Context: an optimization exercise on an open-source flow, tuned for small area. The choices shown serve that exercise and are no tape-out recipe. RTL that was checked went through simulation tests only; none was proved equivalent to the original. The series may have gaps, and a smaller design here may also do less where the tests do not look. For runs 6 and 7, only the layout was checked, not whether the RTL still works.

==> flow/design.v <==
module drvAd56x3_parm
    (input  logic                 clk,
     input  logic                 reset,
     input  logic         [2 : 0] avsAdr,
     input  logic                 avsWr,
     input  logic        [15 : 0] avsWrData,
     input  logic                 avsRd,
     output logic        [15 : 0] avsRdData,
     output logic                 genSel,
     output logic                 chSwap,
     output logic        [15 : 0] ceDivider,
     output logic signed [15 : 0] incrRate0,
     output logic signed [15 : 0] incrRate1);
    localparam logic DEFAULT_GEN_SEL = 1'b0;
    localparam logic DEFAULT_CH_SWAP = 1'b0;
    localparam int DEFAULT_CE_DIVIDER = 125;
    localparam int DEFAULT_INCR_RATE0 = +1;
    localparam int DEFAULT_INCR_RATE1 = -1;
    always_ff @(posedge clk, posedge reset)
    if (reset) begin
        avsRdData <= '0;
        genSel    <= DEFAULT_GEN_SEL;
        chSwap    <= DEFAULT_CH_SWAP;
        ceDivider <= (16)'(DEFAULT_CE_DIVIDER);
        incrRate0 <= (16)'(DEFAULT_INCR_RATE0);
        incrRate1 <= (16)'(DEFAULT_INCR_RATE1);
    end else begin
        if (avsWr) begin
            case (avsAdr)
                4'd0: begin
                    if (avsWrData[0]) begin
                        genSel    <= DEFAULT_GEN_SEL;
                        chSwap    <= DEFAULT_CH_SWAP;
                        ceDivider <= (16)'(DEFAULT_CE_DIVIDER);
                        incrRate0 <= (16)'(DEFAULT_INCR_RATE0);
                        incrRate1 <= (16)'(DEFAULT_INCR_RATE1);
                    end
                end
                4'd1: genSel    <= avsWrData[0];
                4'd2: chSwap    <= avsWrData[0];
                4'd3: ceDivider <= avsWrData;
                4'd4: incrRate0 <= avsWrData;
                4'd5: incrRate1 <= avsWrData;
                default: ;
            endcase            
        end
        if (avsRd) begin
            case (avsAdr)
                4'd1: avsRdData <= genSel;
                4'd2: avsRdData <= chSwap;
                4'd3: avsRdData <= ceDivider;
                4'd4: avsRdData <= incrRate0;
                4'd5: avsRdData <= incrRate1;
                default: avsRdData <= '0;
            endcase        
        end
    end
endmodule
module drvAd56x3_gen
   #(parameter DATA_WIDTH = 14)
    (input  logic                           clk,
     input  logic                           reset,
     input logic                   [15 : 0] ceDivider,
     input logic signed            [15 : 0] incrRate0,
     input logic signed            [15 : 0] incrRate1,
     output logic                           genValid0,
     output logic signed [DATA_WIDTH-1 : 0] genData0,
     input  logic                           genRdy0,
     output logic                           genValid1,
     output logic signed [DATA_WIDTH-1 : 0] genData1,
     input  logic                           genRdy1);
    logic genValid;
    logic [15 : 0] cnt; 
    always_ff @(posedge clk, posedge reset)
    if (reset) begin        
        genData0 <= '0;
        genData1 <= '0;
        cnt      <= '0;
    end else begin
        if (cnt == ceDivider - 1'd1) begin
            if (genRdy0 & genRdy1) begin
                cnt      <= '0;
                genData0 <= genData0 + incrRate0[DATA_WIDTH-1 : 0];
                genData1 <= genData1 + incrRate1[DATA_WIDTH-1 : 0];
            end
        end else begin
            cnt <= cnt + 1'd1;
        end
    end
    assign genValid = genRdy0 & genRdy1 & (cnt == ceDivider - 1'd1);
    assign genValid0 = genValid;
    assign genValid1 = genValid;
endmodule
module drvAd56x3_core
   #( parameter SIGN_A = "UNSIGNED",  
                SIGN_B = "UNSIGNED",         
                DATA_WIDTH    = 14,   
                SCLK_DIVIDER  = 2,    
                SYNC_DURATION = 5)    
    (input logic                    clk,
     input logic                    reset,
     input logic                    coreValid0,
     input logic [DATA_WIDTH-1 : 0] coreData0,
     output logic                   coreRdy0,    
     input logic                    coreValid1,
     input logic [DATA_WIDTH-1 : 0] coreData1,
     output logic                   coreRdy1, 
     output logic                   dacSync,                                                   
     output logic                   dacSclk,    
     output logic                   dacDin);       
    localparam logic [2 : 0] COMMAND_WORD_A = 3'b000;  
    localparam logic [2 : 0] COMMAND_WORD_B = 3'b010;
    localparam logic [2 : 0] ADDRESS_WORD_A = 3'b000;
    localparam logic [2 : 0] ADDRESS_WORD_B = 3'b001;
    localparam XOR_A = (SIGN_A == "SIGNED") ? 1'b1 : 1'b0;
    localparam XOR_B = (SIGN_B == "SIGNED") ? 1'b1 : 1'b0;
    localparam SHIFT_WIDTH = 24;
    logic [SHIFT_WIDTH-1 : 0] shiftReg, shiftAReg, shiftBReg;  
    logic [$clog2(SHIFT_WIDTH)-1 : 0] shiftCnt;  
    logic [$clog2(SYNC_DURATION)-1 : 0] syncCnt;  
    logic startData;
    logic channel;   
    logic [DATA_WIDTH-1 : 0] dataAReg, dataBReg;  
    logic coreRdy;
    logic sclkSync;
    generate    
        if (SCLK_DIVIDER == 1) begin
            assign sclkSync = 1'b1;
            assign dacSclk = clk;
        end else if (SCLK_DIVIDER == 2) begin
            always_ff @(posedge clk, posedge reset)
            if (reset)
                sclkSync <= 1'b0;
            else 
                sclkSync <= ~sclkSync;            
            assign dacSclk = ~sclkSync;
        end else begin  
            initial begin
                if ((SCLK_DIVIDER % 2) != 0) begin  
                    $error("SCLK_DIVIDER must be even.");
                    $stop;
                end
            end
            logic [$clog2(SCLK_DIVIDER)-1 : 0] sclkCnt;
            always_ff @(posedge clk, posedge reset)
            if (reset) begin
                sclkCnt <= '0;
            end else begin
                if (sclkCnt == SCLK_DIVIDER-1)
                    sclkCnt <= '0;                    
                else
                    sclkCnt <= sclkCnt + 1;                                                        
            end
            assign sclkSync = (sclkCnt == SCLK_DIVIDER - 1) ? 1'b1 : 1'b0; 
            assign dacSclk = (sclkCnt <= SCLK_DIVIDER/2 - 1) ? 1'b1 : 1'b0;
        end
    endgenerate       
    always_ff @(posedge clk, posedge reset)
    if (reset) begin
        dataAReg  <= '0;
        dataBReg  <= '0;
        startData <= 1'b0;
    end else begin
        if (coreValid0 & coreRdy) begin
            dataAReg  <= coreData0;
            startData <= 1'b1;
        end else if (sclkSync) begin
            startData <= 1'b0;
        end
        if (coreValid1) begin
            dataBReg <= coreData1;
        end
    end
    always_comb
    begin
        shiftAReg <= {2'b00,  
                      COMMAND_WORD_A,
                      ADDRESS_WORD_A,
                      XOR_A ^ dataAReg[$left(dataAReg)],
                      dataAReg[$left(dataAReg)-1 : 0],
                      {16 - DATA_WIDTH{1'b0}}};
        shiftBReg <= {2'b00,
                      COMMAND_WORD_B,
                      ADDRESS_WORD_B,
                      XOR_B ^ dataBReg[$left(dataBReg)],
                      dataBReg[$left(dataBReg)-1 : 0],
                      {16 - DATA_WIDTH{1'b0}}};
    end       
    always_ff @(posedge clk, posedge reset)
    if (reset) begin
        shiftCnt <= '0;
        dacSync <= 1'b1;
        syncCnt <= '0;
        channel <= 1'b0;
        shiftReg <= '0;        
    end else begin        
        if (sclkSync) begin
            if (dacSync) begin  
                shiftCnt <= '0;                                
                if (syncCnt == SYNC_DURATION-1) begin
                    if (~channel) begin
                        shiftReg <= shiftAReg;
                        if (startData)
                            dacSync <= 1'b0;
                    end else begin
                        shiftReg <= shiftBReg;
                        dacSync <= 1'b0;
                    end
                end else begin
                    syncCnt <= syncCnt + 1'd1;
                end
            end else begin  
                syncCnt <= '0;
                shiftReg <= shiftReg << 1;
                shiftCnt <= shiftCnt + 1'd1;
                if (shiftCnt == SHIFT_WIDTH-1) begin                    
                    channel <= ~channel;   
                    dacSync <= 1'b1;
                end
            end            
        end
    end
    assign coreRdy = dacSync & ~channel & ~startData & (syncCnt == SYNC_DURATION - 1);
    assign coreRdy0 = coreRdy;
    assign coreRdy1 = coreRdy;
    assign dacDin = shiftReg[$left(shiftReg)];
endmodule
module drvAd56x3    
   #( parameter SIGN_A = "UNSIGNED",  
                SIGN_B = "UNSIGNED",         
                DATA_WIDTH    = 14,   
                SCLK_DIVIDER  = 2,    
                SYNC_DURATION = 5)    
    (input logic                     clk,    
     input logic                     reset,
     input  logic            [2 : 0] avsAdr,
     input  logic                    avsWr,
     input  logic           [15 : 0] avsWrData,
     input  logic                    avsRd,
     output logic           [15 : 0] avsRdData,
     input  logic                    asiValid0,       
     input  logic [DATA_WIDTH-1 : 0] asiData0,
     output logic                    asiRdy0,    
     input  logic                    asiValid1,
     input  logic [DATA_WIDTH-1 : 0] asiData1,
     output logic                    asiRdy1, 
     output logic                    dacSync,         
     output logic                    dacSclk,         
     output logic                    dacDin);         
    logic          genSel;
    logic          chSwap;  
    logic [15 : 0] ceDivider;
    logic [15 : 0] incrRate0;
    logic [15 : 0] incrRate1;    
    logic                           genValid0, genValid1;
    logic signed [DATA_WIDTH-1 : 0] genData0, genData1;
    logic                           genRdy0, genRdy1;
    logic                           chValid0, chValid1;
    logic signed [DATA_WIDTH-1 : 0] chData0, chData1;
    logic                           chRdy0, chRdy1;    
    logic                           coreValid0, coreValid1;
    logic signed [DATA_WIDTH-1 : 0] coreData0, coreData1;
    logic                           coreRdy0, coreRdy1;
    drvAd56x3_parm
    drvAd56x3_parmInst
         (.clk      (clk      ),
          .reset    (reset    ),
          .avsAdr   (avsAdr   ),
          .avsWr    (avsWr    ),
          .avsWrData(avsWrData),
          .avsRd    (avsRd    ),
          .avsRdData(avsRdData),
          .genSel   (genSel   ),
          .chSwap   (chSwap   ),
          .ceDivider(ceDivider),
          .incrRate0(incrRate0),
          .incrRate1(incrRate1));
    drvAd56x3_gen
        #(.DATA_WIDTH(DATA_WIDTH))
    drvAd56x3_genInst
         (.clk      (clk      ),
          .reset    (reset    ),
          .ceDivider(ceDivider),
          .incrRate0(incrRate0),
          .incrRate1(incrRate1),
          .genValid0(genValid0),
          .genData0 (genData0 ),
          .genRdy0  (genRdy0  ),
          .genValid1(genValid1),
          .genData1 (genData1 ),
          .genRdy1  (genRdy1  ));
    drvAd56x3_core
       #(.SIGN_A       (SIGN_A       ),          
         .SIGN_B       (SIGN_B       ),                
         .DATA_WIDTH   (DATA_WIDTH   ),                  
         .SCLK_DIVIDER (SCLK_DIVIDER ), 
         .SYNC_DURATION(SYNC_DURATION))
    drvAd56x3_coreInst
        (.clk       (clk       ),
         .reset     (reset     ),
         .coreValid0(coreValid0),
         .coreData0 (coreData0 ),
         .coreRdy0  (coreRdy0  ),
         .coreValid1(coreValid1),
         .coreData1 (coreData1 ),
         .coreRdy1  (coreRdy1  ),
         .dacSync   (dacSync   ),
         .dacSclk   (dacSclk   ),
         .dacDin    (dacDin    ));
    assign chValid0 = (genSel) ? genValid0 : asiValid0;
    assign chData0  = (genSel) ? genData0  : asiData0;
    assign chValid1 = (genSel) ? genValid1 : asiValid1;
    assign chData1  = (genSel) ? genData1  : asiData1;    
    assign coreValid0 = (chSwap) ? chValid1 : chValid0;
    assign coreData0  = (chSwap) ? chData1  : chData0;
    assign coreValid1 = (chSwap) ? chValid0 : chValid1;
    assign coreData1  = (chSwap) ? chData0  : chData1;
    assign chRdy0 = (chSwap) ? coreRdy1 : coreRdy0;    
    assign chRdy1 = (chSwap) ? coreRdy0 : coreRdy1;
    assign genRdy0 = genSel & chRdy0;
    assign genRdy1 = genSel & chRdy1;    
    assign asiRdy0 = ~genSel & chRdy0;
    assign asiRdy1 = ~genSel & chRdy1;
endmodule
==> flow/run.sh <==
#!/bin/bash
# synth_recipe.tcl (not shown) runs the flow's synth.tcl, then flattens the netlist and writes it again
# the make line also repeats each setting of config.mk as NAME=value (left out here)
make -C /OpenROAD-flow-scripts/flow DESIGN_CONFIG=/design/flow/config.mk WORK_HOME=/design/flow/orfs CLKGATE_MAP_FILE= SYNTH_SCRIPT=/design/flow/synth_recipe.tcl finish
==> flow/config.mk <==
export PLATFORM = sky130hd
export DESIGN_NAME = drvAd56x3
export DESIGN_NICKNAME = drvAd56x3
export VERILOG_FILES = /design/flow/design.v
export SDC_FILE = /design/flow/constraint.sdc
export NUM_CORES = 4
export LEC_CHECK = 0
export CAP_MARGIN = 20
export CORE_MARGIN = 2
export CORE_UTILIZATION = 40
export SLEW_MARGIN = 20
==> flow/constraint.sdc <==
create_clock -name core_clock -period 10.0 [get_ports {clk}]
set_input_delay 2.0000 -clock core_clock [delete_from_list [all_inputs] [get_ports {clk}]]
set_output_delay 2.0000 -clock core_clock [all_outputs]
set_load 0.01 [all_outputs]
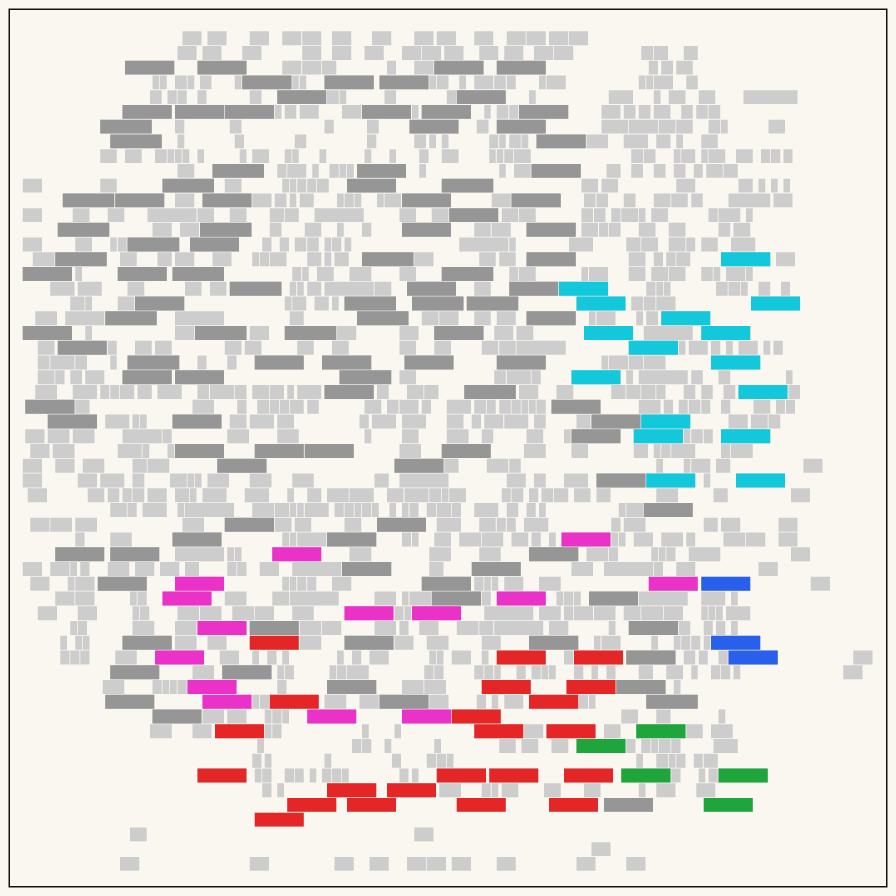
Fig. 1. Register map, names as in the netlist (run 1).
Other sequential cells in the stronger grey, the rest of the logic in the fainter grey.
[blue] `drvAd56x3_coreInst.syncCnt` | flops: 3
[magenta] `drvAd56x3_coreInst.dataBReg` | flops: 14
[green] `drvAd56x3_coreInst.shiftCnt` | flops: 5 | where: bottom right
[red] `drvAd56x3_coreInst.shiftReg` | flops: 22 | where: bottom middle
[cyan] `drvAd56x3_genInst.cnt` | flops: 16 | where: right middle

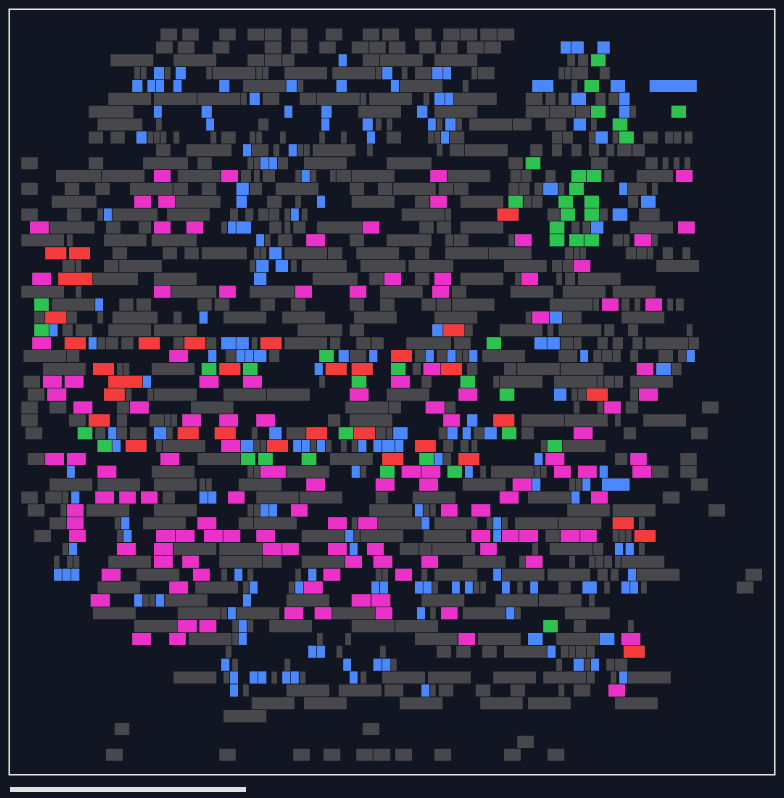
Fig. 2. Gate families picked out (run 1).
Bar = 50 microns.
[red] adder and majority cells | cells: 33 | most used: ha_1 | where: a horizontal strip, middle
[magenta] multiplexers | cells: 125 | most used: mux2i_1
[green] XOR/XNOR gates | cells: 41 | most used: xnor2_1
[blue] inverting AOI/OAI gates | cells: 179 | most used: o21ai_0
final cell count without fillers: 1,370
commonest non-fill, non-tap cell in the layout: dfrtp_1
fraction of standard cell area in multi-input logic: 45.3%

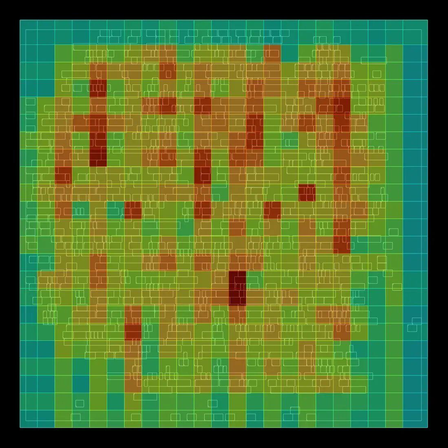
Fig. 3. Routing congestion (run 1).
M2 GR Usage: 31.5%
met3 Use GR: 2.80%

==> summary.txt, run 1 <==
RR Startpoint: drvAd56x3_parmInst.ceDivider[1]$_DFFE_PP0P_
Antenna cells: 0
Hold path endpoint: drvAd56x3_coreInst.shiftReg[12]$_DFFE_PP0P_
Clock buffer count from CTS: 17
DP HPWL: 17.6 mm
Bufs on Longest Clock Path: 2
Crit. Startpoint: drvAd56x3_coreInst.dacSync$_DFFE_PP1P_
Hold Violations, Final: 0
HP Start: drvAd56x3_coreInst.shiftReg[12]$_DFFE_PP0P_
Worst-margin pin slew: 0.991 ns
Sum Neg Setup Slack: 0 ns
Vias/cell: 5.50
Max Transition Viols Final: 0
FF+latch count, synth: 172
Fmax: 215 MHz
Post-synth EDFFs: 0
Sequential area share after synthesis: 43.6%
Drt drc: 0
Leading area contributor after synthesis: dfrtp_1
Clock Skews: 0.0145 ns
Hold Path Depth: 2
Status: finished clean
Met1 Use GR: 26.8%
Most frequent cells in the layout: 147 x dfrtp_1, 92 x nand2_1, 73 x clkdlybuf4s50_1
Worst path buffer plus inverter count: 1
Worst hold margin: 0.477 ns
Layout cells sized above 1: 13.2%
Clock sinks: 172
Synth area leaders: dfrtp_1 37%, dfstp_2 6.3%, mux2_2 6.1%, mux2i_1 6.0%, ha_1 3.9%
Worst Hold Class: reg2reg
FFs w/ async S/R, synth: 100%
Nets: 1,119
WL met1: 11.6 mm
Synthesized area per cell: 9.95 sq um
Main combinational cell family by area after synthesis: compound AO/OA/AOI/OAI gates
DR WL met3: 699 microns
Core Footprint: 24,300 sq um
Layout Area Growth over Synthesis: 14.8%
Largest net degree at the start of global routing: 92
FF-to-FF path depth: 10
Clock-pin transition on the worst setup and hold timing paths: 0.08 ns
Cell count after synthesis: 998
Worst Path Max Fanout: 40
FP Rows: 57
Setup-failing EPs final: 0
Initial antenna violation count: 0
==> run 1: flip-flops by register name (all words and copies together), names as in the netlist, 3 cells and up <==
| register | flops |
|---|---|
| drvAd56x3_coreInst.dataBReg | 14 |
| drvAd56x3_coreInst.syncCnt | 3 |
| drvAd56x3_genInst.genData1 | 14 |
| drvAd56x3_coreInst.shiftCnt | 5 |
| drvAd56x3_parmInst.incrRate1 | 16 |
| drvAd56x3_genInst.cnt | 16 |
| drvAd56x3_parmInst.incrRate0 | 16 |
| drvAd56x3_parmInst.ceDivider | 16 |
| drvAd56x3_genInst.genData0 | 14 |
| drvAd56x3_coreInst.dataAReg | 14 |
| drvAd56x3_parmInst.avsRdData | 16 |
| drvAd56x3_coreInst.shiftReg | 22 |
==> run 1: synthesized netlist by cell type (3+ instances only) <==
cell type  instances
nor4_1            11
o21bai_1           3
clkbuf_1          45
dfstp_2           24
a31oi_1            8
or2_2              3
or3_1              3
a21boi_0           3
mux2_2            54
nor2_1            58
and3_1            15
inv_1             41
nand4b_1           3
o21a_1             3
buf_4              4
nor2b_1            7
and2_1             5
nand2_1           93
a22o_1            29
a21o_1            11
o211ai_1           5
a21oi_1           52
buf_2              7
nand3_1           21
nand2b_1           8
mux2_1            10
o31ai_1            8
dfrtp_1          148
xor2_1            15
buf_1              5
o22a_1            21
xnor2_1           26
o22ai_1           17
nor3_1            17
nand4_1            7
o21ai_0           66
mux2i_1           60
o2bb2ai_1          4
ha_1              31
==> run 1: worst register-to-register path: stages, from the launching register on <==
cell	delay (ns)
dfrtp_1	0.48
inv_1	0.17
ha_1	0.41
or4b_4	0.56
nor4_1	0.28
xnor2_1	0.20
o2111ai_1	0.16
nor4_2	0.31
nand2_2	0.23
a21oi_4	0.55
mux2_2	0.41
==> run 1: layout make-up <==
cell class	count	area [sq um]
clock buffer	18	429
clock inverter	14	124
fill	2296	12900
inverter	41	159
multi-input combinational	721	5170
sequential	172	4340
tap	324	405
timing repair buffer	80	787
==> run 1: per-stage QoR <==
step / setup slack [ns] / utilization [%]
floorplan: 3.38 / -
global placement: 5.75 / 44.6
detailed placement: 5.73 / 44.6
CTS: 5.31 / 46.9
global route: 5.10 / 46.9
finish: 5.35 / 46.9
Fig. 4: run 1, I/O pins on the die edge
Pins as bars across the die edge, other pins in grey.
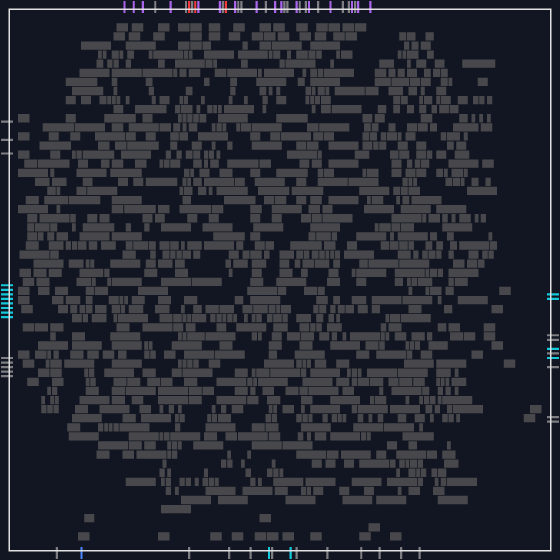

## Run 2: files that changed since run 1, shown whole
removed: flow/run.sh
==> flow/design.v <==
module drvAd56x3_parm
    (input  logic                 clk,
     input  logic                 reset,
     input  logic         [2 : 0] avsAdr,
     input  logic                 avsWr,
     input  logic        [15 : 0] avsWrData,
     input  logic                 avsRd,
     output logic        [15 : 0] avsRdData,
     output logic                 genSel,
     output logic                 chSwap,
     output logic        [15 : 0] ceDivider,
     output logic signed [15 : 0] incrRate0,
     output logic signed [15 : 0] incrRate1);
    localparam logic DEFAULT_GEN_SEL = 1'b0;
    localparam logic DEFAULT_CH_SWAP = 1'b0;
    localparam int DEFAULT_CE_DIVIDER = 125;
    localparam int DEFAULT_INCR_RATE0 = +1;
    localparam int DEFAULT_INCR_RATE1 = -1;
    always_ff @(posedge clk, posedge reset)
    if (reset) begin
        avsRdData <= '0;
        genSel    <= DEFAULT_GEN_SEL;
        chSwap    <= DEFAULT_CH_SWAP;
        ceDivider <= (16)'(DEFAULT_CE_DIVIDER);
        incrRate0 <= (16)'(DEFAULT_INCR_RATE0);
        incrRate1 <= (16)'(DEFAULT_INCR_RATE1);
    end else begin
        if (avsWr) begin
            case (avsAdr)
                4'd0: begin
                    if (avsWrData[0]) begin
                        genSel    <= DEFAULT_GEN_SEL;
                        chSwap    <= DEFAULT_CH_SWAP;
                        ceDivider <= (16)'(DEFAULT_CE_DIVIDER);
                        incrRate0 <= (16)'(DEFAULT_INCR_RATE0);
                        incrRate1 <= (16)'(DEFAULT_INCR_RATE1);
                    end
                end
                4'd1: genSel    <= avsWrData[0];
                4'd2: chSwap    <= avsWrData[0];
                4'd3: ceDivider <= avsWrData;
                4'd4: incrRate0 <= avsWrData;
                4'd5: incrRate1 <= avsWrData;
                default: ;
            endcase            
        end
        if (avsRd) begin
            case (avsAdr)
                4'd1: avsRdData <= genSel;
                4'd2: avsRdData <= chSwap;
                4'd3: avsRdData <= ceDivider;
                4'd4: avsRdData <= incrRate0;
                4'd5: avsRdData <= incrRate1;
                default: avsRdData <= '0;
            endcase        
        end
    end
endmodule
module drvAd56x3_gen
   #(parameter DATA_WIDTH = 14)
    (input  logic                           clk,
     input  logic                           reset,
     input  logic                  [15 : 0] ceDivider,
     input  logic                  [15 : 0] incrRate0,
     input  logic                  [15 : 0] incrRate1,
     input  logic                           genRdy,    
     output logic                           genValid,
     output logic          [DATA_WIDTH-1 : 0] genData0,
     output logic          [DATA_WIDTH-1 : 0] genData1);
    logic [15 : 0] cntP1;
    logic          cntEnd;
    assign cntEnd   = (cntP1 == ceDivider);
    assign genValid = genRdy & cntEnd;
    always_ff @(posedge clk, posedge reset)
    if (reset) begin
        genData0 <= '0;
        genData1 <= '0;
        cntP1    <= 16'd1;
    end else begin
        if (cntEnd) begin
            if (genRdy) begin
                cntP1    <= 16'd1;
                genData0 <= genData0 + incrRate0[DATA_WIDTH-1 : 0];
                genData1 <= genData1 + incrRate1[DATA_WIDTH-1 : 0];
            end
        end else begin
            cntP1 <= cntP1 + 1'd1;
        end
    end
endmodule
module drvAd56x3_core
   #(parameter DATA_WIDTH = 14)
    (input  logic                    clk,
     input  logic                    reset,
     input  logic                    coreValid0,
     input  logic [DATA_WIDTH-1 : 0] coreData0,
     input  logic                    coreValid1,
     input  logic [DATA_WIDTH-1 : 0] coreData1,
     output logic                    coreRdy,
     output logic                    dacSync,
     output logic                    dacSclk,
     output logic                    dacDin);
    logic [5 : 0] phase;
    logic [4 : 0] bitCnt;
    logic         sclkSync;
    logic         channel;    
    logic         startData;
    logic         waitEnd;    
    logic [DATA_WIDTH-1 : 0] dataReg, dataBReg;
    logic         bitSel;
    assign bitCnt   = phase[5 : 1];
    assign sclkSync = phase[0];
    assign dacSclk  = ~sclkSync;
    assign dacSync  = bitCnt[4] & bitCnt[3];
    assign waitEnd  = (phase == 6'd57);
    assign coreRdy  = (bitCnt == 5'd28) & ~channel & ~startData;
    always_ff @(posedge clk, posedge reset)
    if (reset) begin
        phase     <= 6'd48;
        channel   <= 1'b0;
        startData <= 1'b0;
        dataBReg  <= '0;
    end else begin
        if (waitEnd)
            phase <= (channel | startData) ? 6'd0 : 6'd56;
        else
            phase <= phase + 1'd1;
        if (phase == 6'd47)
            channel <= ~channel;
        if (coreValid0 & coreRdy)
            startData <= 1'b1;
        else if (sclkSync)
            startData <= 1'b0;
        if (coreValid1)
            dataBReg <= coreData1;
    end
    always_ff @(posedge clk)
    if (coreValid0 & coreRdy)
        dataReg <= coreData0;
    else if (waitEnd & channel)
        dataReg <= dataBReg;
    always_comb
    begin
        if (bitCnt[4:3] == 2'b00)
            bitSel = channel & bitCnt[1] & bitCnt[0];
        else if (bitCnt[4:3] == 2'b01)
            bitSel = dataReg[13 - bitCnt[2:0]];
        else if (bitCnt[4:3] == 2'b10 && bitCnt[2:0] < 3'd6)
            bitSel = dataReg[5 - bitCnt[2:0]];
        else
            bitSel = 1'b0;
    end
    assign dacDin = bitSel;
endmodule
module drvAd56x3
   #( parameter SIGN_A = "UNSIGNED",  
                SIGN_B = "UNSIGNED",
                DATA_WIDTH    = 14,   
                SCLK_DIVIDER  = 2,    
                SYNC_DURATION = 5)    
    (input logic                     clk,
     input logic                     reset,
     input  logic            [2 : 0] avsAdr,
     input  logic                    avsWr,
     input  logic           [15 : 0] avsWrData,
     input  logic                    avsRd,
     output logic           [15 : 0] avsRdData,
     input  logic                    asiValid0,
     input  logic [DATA_WIDTH-1 : 0] asiData0,
     output logic                    asiRdy0,
     input  logic                    asiValid1,
     input  logic [DATA_WIDTH-1 : 0] asiData1,
     output logic                    asiRdy1,
     output logic                    dacSync,
     output logic                    dacSclk,
     output logic                    dacDin);
    localparam logic XOR_A = (SIGN_A == "SIGNED") ? 1'b1 : 1'b0;
    localparam logic XOR_B = (SIGN_B == "SIGNED") ? 1'b1 : 1'b0;
    logic          genSel;
    logic          chSwap;
    logic [15 : 0] ceDivider;
    logic [15 : 0] incrRate0;
    logic [15 : 0] incrRate1;
    logic                    genValid;
    logic [DATA_WIDTH-1 : 0] genData0, genData1;
    logic                    chValid0, chValid1;
    logic [DATA_WIDTH-1 : 0] chData0, chData1;
    logic                    coreValid0, coreValid1;
    logic [DATA_WIDTH-1 : 0] coreData0, coreData1;
    logic                    coreRdy;
    drvAd56x3_parm
    drvAd56x3_parmInst
         (.clk      (clk      ),
          .reset    (reset    ),
          .avsAdr   (avsAdr   ),
          .avsWr    (avsWr    ),
          .avsWrData(avsWrData),
          .avsRd    (avsRd    ),
          .avsRdData(avsRdData),
          .genSel   (genSel   ),
          .chSwap   (chSwap   ),
          .ceDivider(ceDivider),
          .incrRate0(incrRate0),
          .incrRate1(incrRate1));
    drvAd56x3_gen
        #(.DATA_WIDTH(DATA_WIDTH))
    drvAd56x3_genInst
         (.clk      (clk      ),
          .reset    (reset    ),
          .ceDivider(ceDivider),
          .incrRate0(incrRate0),
          .incrRate1(incrRate1),
          .genRdy   (genSel & coreRdy),
          .genValid (genValid ),
          .genData0 (genData0 ),
          .genData1 (genData1 ));
    drvAd56x3_core
        #(.DATA_WIDTH(DATA_WIDTH))
    drvAd56x3_coreInst
        (.clk       (clk       ),
         .reset     (reset     ),
         .coreValid0(coreValid0),
         .coreData0 (coreData0 ),
         .coreValid1(coreValid1),
         .coreData1 (coreData1 ),
         .coreRdy   (coreRdy   ),
         .dacSync   (dacSync   ),
         .dacSclk   (dacSclk   ),
         .dacDin    (dacDin    ));
    assign chValid0 = (genSel) ? genValid : asiValid0;
    assign chData0  = (genSel) ? genData0 : asiData0;
    assign chValid1 = (genSel) ? genValid : asiValid1;
    assign chData1  = (genSel) ? genData1 : asiData1;
    assign coreValid0 = (chSwap) ? chValid1 : chValid0;
    assign coreData0  = ((chSwap) ? chData1 : chData0) ^ {XOR_A, {DATA_WIDTH-1{1'b0}}};
    assign coreValid1 = (chSwap) ? chValid0 : chValid1;
    assign coreData1  = ((chSwap) ? chData0 : chData1) ^ {XOR_B, {DATA_WIDTH-1{1'b0}}};
    assign asiRdy0 = ~genSel & coreRdy;
    assign asiRdy1 = ~genSel & coreRdy;
endmodule
==> flow/flow/run.sh <==
#!/bin/bash
# Own layout flow: the standard synthesis with an area-oriented ABC script
# (only the ABC mapping script differs), then the standard ORFS layout with
# buf_1 port buffers. Each tool's output goes to a log file in this folder.
set -euo pipefail
W=$PWD
rm -rf "$W/synscripts"
cp -r "$FLOW_HOME/scripts" "$W/synscripts"
cp "$W/flow/abc_area.script" "$W/synscripts/abc_speed.script"
bash standard.sh SCRIPTS_DIR="$W/synscripts" synth > "$W/synth.log" 2>&1
bash standard.sh 'BUFFER_PORTS_ARGS=-buffer_cell sky130_fd_sc_hd__buf_1' finish > "$W/layout.log" 2>&1
==> flow/flow/abc_area.script <==
strash
ifraig
dc2
dch -f
amap -m -F 4 -A 8
topo
==> flow/standard.sh <==
#!/bin/bash
# synth_recipe.tcl (not shown) runs the flow's synth.tcl, then flattens the netlist and writes it again
# the make line also repeats each setting of config.mk as NAME=value (left out here)
make -C /OpenROAD-flow-scripts/flow DESIGN_CONFIG=/design/flow/config.mk WORK_HOME=/design/flow/orfs CLKGATE_MAP_FILE= SYNTH_SCRIPT=/design/flow/synth_recipe.tcl "${@:-finish}"
==> flow/config.mk <==
export PLATFORM = sky130hd
export DESIGN_NAME = drvAd56x3
export DESIGN_NICKNAME = drvAd56x3
export VERILOG_FILES = /design/flow/design.v
export SDC_FILE = /design/flow/constraint.sdc
export NUM_CORES = 4
export LEC_CHECK = 0
export CAP_MARGIN = 0
export CORE_MARGIN = 2
export CORE_UTILIZATION = 40
export CTS_BUF_LIST = sky130_fd_sc_hd__clkbuf_8
export SLEW_MARGIN = 0
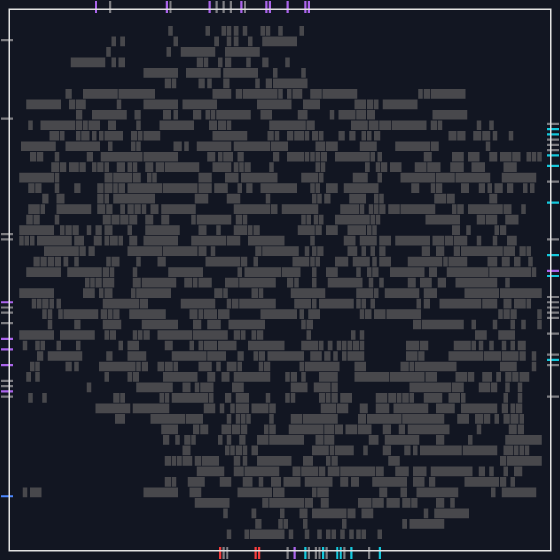
Fig. 5. I/O pins on the die edge (run 2).
Pins as bars across the die edge, other pins in grey.
[cyan] `asiData1` | pins: 14 | direction: input | edge: 8 right, 6 bottom
[red] `avsAdr` | pins: 3 | direction: input | edge: bottom
[blue] `reset` | pins: 1 | direction: input | edge: left
[purple] `avsRdData` | pins: 16 | direction: output | edge: 9 top, 5 left, 1 bottom, 1 right

==> summary.txt, run 2 <==
Status: finished clean (unchanged)
Nets: 971 (was 1,119)
Synth top cells by count: 112 x clkinv_1, 106 x dfrtp_1, 102 x nor2_1, 81 x o22ai_1, 71 x a21oi_1 (was 148 x dfrtp_1, 93 x nand2_1, 66 x o21ai_0, 60 x mux2i_1, 58 x nor2_1)
Clock Skews: 0.0129 ns (was 0.0145 ns)
Core Footprint: 18,100 sq um (was 24,300 sq um)
Bufs on Longest Clock Path: 2 (unchanged)
Initial antenna violation count: 0 (unchanged)
CP Cell Sequence: buf_1 -> clkinv_1 -> nor3_2 -> nor2b_1 -> clkinv_1 -> o21ai_1 -> o22ai_1 (was nand3_1 -> nor4_1 -> clkdlybuf4s50_1)
FF-to-FF path depth: 12 (was 10)
Most frequent cells in the layout: 111 x clkinv_1, 106 x dfrtp_1, 102 x nor2_1 (was 147 x dfrtp_1, 92 x nand2_1, 73 x clkdlybuf4s50_1)
Layout Area Growth over Synthesis: 14.2% (was 14.8%)
Syn_nets: 870 (was 1,084)
Vias/cell: 5.70 (was 5.50)
Worst-margin pin slew: 1.12 ns (was 0.991 ns)
Worst Path Max Fanout: 17 (was 40)
Clock sinks: 146 (was 172)
Fmax: 214 MHz (was 215 MHz)
Post-synth EDFFs: 14 (was 0)
Commonest non-fill, non-tap cell in the layout: clkinv_1 (was dfrtp_1)
Drt drc: 0 (unchanged)
Leading area contributor after synthesis: dfrtp_1 (unchanged)
Synthesized area per cell: 9.46 sq um (was 9.95 sq um)
Clock-pin transition on the worst setup and hold timing paths: 0.09 ns (was 0.08 ns)
Max Transition Viols Final: 0 (unchanged)
Antenna cells: 0 (unchanged)
Hold Path Depth: 2 (unchanged)
Worst Hold Class: reg2reg (unchanged)
FP Rows: 49 (was 57)
Largest net degree at the start of global routing: 70 (was 92)
Final setup margin: 5.33 ns (was 5.35 ns)
Setup slack at placement: 4.88 ns (was 5.73 ns)
FF+latch count, synth: 146 (was 172)
Synth area leaders: dfrtp_1 36%, dfstp_2 9.2%, o22ai_1 6.8%, clkinv_1 5.7%, edfxtp_1 5.7% (was dfrtp_1 37%, dfstp_2 6.3%, mux2_2 6.1%, mux2i_1 6.0%, ha_1 3.9%)
DP HPWL: 14.8 mm (was 17.6 mm)
Cell count after synthesis: 783 (was 998)
Hold Violations, Final: 0 (unchanged)
Clock buffer count from CTS: 17 (unchanged)
FFs w/ async S/R, synth: 90.4% (was 100%)
Final cell count without fillers: 1,126 (was 1,370)
Most common cell in the synthesized netlist: clkinv_1 (was dfrtp_1)
Sequential area share after synthesis: 50.7% (was 43.6%)
Layout cells sized above 1: 8.03% (was 13.2%)
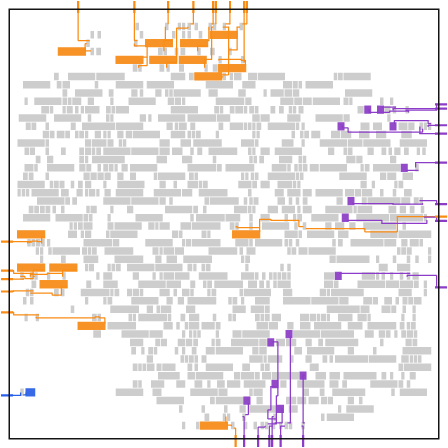
Fig. 6. I/O nets highlighted (run 2).
[purple] `asiData1` | direction: input | edge: 8 right, 6 bottom | end cells: 14 | buffers: 14 | wire: 352 microns
[orange] `avsRdData` | direction: output | edge: 9 top, 5 left, 1 bottom, 1 right | end cells: 16 | buffers: 16 | wire: 391 microns
[blue] `reset` | direction: input | edge: left | end cells: 1 | buffers: 1 | wire: 5.40 microns

[run 2: cell count changes in the layout (fill, tap and decap cells not counted), moves of 44 or more]
| cell | previous run | this run |
|---|---|---|
| buf_1 | 0 | 73 |
| mux2_2 | 54 | 0 |
| mux2i_1 | 60 | 0 |
| nand2_1 | 92 | 42 |
| clkdlybuf4s50_1 | 73 | 0 |
| clkinv_1 | 0 | 111 |
| nor2_1 | 58 | 102 |
| o22ai_1 | 17 | 81 |
[run 2: cell type report]
type,count,area (sq um)
clock buffer,17,234
clock inverter,15,169
fill,1780,9630
inverter,112,425
multi-input combinational,524,3240
sequential,146,3760
tap,229,287
timing repair buffer,83,349
[run 2: layer usage]
| metal | GRT usage (%) | wire length, microns |
|---|---|---|
| met1 | 30.1 | 9480 |
| met2 | 33.1 | 9200 |
| met3 | 4.14 | 1100 |
| met4 | 7.07 | 293 |
| met5 | 0 | 0 |
[run 2: stage by stage]
stage          instance area, sq um  hold slack (ns)  utilization, %
5_1_grt                        8460            0.510            46.8
6_report                       8460            0.486            46.8
3_5_place_dp                   8050            0.473            44.5
4_1_cts                        8460            0.488            46.8
3_3_place_gp                   8050            0.469            44.5
2_1_floorplan                  7400            0.441               -
[run 2: worst max-delay path, delay by kind of cell]
kind / cells / cell delay (ns)
simple gates: 2 / 1.30
buf+inv: 3 / 0.78
compound gates: 2 / 0.89
[run 2: worst paths after layout]
path,start,to
max,avsAdr[1],drvAd56x3_parmInst.ceDivider[12]$_DFFE_PP0P_
min,drvAd56x3_parmInst.incrRate0[0]$_DFFE_PP1P_,drvAd56x3_parmInst.incrRate0[0]$_DFFE_PP1P_
max reg2reg,drvAd56x3_genInst.cntP1[0]$_DFFE_PP1P_,drvAd56x3_coreInst.dataReg[6]$_DFFE_PP_
min reg2reg,drvAd56x3_parmInst.incrRate0[0]$_DFFE_PP1P_,drvAd56x3_parmInst.incrRate0[0]$_DFFE_PP1P_
max in group asynchronous,reset,drvAd56x3_genInst.genData1[11]$_DFFE_PP0N_
min in group asynchronous,reset,drvAd56x3_parmInst.avsRdData[4]$_DFFE_PP0P_
[run 2: cells by family after synthesis]
| group | share of synthesized area [%] |
|---|---|
| and+or+nand+nor | 10.4 |
| buffers and inverters | 5.78 |
| DFF | 50.7 |
| adders and majority gates | 5.95 |
| AOI/OAI and AO/OA | 27.1 |
Fig. 7: run 2, gate families picked out
Bar = 50 microns.
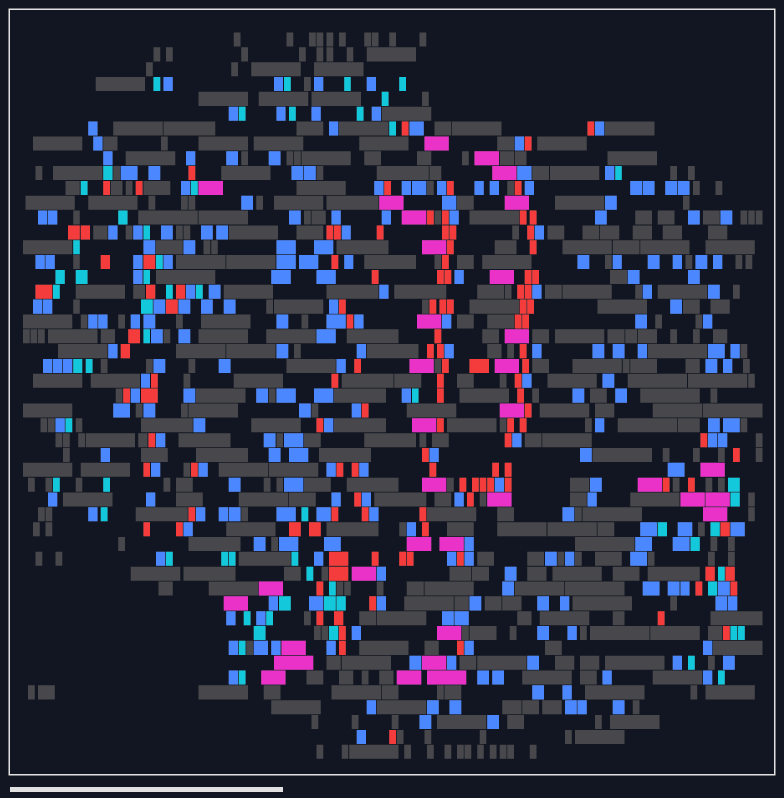

==> run 2 -> run 3 <==
==> flow/run.sh (new file) <==
#!/bin/bash
# synth_recipe.tcl (not shown) runs the flow's synth.tcl, then flattens the netlist and writes it again
# the make line also repeats each setting of config.mk as NAME=value (left out here)
make -C /OpenROAD-flow-scripts/flow DESIGN_CONFIG=/design/flow/config.mk WORK_HOME=/design/flow/orfs CLKGATE_MAP_FILE= SYNTH_SCRIPT=/design/flow/synth_recipe.tcl finish
==> flow/config.mk (replaced) <==
export PLATFORM = sky130hd
export DESIGN_NAME = drvAd56x3
export DESIGN_NICKNAME = drvAd56x3
export VERILOG_FILES = /design/flow/design.v
export SDC_FILE = /design/flow/constraint.sdc
export NUM_CORES = 4
export LEC_CHECK = 0
export CAP_MARGIN = 20
export CORE_MARGIN = 2
export CORE_UTILIZATION = 40
export SLEW_MARGIN = 20
removed: flow/flow/run.sh
removed: flow/flow/abc_area.script
removed: flow/standard.sh
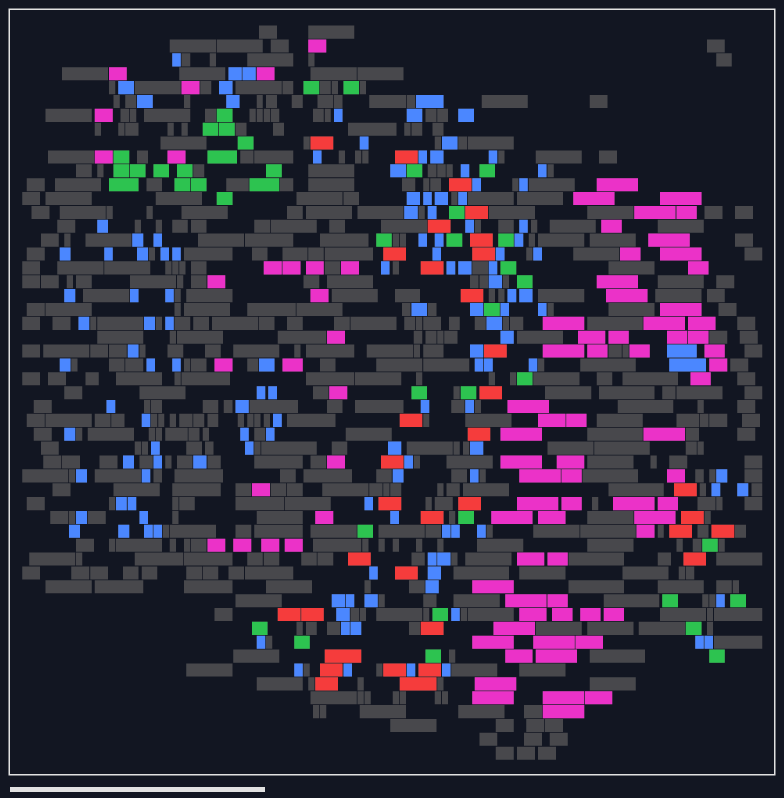
Fig. 8. Gate families picked out (run 3).
Bar = 50 microns.
[blue] inverting AOI/OAI gates | cells: 133 | most used: o21ai_0
[red] adder and majority cells | cells: 34 | most used: ha_1
[magenta] multiplexers | cells: 88 | most used: mux4_2
[green] XOR/XNOR gates | cells: 41 | most used: xnor2_1 | where: widely spread
final cell count without fillers: 1,109
fraction of standard cell area in multi-input logic: 44.3%

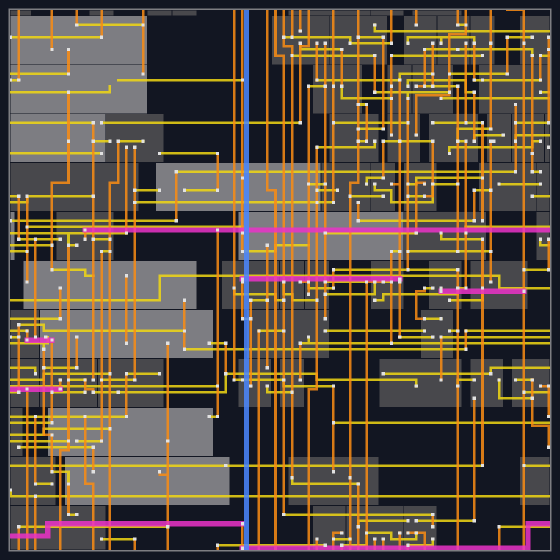
Fig. 9. Zoomed window (run 3).
Window x 60 to 90, y 90 to 120 microns. Cells in grey, sequential cells in the stronger grey; small squares are vias.
[orange] met2
[blue] met4
[magenta] met3
[yellow] met1
cells with their middle in the window: 54
sequential cells in the window: 9
most frequent: dfrtp_1 (7), o21ai_0 (5)
netlist names of flops here include: `drvAd56x3_parmInst.incrRate0` (4), `drvAd56x3_genInst.cntP1` (2), `drvAd56x3_parmInst.incrRate1` (2)

==> summary.txt, run 3 <==
Status: finished clean (unchanged)
DP HPWL: 15.6 mm (was 14.8 mm)
Post-synth EDFFs: 14 (unchanged)
Met3 Use GR: 4.09% (was 4.14%)
Vias/cell: 5.66 (was 5.70)
Syn_nets: 852 (was 870)
Most common cell in the synthesized netlist: dfrtp_1 (was clkinv_1)
Synthesized area per cell: 11.1 sq um (was 9.46 sq um)
Area occupied by registers: 3760 sq um (about the same)
FF+latch count: 146 (unchanged)
FP Rows: 53 (was 49)
Worst-margin pin slew: 0.918 ns (was 1.12 ns)
FF+latch count, synth: 146 (unchanged)
Core Footprint: 21,000 sq um (was 18,100 sq um)
FFs w/ async S/R, synth: 90.4% (unchanged)
Initial antenna violation count: 0 (unchanged)
M2 GR Usage: 30.8% (was 33.1%)
Drt drc: 0 (unchanged)
Layout Area Growth over Synthesis: 18.0% (was 14.2%)
Worst Path Max Fanout: 9 (was 17)
Most frequent cells in the layout: 105 x dfrtp_1, 73 x clkdlybuf4s50_1, 68 x nand2_1 (was 111 x clkinv_1, 106 x dfrtp_1, 102 x nor2_1)
Antenna cells: 0 (unchanged)
Clock-pin transition on the worst setup and hold timing paths: 0.07 ns (was 0.09 ns)
Largest class: multi-input combinational cells (was registers)
Top sig layer: met4 (unchanged)
GRT Max-Usage Layer: met2 (unchanged)
Clk tree area frac: 5.97% (was 4.76%)
Fraction of cell area in non-clock buffers: 7.73% (was 4.13%)
Sequential area share after synthesis: 44.1% (was 50.7%)
Setup slack at placement: 5.74 ns (was 4.88 ns)
Placed instance area: 9430 sq um (was 8050 sq um)
[run 3: changes by cell type after synthesis, moves of 14 or more]
cell	delta
a21oi_1	-36
a221o_1	-14
a222oi_1	-15
clkbuf_1	+29
clkinv_1	-112
inv_1	+30
mux2_2	+18
mux2i_1	+26
mux4_2	+31
nand2_1	+26
nor2_1	-48
o21ai_0	-14
o22ai_1	-62
xnor2_1	+30
[run 3: worst paths after layout]
path                            cells after the start                                     endpoint  slack, ns                                        start
worst min-delay path                                1   drvAd56x3_coreInst.dataBReg[4]$_DFFE_PP0P_       0.51   drvAd56x3_coreInst.dataBReg[4]$_DFFE_PP0P_
worst max register to register                      6      drvAd56x3_coreInst.dataReg[8]$_DFFE_PP_       6.67  drvAd56x3_parmInst.ceDivider[2]$_DFFE_PP1P_
min in group asynchronous                           2  drvAd56x3_coreInst.dataBReg[12]$_DFFE_PP0P_       2.03                                        reset
worst max-delay path                                5                                       dacDin       5.42        drvAd56x3_coreInst.phase[1]$_DFF_PP0_
worst min register to register                      1   drvAd56x3_coreInst.dataBReg[4]$_DFFE_PP0P_       0.51   drvAd56x3_coreInst.dataBReg[4]$_DFFE_PP0P_
max in group asynchronous                           3        drvAd56x3_parmInst.genSel$_DFFE_PP0P_       6.59                                        reset
[run 3: through the flow]
step	hold slack, ns	utilization, %
detailed placement	0.492	45.0
CTS	0.509	47.9
global placement	0.492	45.0
floorplan	0.469	-
global route	0.524	47.9
finish	0.508	47.9
[run 3: critical path: cells and delay by family, from the launching register on]
family | cells | cell delay [ns]
muxes | 2 | 0.83
AOI/OAI and AO/OA | 2 | 0.26
DFF | 1 | 0.58
buffers and inverters | 1 | 0.48
[run 3: logic make-up after synthesis]
| logic type | count (synthesis) | synth area share (%) |
|---|---|---|
| and+or+nand+nor | 193 | 11.1 |
| buffers and inverters | 72 | 3.79 |
| adders and majority gates | 34 | 5.17 |
| xor gates and xnor gates | 41 | 4.48 |
| DFF | 146 | 44.1 |
| AOI/OAI and AO/OA | 191 | 15.6 |
| muxes | 88 | 15.8 |
Fig. 10: run 3, I/O pins on the die edge
Pins as bars across the die edge, other pins in grey.
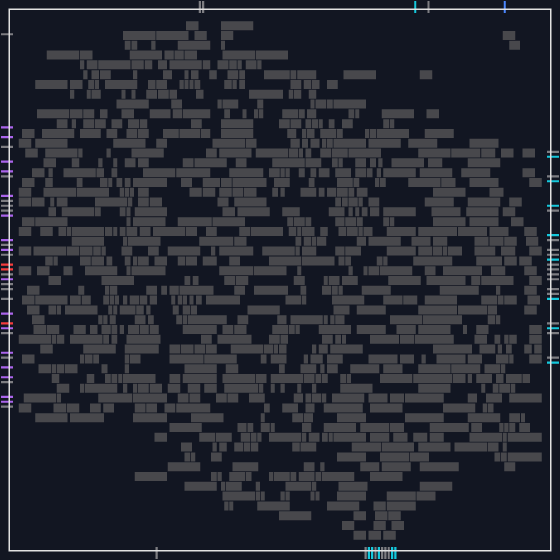

==> run 3 -> run 4 <==
--- a/flow/design.v
+++ b/flow/design.v
@@ -69,23 +69,23 @@
      output logic          [DATA_WIDTH-1 : 0] genData1);
     logic [15 : 0] cntP1;
     logic          cntEnd;
+    logic [DATA_WIDTH-1 : 0] step0, step1;
     assign cntEnd   = (cntP1 == ceDivider);
     assign genValid = genRdy & cntEnd;
+    assign step0    = incrRate0[DATA_WIDTH-1 : 0] & {DATA_WIDTH{genValid}};
+    assign step1    = incrRate1[DATA_WIDTH-1 : 0] & {DATA_WIDTH{genValid}};
     always_ff @(posedge clk, posedge reset)
     if (reset) begin
         genData0 <= '0;
         genData1 <= '0;
         cntP1    <= 16'd1;
     end else begin
-        if (cntEnd) begin
-            if (genRdy) begin
-                cntP1    <= 16'd1;
-                genData0 <= genData0 + incrRate0[DATA_WIDTH-1 : 0];
-                genData1 <= genData1 + incrRate1[DATA_WIDTH-1 : 0];
-            end
-        end else begin
-            cntP1 <= cntP1 + 1'd1;
-        end
+        genData0 <= genData0 + step0;
+        genData1 <= genData1 + step1;
+        if (genValid)
+            cntP1 <= 16'd1;
+        else
+            cntP1 <= cntP1 + {15'd0, ~cntEnd};
     end
 endmodule
 module drvAd56x3_core
==> flow/flow/run.sh (new file) <==
#!/bin/bash
# Own layout flow. Synthesis is the standard synthesis with two changes to
# the combinational mapping only: ripple-carry adders (lcu_ripple.v) and an
# area-oriented ABC script. Layout is the standard ORFS flow with buf_1 port
# buffers and CTS without dummy loads. Each tool's output goes to its own log.
set -euo pipefail
W=$PWD
rm -rf "$W/synscripts"
cp -r "$FLOW_HOME/scripts" "$W/synscripts"
cp "$W/flow/abc_area.script" "$W/synscripts/abc_speed.script"
bash standard.sh SCRIPTS_DIR="$W/synscripts" \
  "SYNTH_OPERATIONS_ARGS=-extra-map $W/flow/lcu_ripple.v" \
  synth > "$W/synth.log" 2>&1
bash standard.sh \
  'BUFFER_PORTS_ARGS=-buffer_cell sky130_fd_sc_hd__buf_1' \
  'CTS_ARGS=-sink_clustering_enable -repair_clock_nets -buf_list sky130_fd_sc_hd__clkbuf_16 -sink_clustering_size 50 -sink_clustering_max_diameter 300 -dont_use_dummy_load' \
  finish > "$W/layout.log" 2>&1
==> flow/flow/abc_area.script (new file) <==
strash
ifraig
dc2
dch -f
amap -m -F 4 -A 8
topo
==> flow/flow/lcu_ripple.v (new file) <==
// ripple-carry lookahead unit: the carries of $alu are built as a chain
(* techmap_celltype = "$lcu" *)
module _80_lcu_ripple (P, G, CI, CO);
	parameter WIDTH = 2;
	(* force_downto *)
	input [WIDTH-1:0] P, G;
	input CI;
	(* force_downto *)
	output [WIDTH-1:0] CO;
	genvar i;
	generate
		for (i = 0; i < WIDTH; i = i + 1) begin : chain
			if (i == 0)
				assign CO[i] = G[i] | (P[i] & CI);
			else
				assign CO[i] = G[i] | (P[i] & CO[i-1]);
		end
	endgenerate
endmodule
==> flow/standard.sh (new file) <==
#!/bin/bash
# synth_recipe.tcl (not shown) runs the flow's synth.tcl, then flattens the netlist and writes it again
# the make line also repeats each setting of config.mk as NAME=value (left out here)
make -C /OpenROAD-flow-scripts/flow DESIGN_CONFIG=/design/flow/config.mk WORK_HOME=/design/flow/orfs CLKGATE_MAP_FILE= SYNTH_SCRIPT=/design/flow/synth_recipe.tcl "${@:-finish}"
--- a/flow/config.mk
+++ b/flow/config.mk
@@ -5,7 +5,7 @@
 export SDC_FILE = /design/flow/constraint.sdc
 export NUM_CORES = 4
 export LEC_CHECK = 0
-export CAP_MARGIN = 20
+export CAP_MARGIN = 0
 export CORE_MARGIN = 2
 export CORE_UTILIZATION = 40
-export SLEW_MARGIN = 20
+export SLEW_MARGIN = 0
removed: flow/run.sh
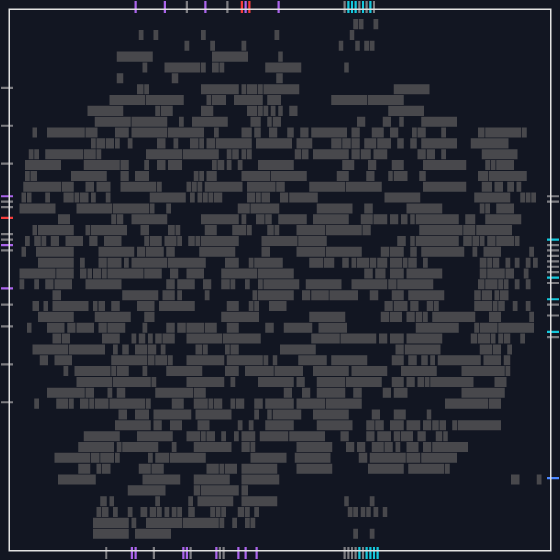
Fig. 11. I/O pins on the die edge (run 4).
Pins as bars across the die edge, other pins in grey.
[purple] `avsRdData` | pins: 16 | direction: output | edge: 8 bottom, 5 top, 3 left
[cyan] `asiData1` | pins: 14 | direction: input | edge: 5 top, 5 bottom, 4 right
[red] `avsAdr` | pins: 3 | direction: input | edge: 2 top, 1 left
[blue] `reset` | pins: 1 | direction: input | edge: right
Chip Height: 135 microns
Die X: 135 microns
port bufs: 73

==> summary.txt, run 4 <==
Initial antenna violation count: 0 (unchanged)
Most common cell in the synthesized netlist: dfrtp_1 (unchanged)
Antenna cells: 0 (unchanged)
Crit path max-delay family: adder cells (was multiplexers)
Leading area contributor after synthesis: dfrtp_1 (unchanged)
Status: finished clean (unchanged)
Hold Violations, Final: 0 (unchanged)
Sequential area share after synthesis: 54.3% (was 44.1%)
Final setup margin: 2.33 ns (was 5.42 ns)
Setup-failing EPs final: 0 (unchanged)
Layout Area Growth over Synthesis: 15.2% (was 18.0%)
Commonest non-fill, non-tap cell in the layout: dfrtp_1 (unchanged)
Drt drc: 0 (unchanged)
Syn_nets: 706 (was 852)
Layout cells sized above 1: 7.83% (was 16.2%)
Nets: 806 (was 908)
FFs w/ async S/R, synth: 90.4% (unchanged)
Post-synth EDFFs: 14 (unchanged)
CP Cell Sequence: clkinv_1 -> nor3_2 -> buf_4 -> clkinv_1 -> nor2_1 -> ha_1 -> fa_1 -> fa_1 -> fa_1 -> fa_1 -> fa_1 -> fa_1 -> fa_1 -> fa_1 -> fa_1 -> fa_1 -> fa_1 -> fa_1 -> a21oi_1 -> nor2_1 -> a21oi_1 (was mux4_2 -> mux2_2 -> a31oi_1 -> o22ai_1 -> clkdlybuf4s50_1)
Worst-margin pin slew: 1.15 ns (was 0.918 ns)
Bufs on Longest Clock Path: 2 (unchanged)
Fmax: 130 MHz (was 218 MHz)
Worst path buffer plus inverter count: 3 (was 1)
Synth area leaders: dfrtp_1 38%, dfstp_2 9.9%, fa_1 7.0%, o22ai_1 6.5%, edfxtp_1 6.1% (was dfrtp_1 31%, mux4_2 8.2%, dfstp_2 8.0%, edfxtp_1 4.9%, ha_1 4.7%)
Worst Path Max Fanout: 32 (was 9)
Synthesized area per cell: 11.4 sq um (was 11.1 sq um)
Sum Neg Setup Slack: 0 ns (unchanged)
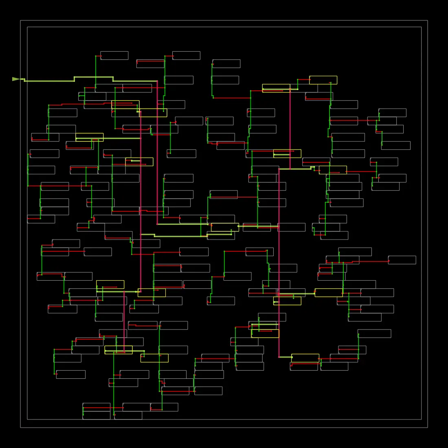
Fig. 12. Clock nets (run 4).
Clock Skews: 0.0242 ns
FF+latch count: 146
clock buffer count: 17
clock sinks: 146
clock buffer count from CTS: 17

-- run 4: layout make-up --
class	instances	area [sq um]
Fill cell	1633	9150
Sequential cell	146	3760
Multi-Input combinational cell	378	2860
Clock buffer	17	425
Timing Repair Buffer	82	342
Inverter	79	299
Tap cell	225	282
-- run 4: final timing paths --
kind,start,end,slack (ns),depth (start not counted)
setup / recovery,drvAd56x3_parmInst.genSel$_DFFE_PP0P_,drvAd56x3_genInst.genData0[13]$_DFF_PP0_,2.33,21
hold / removal,drvAd56x3_parmInst.avsRdData[4]$_DFFE_PP0P_,drvAd56x3_parmInst.avsRdData[4]$_DFFE_PP0P_,0.49,2
setup reg to reg,drvAd56x3_parmInst.genSel$_DFFE_PP0P_,drvAd56x3_genInst.genData0[13]$_DFF_PP0_,2.33,21
hold reg to reg,drvAd56x3_parmInst.avsRdData[4]$_DFFE_PP0P_,drvAd56x3_parmInst.avsRdData[4]$_DFFE_PP0P_,0.49,2
max in group asynchronous,reset,drvAd56x3_genInst.cntP1[13]$_DFF_PP0_,6.89,3
min in group asynchronous,reset,drvAd56x3_coreInst.dataBReg[2]$_DFFE_PP0P_,1.72,2
-- run 4: metal layers --
layer	share of wire [%]	routed length, microns	global-route usage, %	vias to the layer above
li1	-	-	-	2452
met1	44	7680	27.6	2620
met2	49	8520	33.0	147
met3	4.8	834	4.26	32
met4	2.1	359	7.29	0
met5	0	0	0	-
-- run 4: stage by stage --
stage / cell area (sq um) / hold WS (ns) / utilization [%]
4_1_cts: 7970 / 0.485 / 46.5
3_3_place_gp: 7540 / 0.467 / 44.1
5_1_grt: 7970 / 0.502 / 46.5
2_1_floorplan: 6910 / 0.465 / -
6_report: 7970 / 0.485 / 46.5
3_5_place_dp: 7540 / 0.471 / 44.1
-- run 4: cell families after synthesis --
logic type | count (synthesis) | share of synthesized area (%)
AOI/OAI and AO/OA | 216 | 22.1
DFF | 146 | 54.3
buffers and inverters | 80 | 4.40
adders and majority gates | 49 | 11.5
xor gates and xnor gates | 1 | 0.127
and+or+nand+nor | 112 | 7.53
Fig. 13: run 4, routing congestion
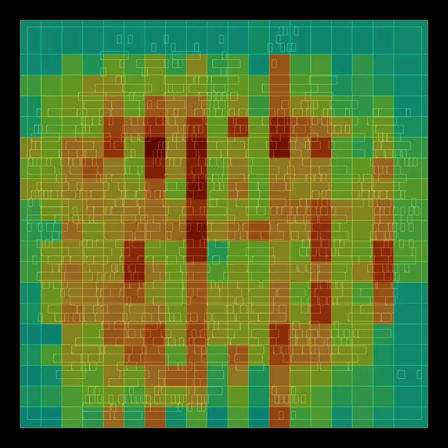

==> run 4 -> run 5 <==
--- a/flow/flow/run.sh
+++ b/flow/flow/run.sh
@@ -13,5 +13,5 @@
   synth > "$W/synth.log" 2>&1
 bash standard.sh \
   'BUFFER_PORTS_ARGS=-buffer_cell sky130_fd_sc_hd__buf_1' \
-  'CTS_ARGS=-sink_clustering_enable -repair_clock_nets -buf_list sky130_fd_sc_hd__clkbuf_16 -sink_clustering_size 50 -sink_clustering_max_diameter 300 -dont_use_dummy_load' \
+  'CTS_ARGS=-sink_clustering_enable -repair_clock_nets -buf_list sky130_fd_sc_hd__clkbuf_8 -dont_use_dummy_load' \
   finish > "$W/layout.log" 2>&1
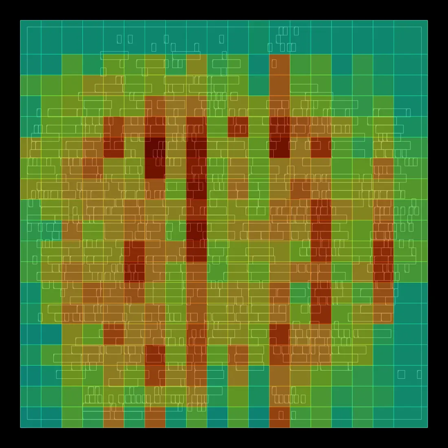
Fig. 14. Routing congestion (run 5).
GRT Max-Usage Layer: met2
fin util: 45.4%
met3 Use GR: 4.00%
met1 Use GR: 27.9%

==> summary.txt, run 5 <==
Synth area leaders: dfrtp_1 38%, dfstp_2 9.9%, fa_1 7.0%, o22ai_1 6.5%, edfxtp_1 6.1% (unchanged)
WL met1: 7.66 mm (was 7.68 mm)
Fin area: 7770 sq um (was 7970 sq um)
Post-synth EDFFs: 14 (unchanged)
Sum Neg Setup Slack: 0 ns (unchanged)
Bufs on Longest Clock Path: 2 (unchanged)
FF+latch count, synth: 146 (unchanged)
Most common cell in the synthesized netlist: dfrtp_1 (unchanged)
Worst-margin pin slew: 1.14 ns (was 1.15 ns)
Reg2Reg Setup Slack: 2.33 ns (about the same)
FP Rows: 48 (unchanged)
Max Transition Viols Final: 0 (unchanged)
Final cell count without fillers: 927 (unchanged)
Worst Path Max Fanout: 32 (unchanged)
DR WL met3: 912 microns (was 834 microns)
Nets: 806 (unchanged)
Syn_nets: 706 (unchanged)
Vias/cell: 5.62 (was 5.66)
Commonest non-fill, non-tap cell in the layout: dfrtp_1 (unchanged)
Layout cells sized above 1: 7.83% (unchanged)
Hold Violations, Final: 0 (unchanged)
Synth top cells by count: 106 x dfrtp_1, 79 x clkinv_1, 72 x o22ai_1, 44 x o21ai_0, 36 x nor2_1 (unchanged)
Setup slack at placement: 2.36 ns (unchanged)
Chip Height: 135 microns (unchanged)
Metal2 WL: 8.43 mm (was 8.52 mm)
Port bufs: 73 (unchanged)
Fillcell total: 1,658 (was 1,633)
Setup-failing EPs final: 0 (unchanged)
Placed instance area: 7540 sq um (unchanged)
CP Cell Sequence: clkinv_1 -> nor3_2 -> buf_4 -> clkinv_1 -> nor2_1 -> ha_1 -> fa_1 -> fa_1 -> fa_1 -> fa_1 -> fa_1 -> fa_1 -> fa_1 -> fa_1 -> fa_1 -> fa_1 -> fa_1 -> fa_1 -> a21oi_1 -> nor2_1 -> a21oi_1 (unchanged)
Die X: 135 microns (unchanged)
Clock Skews: 0.0341 ns (was 0.0242 ns)
DP HPWL: 12.8 mm (unchanged)
Status: finished clean (unchanged)
Top sig layer: met4 (unchanged)
Sequential area share after synthesis: 54.3% (unchanged)
Leading area contributor after synthesis: dfrtp_1 (unchanged)
Worst path buffer plus inverter count: 3 (unchanged)
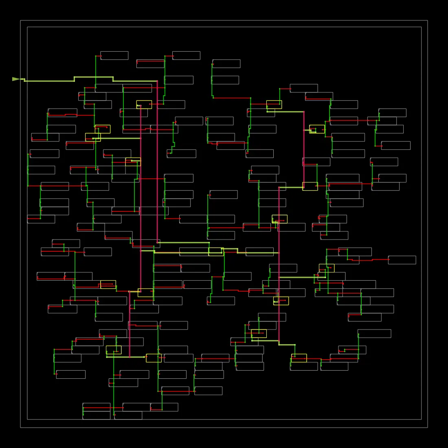
Fig. 15. Clock nets (run 5).
clock latency (worst-skew pair): 0.46 ns

run 5: cell families after synthesis:
logic type	Yosys count	synth area share, %
flops	146	54.3
xor+xnor	1	0.127
simple gates	112	7.53
fa+ha+maj	49	11.5
compound gates	216	22.1
buf+inv	80	4.40
run 5: path summary, 6_finish.rpt:
| kind | from | endpoint | depth (start not counted) |
|---|---|---|---|
| max | drvAd56x3_parmInst.genSel$_DFFE_PP0P_ | drvAd56x3_genInst.genData0[13]$_DFF_PP0_ | 21 |
| min | drvAd56x3_parmInst.avsRdData[4]$_DFFE_PP0P_ | drvAd56x3_parmInst.avsRdData[4]$_DFFE_PP0P_ | 2 |
| max reg2reg | drvAd56x3_parmInst.genSel$_DFFE_PP0P_ | drvAd56x3_genInst.genData0[13]$_DFF_PP0_ | 21 |
| min reg2reg | drvAd56x3_parmInst.avsRdData[4]$_DFFE_PP0P_ | drvAd56x3_parmInst.avsRdData[4]$_DFFE_PP0P_ | 2 |
| max in group asynchronous | reset | drvAd56x3_parmInst.avsRdData[9]$_DFFE_PP0P_ | 3 |
| min in group asynchronous | reset | drvAd56x3_coreInst.dataBReg[7]$_DFFE_PP0P_ | 2 |
run 5: layer usage:
| metal | vias to the layer above | global-route usage [%] |
|---|---|---|
| met5 | - | 0 |
| met1 | 2568 | 27.9 |
| met4 | 0 | 7.52 |
| met2 | 165 | 32.5 |
| met3 | 28 | 4.00 |
| li1 | 2453 | - |
run 5: worst register-to-register path, delay by kind of cell (launching register included):
family | cells | cell delay, ns
adder cells (fa/ha/maj) | 13 | 5.01
flip-flops | 1 | 0.72
AO/OA/AOI/OAI | 2 | 0.31
AND/OR/NAND/NOR | 3 | 0.27
buffers and inverters | 3 | 1.31
run 5: area by class of cell:
type                    instances  area (sq um)  area share, %
flip-flops and latches        146          3760           48.3
multi-input cells             378          2860           36.8
repair buffers                 82           342           4.39
inverters                      79           299           3.85
well taps                     225           282           3.62
clock buffers                  17           234           3.01
Fig. 16: run 5, I/O pins on the die edge
Pins as bars across the die edge, other pins in grey.
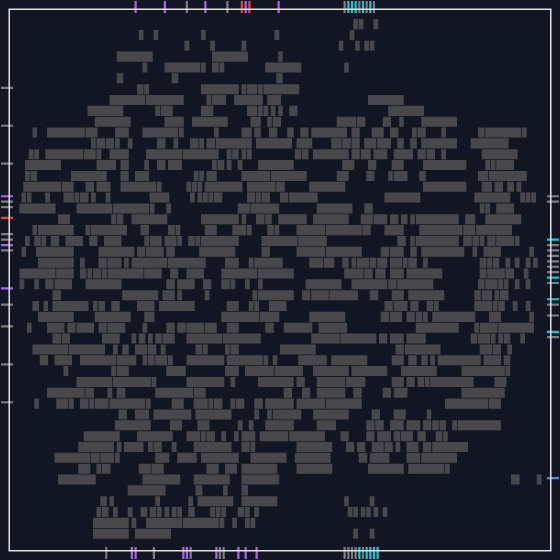

==> run 5 -> run 6 <==
--- a/flow/design.v
+++ b/flow/design.v
@@ -9,52 +9,42 @@
      output logic                 genSel,
      output logic                 chSwap,
      output logic        [15 : 0] ceDivider,
-     output logic signed [15 : 0] incrRate0,
-     output logic signed [15 : 0] incrRate1);
-    localparam logic DEFAULT_GEN_SEL = 1'b0;
-    localparam logic DEFAULT_CH_SWAP = 1'b0;
-    localparam int DEFAULT_CE_DIVIDER = 125;
-    localparam int DEFAULT_INCR_RATE0 = +1;
-    localparam int DEFAULT_INCR_RATE1 = -1;
+     output logic        [15 : 0] incrRate0,
+     output logic        [15 : 0] incrRate1);
+    localparam logic [15 : 0] DEFAULT_CE_DIVIDER = 16'd125;
+    localparam logic [15 : 0] DEFAULT_INCR_RATE0 = 16'h0001;
+    localparam logic [15 : 0] DEFAULT_INCR_RATE1 = 16'hFFFF;
+    logic       init;      
+    logic [5:1] wrSel;     
+    logic [5:1] keep;      
+    assign init = reset | (avsWr & (avsAdr == 3'd0) & avsWrData[0]);
+    always_comb
+        for (int a = 1; a <= 5; a++) begin
+            wrSel[a] = ~reset & avsWr & (avsAdr == 3'(a));
+            keep[a]  = ~init & ~wrSel[a];
+        end
+    always_ff @(posedge clk) begin
+        genSel    <= (wrSel[1] & avsWrData[0]) | (keep[1] & genSel);
+        chSwap    <= (wrSel[2] & avsWrData[0]) | (keep[2] & chSwap);
+        ceDivider <= ({16{wrSel[3]}} & avsWrData) | ({16{keep[3]}} & ceDivider) |
+                     ({16{init}} & DEFAULT_CE_DIVIDER);
+        incrRate0 <= ({16{wrSel[4]}} & avsWrData) | ({16{keep[4]}} & incrRate0) |
+                     ({16{init}} & DEFAULT_INCR_RATE0);
+        incrRate1 <= ({16{wrSel[5]}} & avsWrData) | ({16{keep[5]}} & incrRate1) |
+                     ({16{init}} & DEFAULT_INCR_RATE1);
+    end
     always_ff @(posedge clk, posedge reset)
-    if (reset) begin
+    if (reset)
         avsRdData <= '0;
-        genSel    <= DEFAULT_GEN_SEL;
-        chSwap    <= DEFAULT_CH_SWAP;
-        ceDivider <= (16)'(DEFAULT_CE_DIVIDER);
-        incrRate0 <= (16)'(DEFAULT_INCR_RATE0);
-        incrRate1 <= (16)'(DEFAULT_INCR_RATE1);
-    end else begin
-        if (avsWr) begin
-            case (avsAdr)
-                4'd0: begin
-                    if (avsWrData[0]) begin
-                        genSel    <= DEFAULT_GEN_SEL;
-                        chSwap    <= DEFAULT_CH_SWAP;
-                        ceDivider <= (16)'(DEFAULT_CE_DIVIDER);
-                        incrRate0 <= (16)'(DEFAULT_INCR_RATE0);
-                        incrRate1 <= (16)'(DEFAULT_INCR_RATE1);
-                    end
-                end
-                4'd1: genSel    <= avsWrData[0];
-                4'd2: chSwap    <= avsWrData[0];
-                4'd3: ceDivider <= avsWrData;
-                4'd4: incrRate0 <= avsWrData;
-                4'd5: incrRate1 <= avsWrData;
-                default: ;
-            endcase            
-        end
-        if (avsRd) begin
-            case (avsAdr)
-                4'd1: avsRdData <= genSel;
-                4'd2: avsRdData <= chSwap;
-                4'd3: avsRdData <= ceDivider;
-                4'd4: avsRdData <= incrRate0;
-                4'd5: avsRdData <= incrRate1;
-                default: avsRdData <= '0;
-            endcase        
-        end
-    end
+    else if (avsRd)
+        case (avsAdr)
+            3'd1: avsRdData <= {15'd0, genSel};
+            3'd2: avsRdData <= {15'd0, chSwap};
+            3'd3: avsRdData <= ceDivider;
+            3'd4: avsRdData <= incrRate0;
+            3'd5: avsRdData <= incrRate1;
+            default: avsRdData <= '0;
+        endcase
 endmodule
 module drvAd56x3_gen
    #(parameter DATA_WIDTH = 14)
@@ -78,15 +68,15 @@
     if (reset) begin
         genData0 <= '0;
         genData1 <= '0;
-        cntP1    <= 16'd1;
     end else begin
         genData0 <= genData0 + step0;
         genData1 <= genData1 + step1;
-        if (genValid)
-            cntP1 <= 16'd1;
-        else
-            cntP1 <= cntP1 + {15'd0, ~cntEnd};
-    end
+    end
+    always_ff @(posedge clk)
+    if (reset | genValid)
+        cntP1 <= 16'd1;
+    else
+        cntP1 <= cntP1 + {15'd0, ~cntEnd};
 endmodule
 module drvAd56x3_core
    #(parameter DATA_WIDTH = 14)
@@ -115,30 +105,24 @@
     assign waitEnd  = (phase == 6'd57);
     assign coreRdy  = (bitCnt == 5'd28) & ~channel & ~startData;
     always_ff @(posedge clk, posedge reset)
-    if (reset) begin
-        phase     <= 6'd48;
-        channel   <= 1'b0;
-        startData <= 1'b0;
-        dataBReg  <= '0;
-    end else begin
-        if (waitEnd)
-            phase <= (channel | startData) ? 6'd0 : 6'd56;
-        else
-            phase <= phase + 1'd1;
-        if (phase == 6'd47)
-            channel <= ~channel;
-        if (coreValid0 & coreRdy)
-            startData <= 1'b1;
-        else if (sclkSync)
-            startData <= 1'b0;
-        if (coreValid1)
-            dataBReg <= coreData1;
-    end
+    if (reset)
+        phase <= 6'd48;
+    else if (waitEnd)
+        phase <= (channel | startData) ? 6'd0 : 6'd56;
+    else
+        phase <= phase + 1'd1;
+    always_ff @(posedge clk) begin
+        channel   <= ~reset & (channel ^ (phase == 6'd47));
+        startData <= ~reset & ((coreValid0 & coreRdy) | (startData & ~sclkSync));
+        dataBReg  <= ({DATA_WIDTH{~reset & coreValid1}} & coreData1) |
+                     ({DATA_WIDTH{~reset & ~coreValid1}} & dataBReg);
+    end
+    logic loadA, loadB;
+    assign loadA = coreValid0 & coreRdy;
+    assign loadB = waitEnd & channel;
     always_ff @(posedge clk)
-    if (coreValid0 & coreRdy)
-        dataReg <= coreData0;
-    else if (waitEnd & channel)
-        dataReg <= dataBReg;
+        dataReg <= ({DATA_WIDTH{loadA}} & coreData0) | ({DATA_WIDTH{loadB}} & dataBReg) |
+                   ({DATA_WIDTH{~loadA & ~loadB}} & dataReg);
     always_comb
     begin
         if (bitCnt[4:3] == 2'b00)
--- a/flow/config.mk
+++ b/flow/config.mk
@@ -7,5 +7,5 @@
 export LEC_CHECK = 0
 export CAP_MARGIN = 0
 export CORE_MARGIN = 2
-export CORE_UTILIZATION = 40
+export CORE_UTILIZATION = 70
 export SLEW_MARGIN = 0
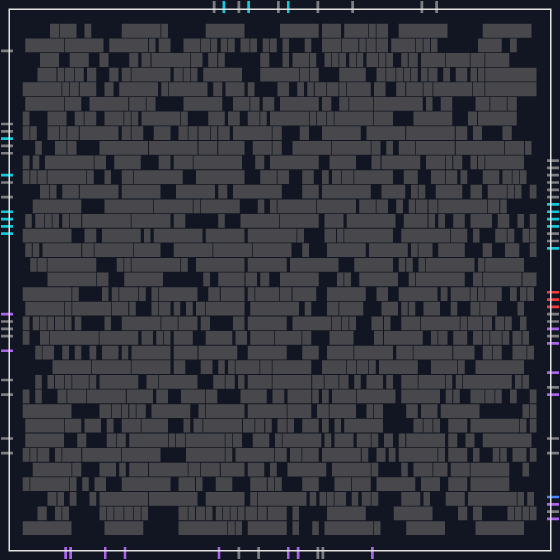
Fig. 17. I/O pins on the die edge (run 6).
Pins as bars across the die edge, other pins in grey.
[red] `avsAdr` | pins: 3 | direction: input | edge: right
[cyan] `asiData1` | pins: 14 | direction: input | edge: 6 left, 5 right, 3 top
[blue] `reset` | pins: 1 | direction: input | edge: right
[purple] `avsRdData` | pins: 16 | direction: output | edge: 8 bottom, 6 right, 2 left
Die X: 100 microns
Chip Height: 100 microns

==> summary.txt, run 6 <==
Status: finished clean (unchanged)
DP HPWL: 11.6 mm (was 12.8 mm)
Sequential area share after synthesis: 48.8% (was 54.3%)
Worst-margin pin slew: 1.23 ns (was 1.14 ns)
Synthesized area per cell: 9.89 sq um (was 11.4 sq um)
CP Cell Sequence: clkinv_1 -> nor2_1 -> a2111oi_0 -> nand3_1 -> or4_1 -> nor3_1 -> clkinv_1 -> nor2_1 -> ha_1 -> fa_1 -> fa_1 -> fa_1 -> fa_1 -> fa_1 -> fa_1 -> fa_1 -> fa_1 -> fa_1 -> fa_1 -> fa_1 -> fa_1 -> a21oi_1 -> nor2_1 -> a21oi_1 (was clkinv_1 -> nor3_2 -> buf_4 -> clkinv_1 -> nor2_1 -> ha_1 -> fa_1 -> fa_1 -> fa_1 -> fa_1 -> fa_1 -> fa_1 -> fa_1 -> fa_1 -> fa_1 -> fa_1 -> fa_1 -> fa_1 -> a21oi_1 -> nor2_1 -> a21oi_1)
Bufs on Longest Clock Path: 2 (unchanged)
Cell count after synthesis: 658 (was 604)
Fillcell total: 620 (was 1,658)
Area used by multi-input combinational logic: 2990 sq um (was 2860 sq um)
FFs w/ async S/R, synth: 34.2% (was 90.4%)
Placed instance area: 7000 sq um (was 7540 sq um)
Synth top cells by count: 96 x dfxtp_1, 90 x clkinv_1, 53 x nor2_1, 51 x o22ai_1, 50 x nand2_1 (was 106 x dfrtp_1, 79 x clkinv_1, 72 x o22ai_1, 44 x o21ai_0, 36 x nor2_1)
Fmax: 129 MHz (was 130 MHz)
Most common cell in the synthesized netlist: dfxtp_1 (was dfrtp_1)
Reg2Reg Setup Slack: 2.24 ns (was 2.33 ns)
Hold path endpoint: drvAd56x3_coreInst.dataReg[6]$_DFF_P_ (was drvAd56x3_parmInst.avsRdData[4]$_DFFE_PP0P_)
Layout Area Growth over Synthesis: 11.3% (was 12.5%)
Fin area: 7240 sq um (was 7770 sq um)
Layout cells sized above 1: 4.22% (was 7.83%)
HP Start: drvAd56x3_coreInst.dataReg[6]$_DFF_P_ (was drvAd56x3_parmInst.avsRdData[4]$_DFFE_PP0P_)
Synth area leaders: dfxtp_1 30%, dfrtp_1 18%, fa_1 7.4%, clkinv_1 5.2%, o22ai_1 4.9% (was dfrtp_1 38%, dfstp_2 9.9%, fa_1 7.0%, o22ai_1 6.5%, edfxtp_1 6.1%)
Leading area contributor after synthesis: dfxtp_1 (was dfrtp_1)
FP Rows: 35 (was 48)
Setup slack at placement: 2.39 ns (was 2.36 ns)
Commonest non-fill, non-tap cell in the layout: dfxtp_1 (was dfrtp_1)
Clock buffer count from CTS: 17 (unchanged)
Vias/cell: 6.64 (was 5.62)
Largest net degree at the start of global routing: 82 (was 75)
Worst path depth: 24 (was 21)
FF+latch count, synth: 146 (unchanged)
Clock latency (worst-skew pair): 0.44 ns (was 0.46 ns)
Antenna cells: 0 (unchanged)
Hold Violations, Final: 0 (unchanged)
Area occupied by registers: 3180 sq um (was 3760 sq um)
Sum Neg Setup Slack: 0 ns (unchanged)
Max Transition Viols Final: 0 (unchanged)
Hold Path Depth: 2 (unchanged)
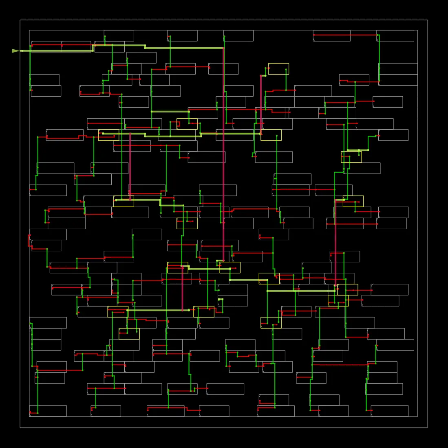
Fig. 18. Clock nets (run 6).
Clock Skews: 0.0306 ns

[run 6: tightest hold or removal path, stage by stage, from the launching register on]
cell      delay [ns]
dfxtp_1         0.32
clkinv_1        0.04
o21ai_0         0.06
[run 6: area by class of cell]
class	instances	area share, %
multi-input cells	421	41.3
repair buffers	85	5.08
flip-flops and latches	146	43.8
well taps	111	1.92
clock buffers	17	3.23
inverters	90	4.66
[run 6: through the flow]
step	cells	hold WS, ns
4_1_cts	869	0.469
3_5_place_dp	852	0.457
6_report	870	0.471
3_3_place_gp	852	0.450
5_1_grt	870	0.478
2_1_floorplan	658	0.435
[run 6: cells by family after synthesis]
family                   count (synthesis)  synth area share (%)
AO/OA/AOI/OAI                          228                  24.1
adder cells (fa/ha/maj)                 49                  12.2
buffers and inverters                   91                  5.31
flip-flops                             146                  48.8
AND/OR/NAND/NOR                        144                  9.61
[run 6: per-layer routing]
metal	routed length, microns	global-route usage, %
met1	7080	50.4
met2	8080	57.3
met3	1480	5.57
met4	545	15.5
met5	0	0
[run 6: how the worst max path moves through the flow]
stage,endpoint,startpoint
5_1_grt,drvAd56x3_genInst.genData1[13]$_DFF_PP0_,drvAd56x3_parmInst.ceDivider[0]$_DFF_P_
2_1_floorplan,drvAd56x3_genInst.genData0[13]$_DFF_PP0_,drvAd56x3_parmInst.genSel$_DFF_P_
3_5_place_dp,drvAd56x3_genInst.genData1[13]$_DFF_PP0_,drvAd56x3_parmInst.ceDivider[0]$_DFF_P_
6_report,drvAd56x3_genInst.genData1[13]$_DFF_PP0_,drvAd56x3_parmInst.ceDivider[8]$_DFF_P_
3_3_place_gp,drvAd56x3_genInst.genData0[13]$_DFF_PP0_,drvAd56x3_parmInst.ceDivider[0]$_DFF_P_
4_1_cts,drvAd56x3_genInst.genData1[13]$_DFF_PP0_,drvAd56x3_parmInst.ceDivider[8]$_DFF_P_
Fig. 19: run 6, I/O nets highlighted
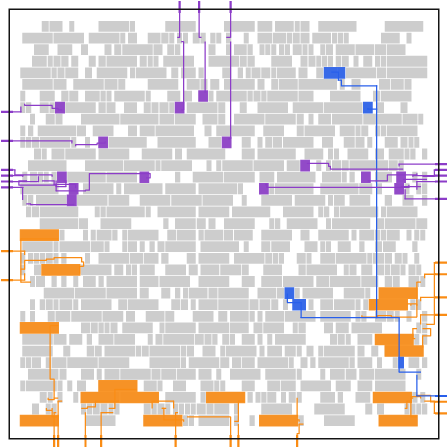

==> run 6 -> run 7 <==
--- a/flow/config.mk
+++ b/flow/config.mk
@@ -7,5 +7,5 @@
 export LEC_CHECK = 0
 export CAP_MARGIN = 0
 export CORE_MARGIN = 2
-export CORE_UTILIZATION = 70
+export CORE_UTILIZATION = 40
 export SLEW_MARGIN = 0
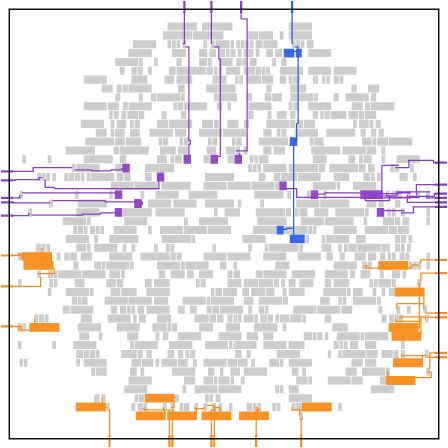
Fig. 20. I/O nets highlighted (run 7).
Ports: 74

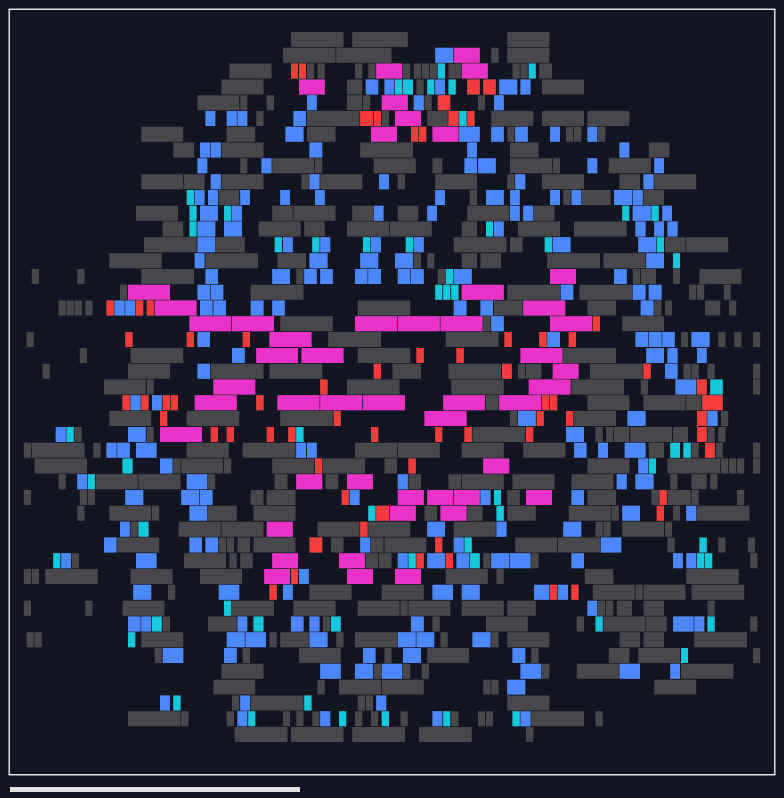
Fig. 21. Gate families picked out (run 7).
Bar = 50 microns.
[blue] inverting AOI/OAI gates | cells: 205 | most used: o22ai_1 | where: widely spread
[cyan] NAND gates | cells: 59 | most used: nand2_1 | where: widely spread
[red] NOR gates | cells: 66 | most used: nor2_1
[magenta] adder and majority cells | cells: 49 | most used: ha_1
final cell count without fillers: 975
fraction of standard cell area in multi-input logic: 40.6%
commonest non-fill, non-tap cell in the layout: dfxtp_1

==> summary.txt, run 7 <==
Status: finished clean (unchanged)
Bufs on Longest Clock Path: 2 (unchanged)
Layout Area Growth over Synthesis: 13.3% (was 11.3%)
Clock-pin transition on the worst setup and hold timing paths: 0.08 ns (about the same)
Fmax: 139 MHz (was 129 MHz)
Crit path max-delay family: adder cells (unchanged)
Syn_nets: 760 (unchanged)
M2 GR Usage: 32.0% (was 57.3%)
Fillcell total: 1,549 (was 620)
Metal2 WL: 7.89 mm (was 8.08 mm)
Die X: 132 microns (was 100 microns)
Met3 Use GR: 3.97% (was 5.57%)
Chip Height: 132 microns (was 100 microns)
Hold Path Depth: 2 (unchanged)
Worst setup EP type: flip-flop (unchanged)
Sum Neg Setup Slack: 0 ns (unchanged)
Worst-margin pin slew: 0.988 ns (was 1.23 ns)
Sequential area share after synthesis: 48.8% (unchanged)
Port bufs: 73 (unchanged)
Met1 Use GR: 28.5% (was 50.4%)
Fin util: 46.4% (was 79.5%)
FP Rows: 46 (was 35)
Area used by multi-input combinational logic: 2990 sq um (about the same)
RR Startpoint: drvAd56x3_parmInst.genSel$_DFF_P_ (was drvAd56x3_parmInst.ceDivider[8]$_DFF_P_)
Clock buffer count from CTS: 17 (unchanged)
Clock latency (worst-skew pair): 0.45 ns (was 0.44 ns)
Drt drc: 0 (unchanged)
Worst Path Max Fanout: 32 (was 44)
Hold path endpoint: drvAd56x3_coreInst.dataReg[9]$_DFF_P_ (was drvAd56x3_coreInst.dataReg[6]$_DFF_P_)
Setup-failing EPs final: 0 (unchanged)
Layout cells sized above 1: 4.35% (was 4.22%)
CP Cell Sequence: clkinv_1 -> buf_4 -> nor3_1 -> clkinv_1 -> nor2_1 -> ha_1 -> fa_1 -> fa_1 -> fa_1 -> fa_1 -> fa_1 -> fa_1 -> fa_1 -> fa_1 -> fa_1 -> fa_1 -> fa_1 -> fa_1 -> a21oi_1 -> nor2_1 -> a21oi_1 (was clkinv_1 -> nor2_1 -> a2111oi_0 -> nand3_1 -> or4_1 -> nor3_1 -> clkinv_1 -> nor2_1 -> ha_1 -> fa_1 -> fa_1 -> fa_1 -> fa_1 -> fa_1 -> fa_1 -> fa_1 -> fa_1 -> fa_1 -> fa_1 -> fa_1 -> fa_1 -> a21oi_1 -> nor2_1 -> a21oi_1)
Area occupied by registers: 3180 sq um (unchanged)
Synthesized area per cell: 9.89 sq um (unchanged)
Nets: 863 (unchanged)
Vias/cell: 5.67 (was 6.64)
RR Endpoint: drvAd56x3_genInst.genData1[13]$_DFF_PP0_ (unchanged)
Core Footprint: 15,900 sq um (was 9110 sq um)
HP Start: drvAd56x3_coreInst.dataReg[9]$_DFF_P_ (was drvAd56x3_coreInst.dataReg[6]$_DFF_P_)
Synth top cells by count: 96 x dfxtp_1, 90 x clkinv_1, 53 x nor2_1, 51 x o22ai_1, 50 x nand2_1 (unchanged)
Initial antenna violation count: 0 (unchanged)
WL met1: 8.10 mm (was 7.08 mm)
Clock Skews: 0.0221 ns (was 0.0306 ns)
DR WL met3: 890 microns (was 1.48 mm)
Cell count after synthesis: 658 (unchanged)
Clock sinks: 146 (unchanged)
Top sig layer: met4 (unchanged)
Antenna cells: 0 (unchanged)
Max Transition Viols Final: 0 (unchanged)
Most frequent cells in the layout: 96 x dfxtp_1, 89 x clkinv_1, 73 x buf_1 (unchanged)
GRT Max-Usage Layer: met2 (unchanged)
Reg2Reg Setup Slack: 2.83 ns (was 2.24 ns)
Largest net degree at the start of global routing: 49 (was 82)
Hold Violations, Final: 0 (unchanged)
Synth area leaders: dfxtp_1 30%, dfrtp_1 18%, fa_1 7.4%, clkinv_1 5.2%, o22ai_1 4.9% (unchanged)
FF-to-FF path depth: 21 (was 24)
[run 7: cell counts after synthesis]
No cell type changed its count.
[run 7: logic make-up after synthesis]
family | count (synthesis) | synth area share [%]
compound gates | 228 | 24.1
fa+ha+maj | 49 | 12.2
flops | 146 | 48.8
buf+inv | 91 | 5.31
simple gates | 144 | 9.61
[run 7: worst max-delay path by stage]
| stage | slack (ns) | start | endpoint | cells past startpoint |
|---|---|---|---|---|
| detailed placement | 2.81 | drvAd56x3_parmInst.genSel$_DFF_P_ | drvAd56x3_genInst.genData1[13]$_DFF_PP0_ | 21 |
| finish | 2.83 | drvAd56x3_parmInst.genSel$_DFF_P_ | drvAd56x3_genInst.genData1[13]$_DFF_PP0_ | 21 |
| floorplan | 2.73 | drvAd56x3_parmInst.genSel$_DFF_P_ | drvAd56x3_genInst.genData0[13]$_DFF_PP0_ | 20 |
| CTS | 2.79 | drvAd56x3_parmInst.genSel$_DFF_P_ | drvAd56x3_genInst.genData1[13]$_DFF_PP0_ | 21 |
| global placement | 2.96 | drvAd56x3_parmInst.genSel$_DFF_P_ | drvAd56x3_genInst.genData0[13]$_DFF_PP0_ | 21 |
| global route | 2.29 | drvAd56x3_parmInst.genSel$_DFF_P_ | drvAd56x3_genInst.genData1[13]$_DFF_PP0_ | 21 |
[run 7: layout make-up]
class,instances,area share [%]
flip-flops and latches,146,43.1
multi-input cells,421,40.6
repair buffers,85,4.90
inverters,90,4.58
well taps,216,3.67
clock buffers,17,3.17
[run 7: tightest hold or removal path, stage by stage, from the launching register on]
cell	delay, ns
dfxtp_1	0.31
clkinv_1	0.04
o21ai_0	0.07
[run 7: through the flow]
step / std cells / hold slack (ns) / setup WS (ns) / cell area, sq um
6_report: 975 / 0.467 / 2.83 / 7370
5_1_grt: 975 / 0.489 / 2.29 / 7370
4_1_cts: 974 / 0.469 / 2.79 / 7370
3_5_place_dp: 957 / 0.459 / 2.81 / 7130
3_3_place_gp: 957 / 0.451 / 2.96 / 7130
2_1_floorplan: 658 / 0.435 / 2.73 / 6510
Fig. 22: run 7, routing congestion
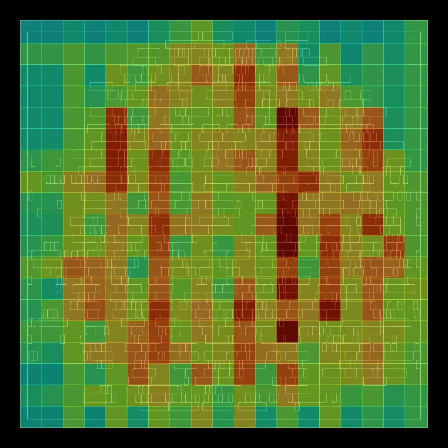

==> run 7 -> run 8 <==
--- a/flow/design.v
+++ b/flow/design.v
@@ -117,12 +117,11 @@
         dataBReg  <= ({DATA_WIDTH{~reset & coreValid1}} & coreData1) |
                      ({DATA_WIDTH{~reset & ~coreValid1}} & dataBReg);
     end
-    logic loadA, loadB;
-    assign loadA = coreValid0 & coreRdy;
-    assign loadB = waitEnd & channel;
     always_ff @(posedge clk)
-        dataReg <= ({DATA_WIDTH{loadA}} & coreData0) | ({DATA_WIDTH{loadB}} & dataBReg) |
-                   ({DATA_WIDTH{~loadA & ~loadB}} & dataReg);
+    if (coreValid0 & coreRdy)
+        dataReg <= coreData0;
+    else if (waitEnd & channel)
+        dataReg <= dataBReg;
     always_comb
     begin
         if (bitCnt[4:3] == 2'b00)
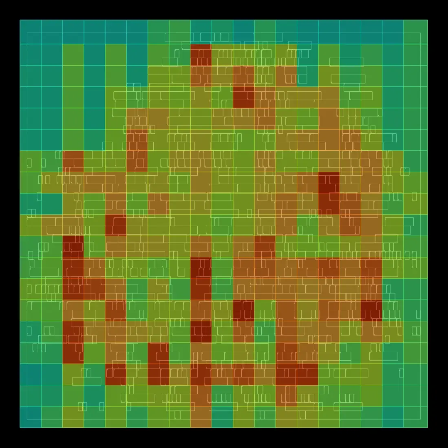
Fig. 23. Routing congestion (run 8).
met1 Use GR: 26.9%
DR WL/cell: 18.0 microns
M2 GR Usage: 32.1%
met3 Use GR: 4.61%

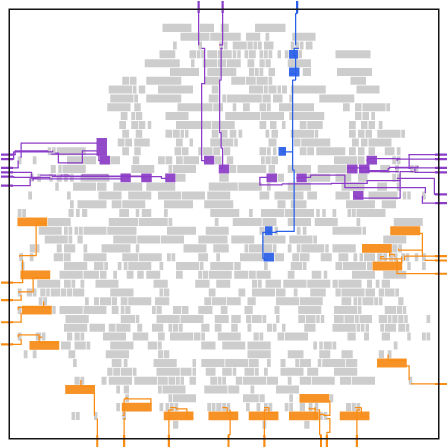
Fig. 24. I/O nets highlighted (run 8).

==> summary.txt, run 8 <==
Bufs on Longest Clock Path: 2 (unchanged)
Clock sinks: 146 (unchanged)
Die X: 132 microns (about the same)
FF-to-FF path depth: 19 (was 21)
Setup-failing EPs final: 0 (unchanged)
FP Rows: 46 (unchanged)
DR WL met3: 1.01 mm (was 890 microns)
Synthesized area per cell: 10.4 sq um (was 9.89 sq um)
Clock latency (worst-skew pair): 0.46 ns (was 0.45 ns)
Simple-gate portion of the synthesized area: 8.69% (was 9.61%)
Leading area contributor after synthesis: dfxtp_1 (unchanged)
Max Transition Viols Final: 0 (unchanged)
WL met1: 7.63 mm (was 8.10 mm)
Compound-Gate Fraction of Synth Area: 23.2% (was 24.1%)
GRT Max-Usage Layer: met2 (unchanged)
RR Endpoint: drvAd56x3_genInst.genData1[13]$_DFF_PP0_ (unchanged)
Clock buffer count from CTS: 17 (unchanged)
Metal2 WL: 7.86 mm (was 7.89 mm)
RR Startpoint: drvAd56x3_parmInst.genSel$_DFF_P_ (unchanged)
DP HPWL: 12.4 mm (was 12.6 mm)
Clock Skews: 0.0257 ns (was 0.0221 ns)
Most common cell in the synthesized netlist: clkinv_1 (was dfxtp_1)
Worst setup endpoint: drvAd56x3_genInst.genData1[13]$_DFF_PP0_ (unchanged)
Top sig layer: met4 (unchanged)
Ports: 74 (unchanged)
Core Footprint: 15,900 sq um (about the same)
Reg2Reg Setup Slack: 2.39 ns (was 2.83 ns)
Post-Synth Adder-Cell Area: 12.1% (was 12.2%)
Fillcell total: 1,538 (was 1,549)
Worst setup EP type: flip-flop (unchanged)
Main combinational cell family by area after synthesis: compound AO/OA/AOI/OAI gates (unchanged)
Drt drc: 0 (unchanged)
Worst path buffer plus inverter count: 2 (was 3)
Crit. Startpoint: drvAd56x3_parmInst.genSel$_DFF_P_ (unchanged)
Largest net degree at the start of global routing: 69 (was 49)
Worst hold margin: 0.468 ns (was 0.467 ns)
Sum Neg Setup Slack: 0 ns (unchanged)
Chip Height: 132 microns (about the same)
Syn_nets: 731 (was 760)
CP Cell Sequence: clkinv_1 -> nor3_1 -> clkinv_1 -> nor2_1 -> ha_1 -> fa_1 -> fa_1 -> fa_1 -> fa_1 -> fa_1 -> fa_1 -> fa_1 -> fa_1 -> fa_1 -> fa_1 -> fa_1 -> fa_1 -> o21ai_0 -> o21ai_0 (was clkinv_1 -> buf_4 -> nor3_1 -> clkinv_1 -> nor2_1 -> ha_1 -> fa_1 -> fa_1 -> fa_1 -> fa_1 -> fa_1 -> fa_1 -> fa_1 -> fa_1 -> fa_1 -> fa_1 -> fa_1 -> fa_1 -> a21oi_1 -> nor2_1 -> a21oi_1)
Nets: 830 (was 863)
Commonest non-fill, non-tap cell in the layout: clkinv_1 (was dfxtp_1)
Clock-pin transition on the worst setup and hold timing paths: 0.08 ns (about the same)
Fmax: 131 MHz (was 139 MHz)
Most frequent cells in the layout: 91 x clkinv_1, 82 x dfxtp_1, 77 x o22ai_1 (was 96 x dfxtp_1, 89 x clkinv_1, 73 x buf_1)
Port bufs: 73 (unchanged)
Worst Hold Class: reg2reg (unchanged)
Status: finished clean (unchanged)
-- run 8: changes by cell type in the layout (fill, tap and decap cells not counted), moves of 13 or more --
cell / before / now
o21ai_0: 49 / 36
nand2_1: 50 / 35
dfxtp_1: 96 / 82
edfxtp_1: 0 / 14
a21oi_1: 43 / 11
a22o_1: 0 / 29
a221oi_1: 15 / 2
o22ai_1: 51 / 77
a32o_1: 18 / 3
-- run 8: how the worst min path moves through the flow --
| stage | cells past startpoint | from | slack (ns) | to |
|---|---|---|---|---|
| final | 2 | drvAd56x3_coreInst.startData$_DFF_P_ | 0.47 | drvAd56x3_coreInst.startData$_DFF_P_ |
| after global routing | 2 | drvAd56x3_coreInst.dataBReg[4]$_DFF_P_ | 0.48 | drvAd56x3_coreInst.dataBReg[4]$_DFF_P_ |
| after CTS | 2 | drvAd56x3_coreInst.dataBReg[4]$_DFF_P_ | 0.47 | drvAd56x3_coreInst.dataBReg[4]$_DFF_P_ |
| after detailed placement | 2 | drvAd56x3_coreInst.dataBReg[4]$_DFF_P_ | 0.46 | drvAd56x3_coreInst.dataBReg[4]$_DFF_P_ |
| after global placement | 2 | drvAd56x3_coreInst.startData$_DFF_P_ | 0.45 | drvAd56x3_coreInst.startData$_DFF_P_ |
| after floorplan | 2 | drvAd56x3_coreInst.startData$_DFF_P_ | 0.43 | drvAd56x3_coreInst.startData$_DFF_P_ |
-- run 8: per-stage QoR --
step | instance area (sq um) | std cells | setup slack [ns]
2_1_floorplan | 6550 | 629 | 2.71
3_3_place_gp | 7160 | 925 | 2.56
3_5_place_dp | 7160 | 925 | 2.35
4_1_cts | 7390 | 942 | 2.33
5_1_grt | 7390 | 942 | 1.83
6_report | 7390 | 942 | 2.39
-- run 8: final cells by class --
cell class / count / area (sq um) / area share, %
Sequential cell: 146 / 3320 / 44.8
Inverter: 92 / 345 / 4.67
Tap cell: 216 / 270 / 3.66
Multi-Input combinational cell: 390 / 2890 / 39.1
Clock buffer: 17 / 234 / 3.16
Timing Repair Buffer: 81 / 334 / 4.52
-- run 8: cells by family after synthesis --
group	count (synthesis)
AO/OA/AOI/OAI	214
flip-flops	146
AND/OR/NAND/NOR	127
buffers and inverters	93
adder cells (fa/ha/maj)	49
Fig. 25: run 8, clock nets
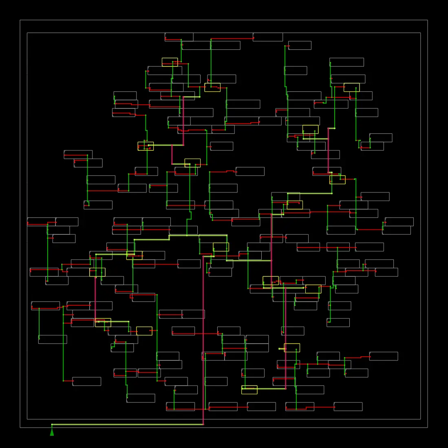

==> run 8 -> run 9 <==
--- a/flow/design.v
+++ b/flow/design.v
@@ -17,6 +17,7 @@
     logic       init;      
     logic [5:1] wrSel;     
     logic [5:1] keep;      
+    logic [15 : 0] nIncrRate0, nIncrRate1;  
     assign init = reset | (avsWr & (avsAdr == 3'd0) & avsWrData[0]);
     always_comb
         for (int a = 1; a <= 5; a++) begin
@@ -28,11 +29,13 @@
         chSwap    <= (wrSel[2] & avsWrData[0]) | (keep[2] & chSwap);
         ceDivider <= ({16{wrSel[3]}} & avsWrData) | ({16{keep[3]}} & ceDivider) |
                      ({16{init}} & DEFAULT_CE_DIVIDER);
-        incrRate0 <= ({16{wrSel[4]}} & avsWrData) | ({16{keep[4]}} & incrRate0) |
-                     ({16{init}} & DEFAULT_INCR_RATE0);
-        incrRate1 <= ({16{wrSel[5]}} & avsWrData) | ({16{keep[5]}} & incrRate1) |
-                     ({16{init}} & DEFAULT_INCR_RATE1);
-    end
+        nIncrRate0 <= ({16{wrSel[4]}} & ~avsWrData) | ({16{keep[4]}} & nIncrRate0) |
+                      ({16{init}} & ~DEFAULT_INCR_RATE0);
+        nIncrRate1 <= ({16{wrSel[5]}} & ~avsWrData) | ({16{keep[5]}} & nIncrRate1) |
+                      ({16{init}} & ~DEFAULT_INCR_RATE1);
+    end
+    assign incrRate0 = ~nIncrRate0;
+    assign incrRate1 = ~nIncrRate1;
     always_ff @(posedge clk, posedge reset)
     if (reset)
         avsRdData <= '0;
@@ -117,19 +120,20 @@
         dataBReg  <= ({DATA_WIDTH{~reset & coreValid1}} & coreData1) |
                      ({DATA_WIDTH{~reset & ~coreValid1}} & dataBReg);
     end
+    logic loadA, loadB, shift;
+    assign loadA = coreValid0 & coreRdy;
+    assign loadB = waitEnd & channel;
+    assign shift = sclkSync & ((bitCnt[4:3] == 2'b01) | ((bitCnt[4:3] == 2'b10) & (bitCnt[2:0] < 3'd5)));
     always_ff @(posedge clk)
-    if (coreValid0 & coreRdy)
-        dataReg <= coreData0;
-    else if (waitEnd & channel)
-        dataReg <= dataBReg;
+        dataReg <= ({DATA_WIDTH{loadA}} & coreData0) | ({DATA_WIDTH{loadB}} & dataBReg) |
+                   ({DATA_WIDTH{shift}} & {dataReg[DATA_WIDTH-2 : 0], 1'b0}) |
+                   ({DATA_WIDTH{~loadA & ~loadB & ~shift}} & dataReg);
     always_comb
     begin
         if (bitCnt[4:3] == 2'b00)
             bitSel = channel & bitCnt[1] & bitCnt[0];
-        else if (bitCnt[4:3] == 2'b01)
-            bitSel = dataReg[13 - bitCnt[2:0]];
-        else if (bitCnt[4:3] == 2'b10 && bitCnt[2:0] < 3'd6)
-            bitSel = dataReg[5 - bitCnt[2:0]];
+        else if (bitCnt[4:3] == 2'b01 || (bitCnt[4:3] == 2'b10 && bitCnt[2:0] < 3'd6))
+            bitSel = dataReg[DATA_WIDTH-1];
         else
             bitSel = 1'b0;
     end
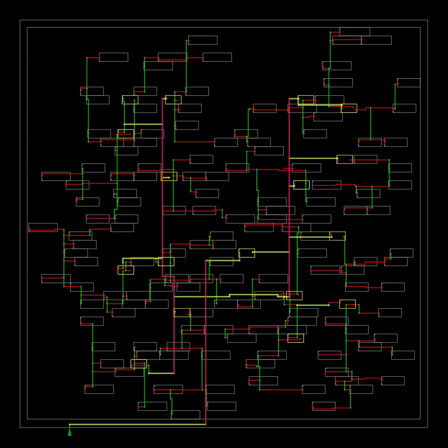
Fig. 26. Clock nets (run 9).
Clock Skews: 0.0285 ns

==> summary.txt, run 9 <==
Clock latency (worst-skew pair): 0.46 ns (about the same)
Antenna cells: 0 (unchanged)
Initial antenna violation count: 0 (unchanged)
Fmax: 128 MHz (was 131 MHz)
Main combinational cell family by area after synthesis: compound AO/OA/AOI/OAI gates (unchanged)
FFs w/ async S/R, synth: 34.2% (unchanged)
Hold path endpoint: drvAd56x3_coreInst.dataReg[0]$_DFF_P_ (was drvAd56x3_coreInst.startData$_DFF_P_)
RR Endpoint: drvAd56x3_genInst.genData1[13]$_DFF_PP0_ (unchanged)
RR Startpoint: drvAd56x3_parmInst.genSel$_DFF_P_ (unchanged)
Worst-margin pin slew: 1.12 ns (was 1.34 ns)
Synth top cells by count: 96 x dfxtp_1, 75 x clkinv_1, 62 x o22ai_1, 56 x nor2_1, 48 x dfrtp_1 (was 92 x clkinv_1, 82 x dfxtp_1, 77 x o22ai_1, 50 x nor2_1, 48 x dfrtp_1)
Worst Path Max Fanout: 44 (was 32)
Core Footprint: 15,700 sq um (was 15,900 sq um)
CP Cell Sequence: buf_4 -> clkinv_1 -> nor3_1 -> clkinv_1 -> nor2_1 -> ha_1 -> fa_1 -> fa_1 -> fa_1 -> fa_1 -> fa_1 -> fa_1 -> fa_1 -> fa_1 -> fa_1 -> fa_1 -> fa_1 -> fa_1 -> nor2_1 -> a21oi_1 -> nor2_1 -> a21oi_1 (was clkinv_1 -> nor3_1 -> clkinv_1 -> nor2_1 -> ha_1 -> fa_1 -> fa_1 -> fa_1 -> fa_1 -> fa_1 -> fa_1 -> fa_1 -> fa_1 -> fa_1 -> fa_1 -> fa_1 -> fa_1 -> o21ai_0 -> o21ai_0)
Cells after DPL: 921 (was 925)
DP HPWL: 12.0 mm (was 12.4 mm)
Compound-Gate Fraction of Synth Area: 24.2% (was 23.2%)
Fillcell total: 1,538 (unchanged)
Nets: 823 (was 830)
Die X: 130 microns (was 132 microns)
HP Start: drvAd56x3_coreInst.dataReg[0]$_DFF_P_ (was drvAd56x3_coreInst.startData$_DFF_P_)
Status: finished clean (unchanged)
Setup-failing EPs final: 0 (unchanged)
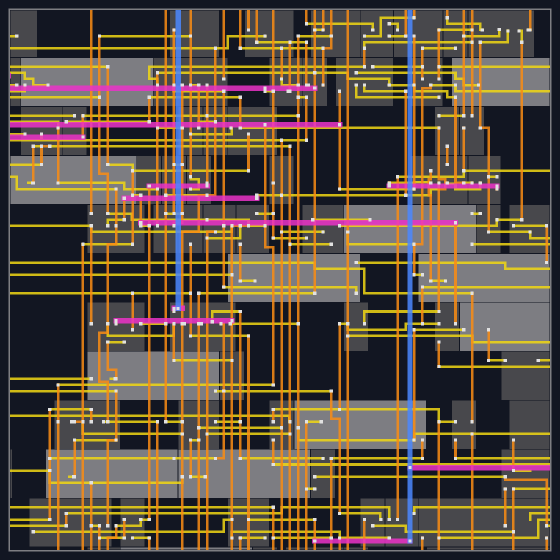
Fig. 27. Zoomed window (run 9).
Window x 50 to 80, y 76 to 106 microns. Cells in grey, sequential cells in the stronger grey; small squares are vias.
[blue] met4
[yellow] met1
[magenta] met3
[orange] met2
netlist names of flops here include: `drvAd56x3_parmInst.nIncrRate0` (3), `drvAd56x3_parmInst.nIncrRate1` (3)
cells with their middle in the window: 61
most frequent: clkinv_1 (12), dfxtp_1 (10), nor2_1 (8)
sequential cells in the window: 11

## run 9: cell count changes after synthesis, moves of 12 or more
cell      previous run  this run
a21oi_1             11        31
a222oi_1            17        29
a22o_1              29         0
a32o_1               3        24
clkinv_1            92        75
dfxtp_1             82        96
edfxtp_1            14         0
o22ai_1             77        62
## run 9: metal layers
| metal | share of wire (%) | up-vias | global-route usage, % | wire length (microns) |
|---|---|---|---|---|
| met5 | 0 | - | 0 | 0 |
| met4 | 1.8 | 0 | 7.46 | 312 |
| met3 | 6.1 | 22 | 4.43 | 1040 |
| met2 | 47 | 190 | 33.6 | 8050 |
| met1 | 45 | 2567 | 28.1 | 7570 |
| li1 | - | 2559 | - | - |
## run 9: layout make-up
class	count	area, sq um	share of cell area (%)
timing repair buffer	87	379	5.22
tap	216	270	3.72
inverter	75	282	3.88
multi-input combinational	397	2920	40.2
clock buffer	17	234	3.22
sequential	146	3180	43.7
## run 9: critical path: cells and delay by family, from the launching register on
| family | cells | cell delay [ns] |
|---|---|---|
| fa+ha+maj | 13 | 5.38 |
| buf+inv | 3 | 1.38 |
| simple gates | 4 | 0.51 |
| flops | 1 | 0.30 |
| compound gates | 2 | 0.11 |
## run 9: worst max path at each step
stage               slack [ns]                              start                                        to
floorplan                 2.75  drvAd56x3_parmInst.genSel$_DFF_P_  drvAd56x3_genInst.genData1[13]$_DFF_PP0_
global placement          2.33  drvAd56x3_parmInst.genSel$_DFF_P_  drvAd56x3_genInst.genData1[13]$_DFF_PP0_
detailed placement        2.14  drvAd56x3_parmInst.genSel$_DFF_P_  drvAd56x3_genInst.genData1[13]$_DFF_PP0_
CTS                       2.13  drvAd56x3_parmInst.genSel$_DFF_P_  drvAd56x3_genInst.genData1[13]$_DFF_PP0_
global route              1.67  drvAd56x3_parmInst.genSel$_DFF_P_  drvAd56x3_genInst.genData1[13]$_DFF_PP0_
finish                    2.19  drvAd56x3_parmInst.genSel$_DFF_P_  drvAd56x3_genInst.genData1[13]$_DFF_PP0_
## run 9: cell families (layout without fill, tap and decap cells)
kind of cell / count (synthesis) / count (layout)
AOI/OAI and AO/OA: 215 / 215
xor gates and xnor gates: 3 / 3
adders and majority gates: 46 / 46
buffers and inverters: 76 / 179
DFF: 146 / 146
and+or+nand+nor: 133 / 133
Fig. 28: run 9, I/O pins on the die edge
Pins as bars across the die edge, other pins in grey.
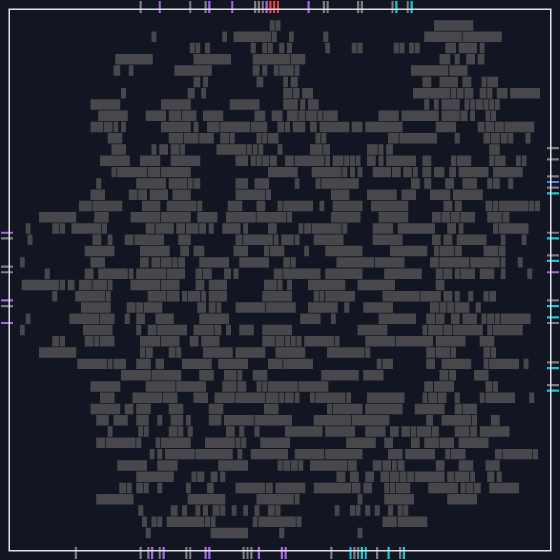

==> run 9 -> run 10 <==
--- a/flow/design.v
+++ b/flow/design.v
@@ -97,7 +97,7 @@
     logic [4 : 0] bitCnt;
     logic         sclkSync;
     logic         channel;    
-    logic         startData;
+    logic         hsA;        
     logic         waitEnd;    
     logic [DATA_WIDTH-1 : 0] dataReg, dataBReg;
     logic         bitSel;
@@ -106,22 +106,26 @@
     assign dacSclk  = ~sclkSync;
     assign dacSync  = bitCnt[4] & bitCnt[3];
     assign waitEnd  = (phase == 6'd57);
-    assign coreRdy  = (bitCnt == 5'd28) & ~channel & ~startData;
+    assign coreRdy  = (bitCnt == 5'd28) & ~channel;
+    assign hsA      = coreValid0 & coreRdy;
     always_ff @(posedge clk, posedge reset)
     if (reset)
         phase <= 6'd48;
     else if (waitEnd)
-        phase <= (channel | startData) ? 6'd0 : 6'd56;
+        phase <= channel ? 6'd0 : (hsA ? 6'd58 : 6'd56);
+    else if (phase == 6'd59)
+        phase <= 6'd0;
+    else if ((phase == 6'd56) & hsA)
+        phase <= 6'd59;
     else
         phase <= phase + 1'd1;
     always_ff @(posedge clk) begin
         channel   <= ~reset & (channel ^ (phase == 6'd47));
-        startData <= ~reset & ((coreValid0 & coreRdy) | (startData & ~sclkSync));
         dataBReg  <= ({DATA_WIDTH{~reset & coreValid1}} & coreData1) |
                      ({DATA_WIDTH{~reset & ~coreValid1}} & dataBReg);
     end
     logic loadA, loadB, shift;
-    assign loadA = coreValid0 & coreRdy;
+    assign loadA = hsA;
     assign loadB = waitEnd & channel;
     assign shift = sclkSync & ((bitCnt[4:3] == 2'b01) | ((bitCnt[4:3] == 2'b10) & (bitCnt[2:0] < 3'd5)));
     always_ff @(posedge clk)
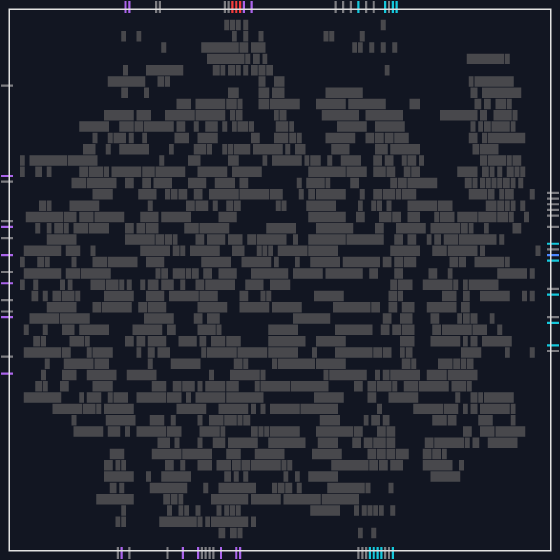
Fig. 29. I/O pins on the die edge (run 10).
Pins as bars across the die edge, other pins in grey.
[red] `avsAdr` | pins: 3 | direction: input | edge: top
[purple] `avsRdData` | pins: 16 | direction: output | edge: 6 bottom, 6 left, 4 top
[blue] `reset` | pins: 1 | direction: input | edge: right
[cyan] `asiData1` | pins: 14 | direction: input | edge: 5 bottom, 5 right, 4 top

==> summary.txt, run 10 <==
Area occupied by registers: 3160 sq um (was 3180 sq um)
Hold Violations, Final: 0 (unchanged)
Compound-Gate Fraction of Synth Area: 24.3% (was 24.2%)
Cell count after synthesis: 616 (was 619)
DP HPWL: 12.4 mm (was 12.0 mm)
Cells after DPL: 915 (was 921)
Synth area leaders: dfxtp_1 30%, dfrtp_1 19%, fa_1 7.6%, o22ai_1 6.9%, clkinv_1 4.7% (was dfxtp_1 30%, dfrtp_1 19%, fa_1 7.5%, o22ai_1 6.1%, a222oi_1 4.6%)
Fin area: 7220 sq um (was 7260 sq um)
Clock buffer count from CTS: 17 (unchanged)
Post-synth EDFFs: 0 (unchanged)
Main combinational cell family by area after synthesis: compound AO/OA/AOI/OAI gates (unchanged)
FF+latch count, synth: 145 (was 146)
Post-Synth XOR/XNOR Area: 0.689% (was 0.412%)
Port bufs: 73 (unchanged)
Status: finished clean (unchanged)
Die X: 130 microns (about the same)
Final cell count without fillers: 932 (was 938)
Core Footprint: 15,700 sq um (unchanged)
Most common cell in the synthesized netlist: dfxtp_1 (unchanged)
FFs w/ async S/R, synth: 34.5% (was 34.2%)
Max Transition Viols Final: 0 (unchanged)
Worst setup EP type: flip-flop (unchanged)
Worst-margin pin slew: 1.09 ns (was 1.12 ns)
Synthesized area per cell: 10.3 sq um (about the same)
Setup slack at placement: 2.62 ns (was 2.14 ns)
Final setup margin: 2.65 ns (was 2.19 ns)
FP Rows: 46 (unchanged)
Fillcell total: 1,502 (was 1,538)
Nets: 818 (was 823)
Layout cells sized above 1: 4.47% (was 5.12%)
Clock sinks: 145 (was 146)
Synth top cells by count: 95 x dfxtp_1, 80 x clkinv_1, 70 x o22ai_1, 54 x nor2_1, 48 x dfrtp_1 (was 96 x dfxtp_1, 75 x clkinv_1, 62 x o22ai_1, 56 x nor2_1, 48 x dfrtp_1)
Fmax: 136 MHz (was 128 MHz)
Largest net degree at the start of global routing: 68 (was 81)
Worst hold margin: 0.462 ns (was 0.468 ns)
Commonest non-fill, non-tap cell in the layout: dfxtp_1 (unchanged)
Simple-gate portion of the synthesized area: 8.46% (was 9.13%)
Drt drc: 0 (unchanged)
Post-Synth Adder-Cell Area: 12.1% (was 11.9%)
Area used by multi-input combinational logic: 2900 sq um (was 2920 sq um)
Mux cell area share after synthesis: 0% (unchanged)
Antenna cells: 0 (unchanged)
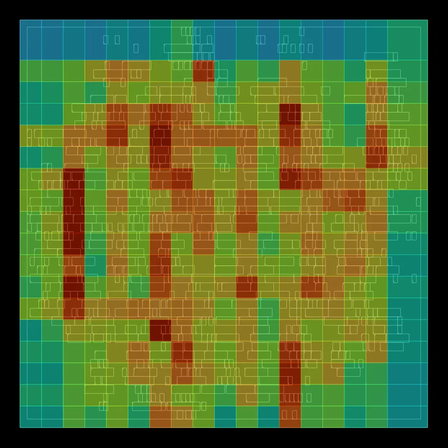
Fig. 30. Routing congestion (run 10).
Overall Global Routing Usage: 21.6%
M2 GR Usage: 35.6%
met3 Use GR: 4.76%
DR WL/cell: 18.6 microns

## run 10: cell count changes after synthesis, moves of 3 or more
cell	previous run	this run
a21oi_1	31	21
a32o_1	24	16
o22ai_1	62	70
a22o_1	0	7
clkinv_1	75	80
a222oi_1	29	25
nand2_1	38	34
a221o_1	5	8
o22a_1	0	3
## run 10: cells by family after synthesis
| group | count (synthesis) |
|---|---|
| compound gates | 214 |
| fa+ha+maj | 47 |
| xor+xnor | 5 |
| buf+inv | 81 |
| flops | 145 |
| simple gates | 124 |
## run 10: layer usage
metal | wire (microns) | GRT usage (%) | share of wire, %
met3 | 880 | 4.76 | 5.1
met5 | 0 | 0 | 0
met2 | 8230 | 35.6 | 48
met4 | 398 | 7.46 | 2.3
met1 | 7810 | 28.4 | 45
## run 10: area by class of cell
cell class | instances | area share (%)
timing repair buffer | 84 | 4.94
clock buffer | 17 | 3.24
multi-input combinational | 390 | 40.2
tap | 216 | 3.74
inverter | 80 | 4.16
sequential | 145 | 43.7
## run 10: worst paths after layout
check / start / endpoint / slack, ns / cells after the start
setup / recovery: drvAd56x3_parmInst.genSel$_DFF_P_ / drvAd56x3_genInst.genData0[13]$_DFF_PP0_ / 2.65 / 21
min in group asynchronous: reset / drvAd56x3_coreInst.phase[1]$_DFF_PP0_ / 1.57 / 2
max in group asynchronous: reset / drvAd56x3_genInst.genData1[13]$_DFF_PP0_ / 7.40 / 3
hold reg to reg: drvAd56x3_coreInst.dataBReg[6]$_DFF_P_ / drvAd56x3_coreInst.dataBReg[6]$_DFF_P_ / 0.46 / 2
setup reg to reg: drvAd56x3_parmInst.genSel$_DFF_P_ / drvAd56x3_genInst.genData0[13]$_DFF_PP0_ / 2.65 / 21
hold / removal: drvAd56x3_coreInst.dataBReg[6]$_DFF_P_ / drvAd56x3_coreInst.dataBReg[6]$_DFF_P_ / 0.46 / 2
## run 10: worst max-delay path: cells and delay by family, from the launching register on
family	cells	cell delay [ns]
and+or+nand+nor	3	0.35
buffers and inverters	4	1.19
DFF	1	0.30
AOI/OAI and AO/OA	2	0.31
adders and majority gates	12	5.13

==> gallery <==
Clock nets.
shot_01.png
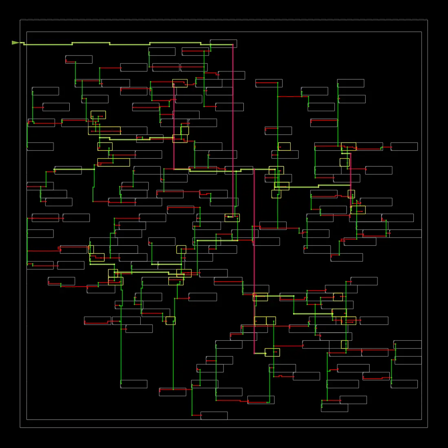
shot_02.png
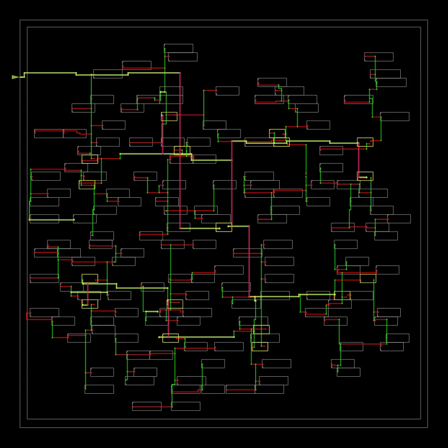
shot_03.png
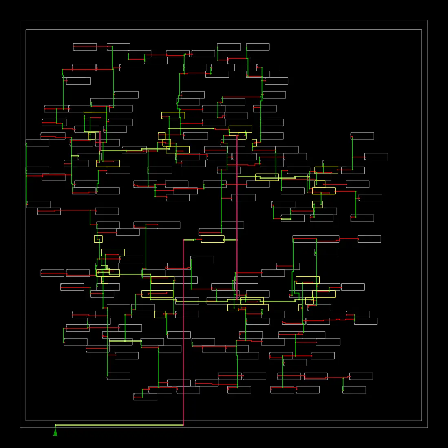
shot_04.png
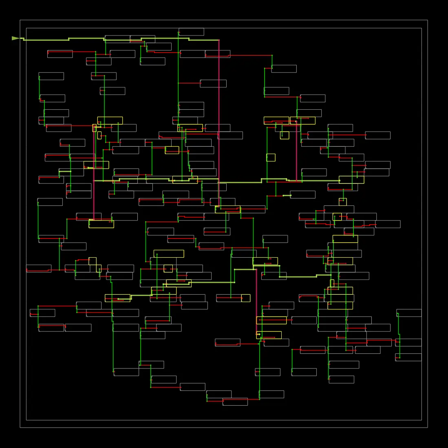
shot_05.png
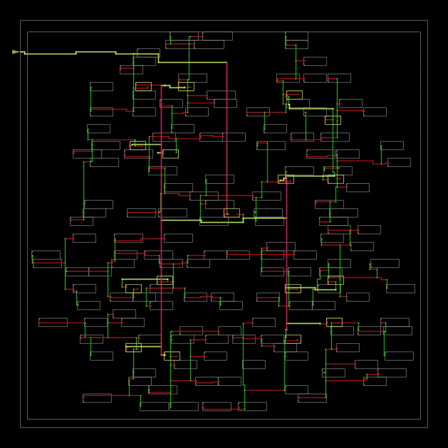
The one with the most sequential cells is shot_03.png.
shot_02.png -> run 10
shot_04.png -> run 3
shot_01.png -> run 2
shot_03.png -> run 1
shot_05.png -> run 7


==> screenshots <==
Gate families picked out.
(a)
Bar = 20 microns.
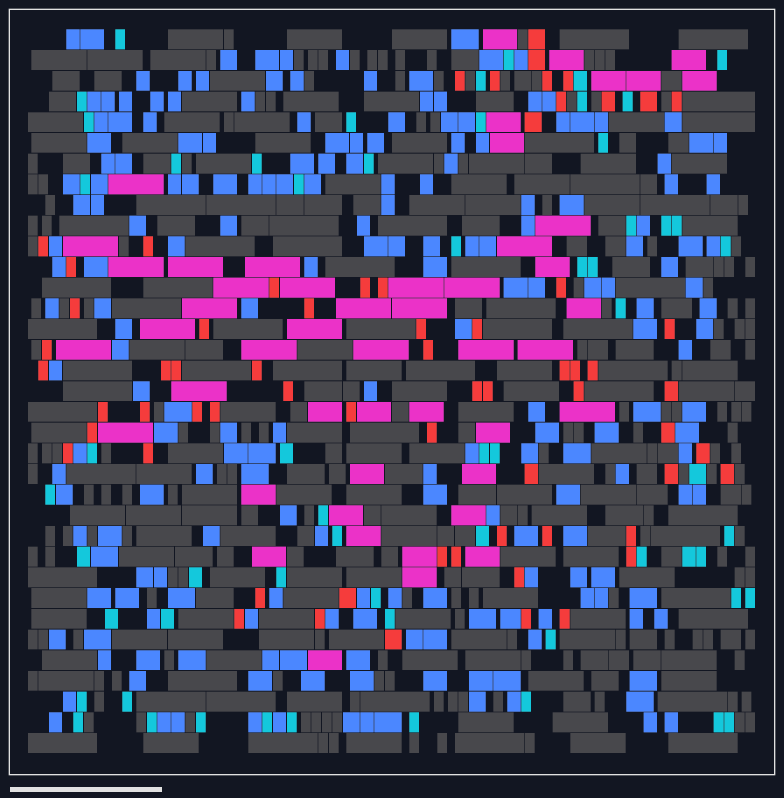
(b)
Bar = 50 microns.
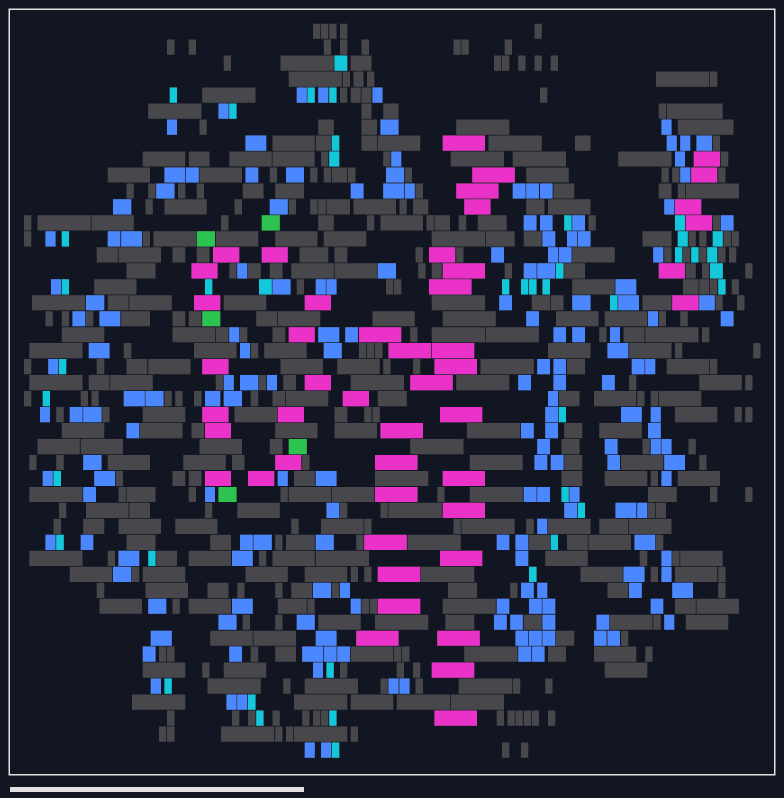
(c)
Bar = 50 microns.
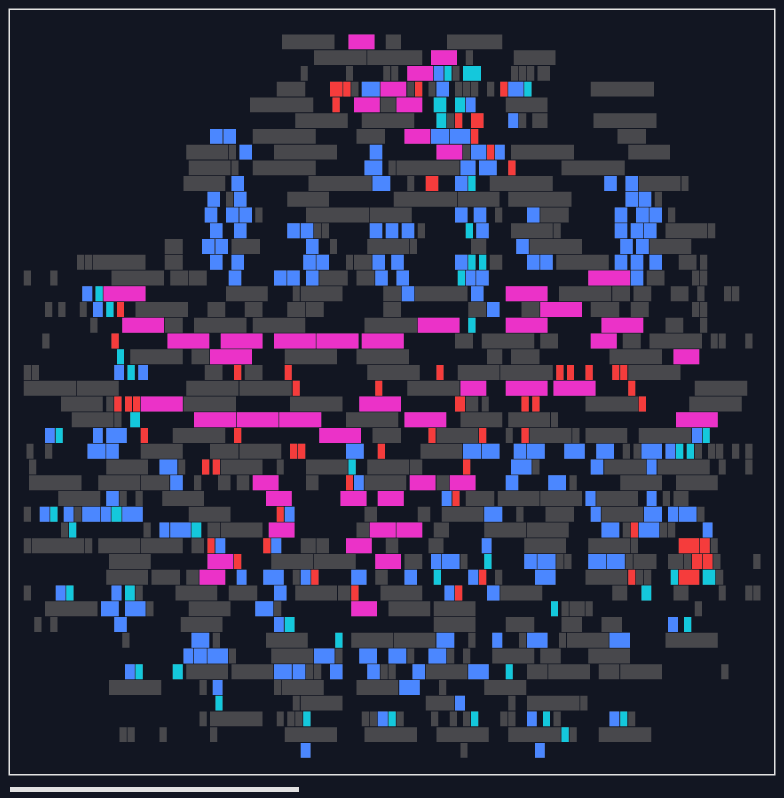
(d)
Bar = 50 microns.
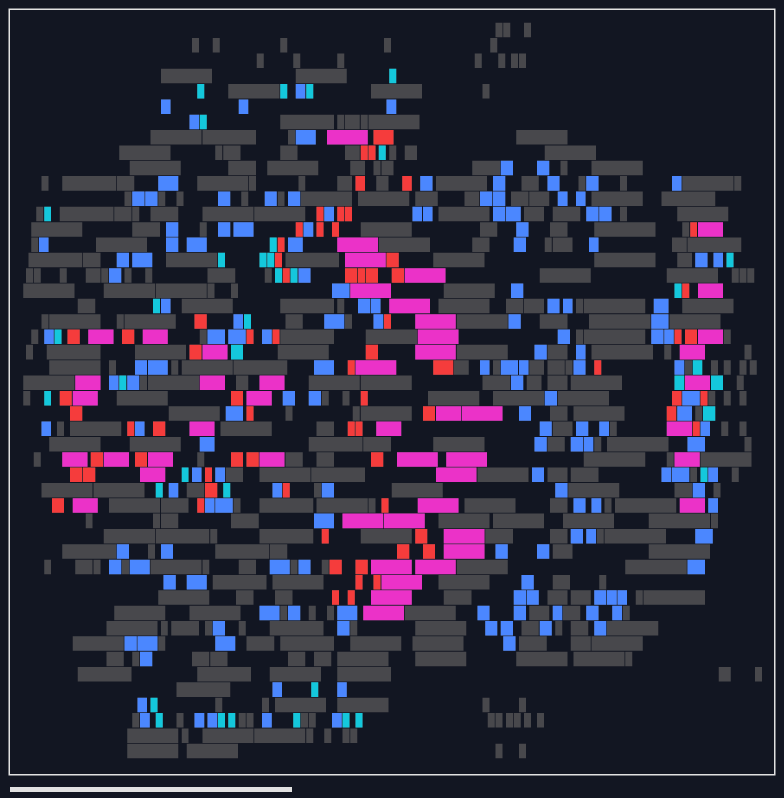
Run 6 is (a).
Run 5 is (d).
Run 10 is (b).
Run 8 is (c).
The one with the smallest die is (a).

Key to (d):
[blue] inverting AOI/OAI gates | cells: 162 | most used: o22ai_1
[red] NOR gates | cells: 71 | most used: nor2_1
[magenta] adder and majority cells | cells: 49 | most used: ha_1
[cyan] NAND gates | cells: 37 | most used: nand2_1 | where: widely spread

-- static timing again, ports no longer ideal --
The results above use ideal ports. As a check the final layouts listed here were re-extracted and re-timed, cells and wires unchanged.
Step 1 (the two cells are an assumption about what drives the block):
set clk [get_ports {clk}]
set_driving_cell -lib_cell sky130_fd_sc_hd__clkbuf_16 $clk
set_driving_cell -lib_cell sky130_fd_sc_hd__buf_2 [delete_from_list [all_inputs] $clk]
Step 2 adds t to the input delays and takes it off the output delays; t is the mean of the earliest and latest rising clock arrival at the registers after step 1. Input paths then give back, and output paths get back, about the clock's delay inside the block.
Three values: ideal ports, drivers, drivers and shift; two values: the first two.
run	t (ns)	setup slack, ns	hold WS [ns]	worst setup path at the end	worst data-port slew with drivers (ns)
run 1	0.467	5.353 / 5.311 / 5.745	0.477 / 0.477 / 0.477	input to register	0.04
run 2	0.504	5.328 / 5.340 / 4.836	0.486 / 0.486 / 0.486	input to register	0.04
run 3	0.473	5.417 / 5.370 / 5.778	0.508 / 0.508 / 0.508	input to register	0.04
run 4	0.455	2.330 / 2.330 / 2.330	0.485 / 0.485 / 0.485	register to register	0.05
run 5	0.478	2.335 / 2.335 / 2.335	0.488 / 0.488 / 0.488	register to register	0.05
run 6	0.459	2.240 / 2.240 / 2.240	0.471 / 0.471 / 0.471	register to register	0.04
run 7	0.477	2.826 / 2.826 / 2.826	0.467 / 0.467 / 0.467	register to register	0.06
run 8	0.479	2.386 / 2.386 / 2.386	0.468 / 0.468 / 0.468	register to register	0.04
run 9	0.483	2.193 / 2.193 / 2.193	0.468 / 0.468 / 0.468	register to register	0.04
run 10	0.479	2.646 / 2.646 / 2.646	0.462 / 0.462 / 0.462	register to register	0.04
After both steps every run listed still meets setup and hold. The setup slack of run 2, which loses most, moves by +0.012 ns with the drivers and by -0.492 ns with both steps.
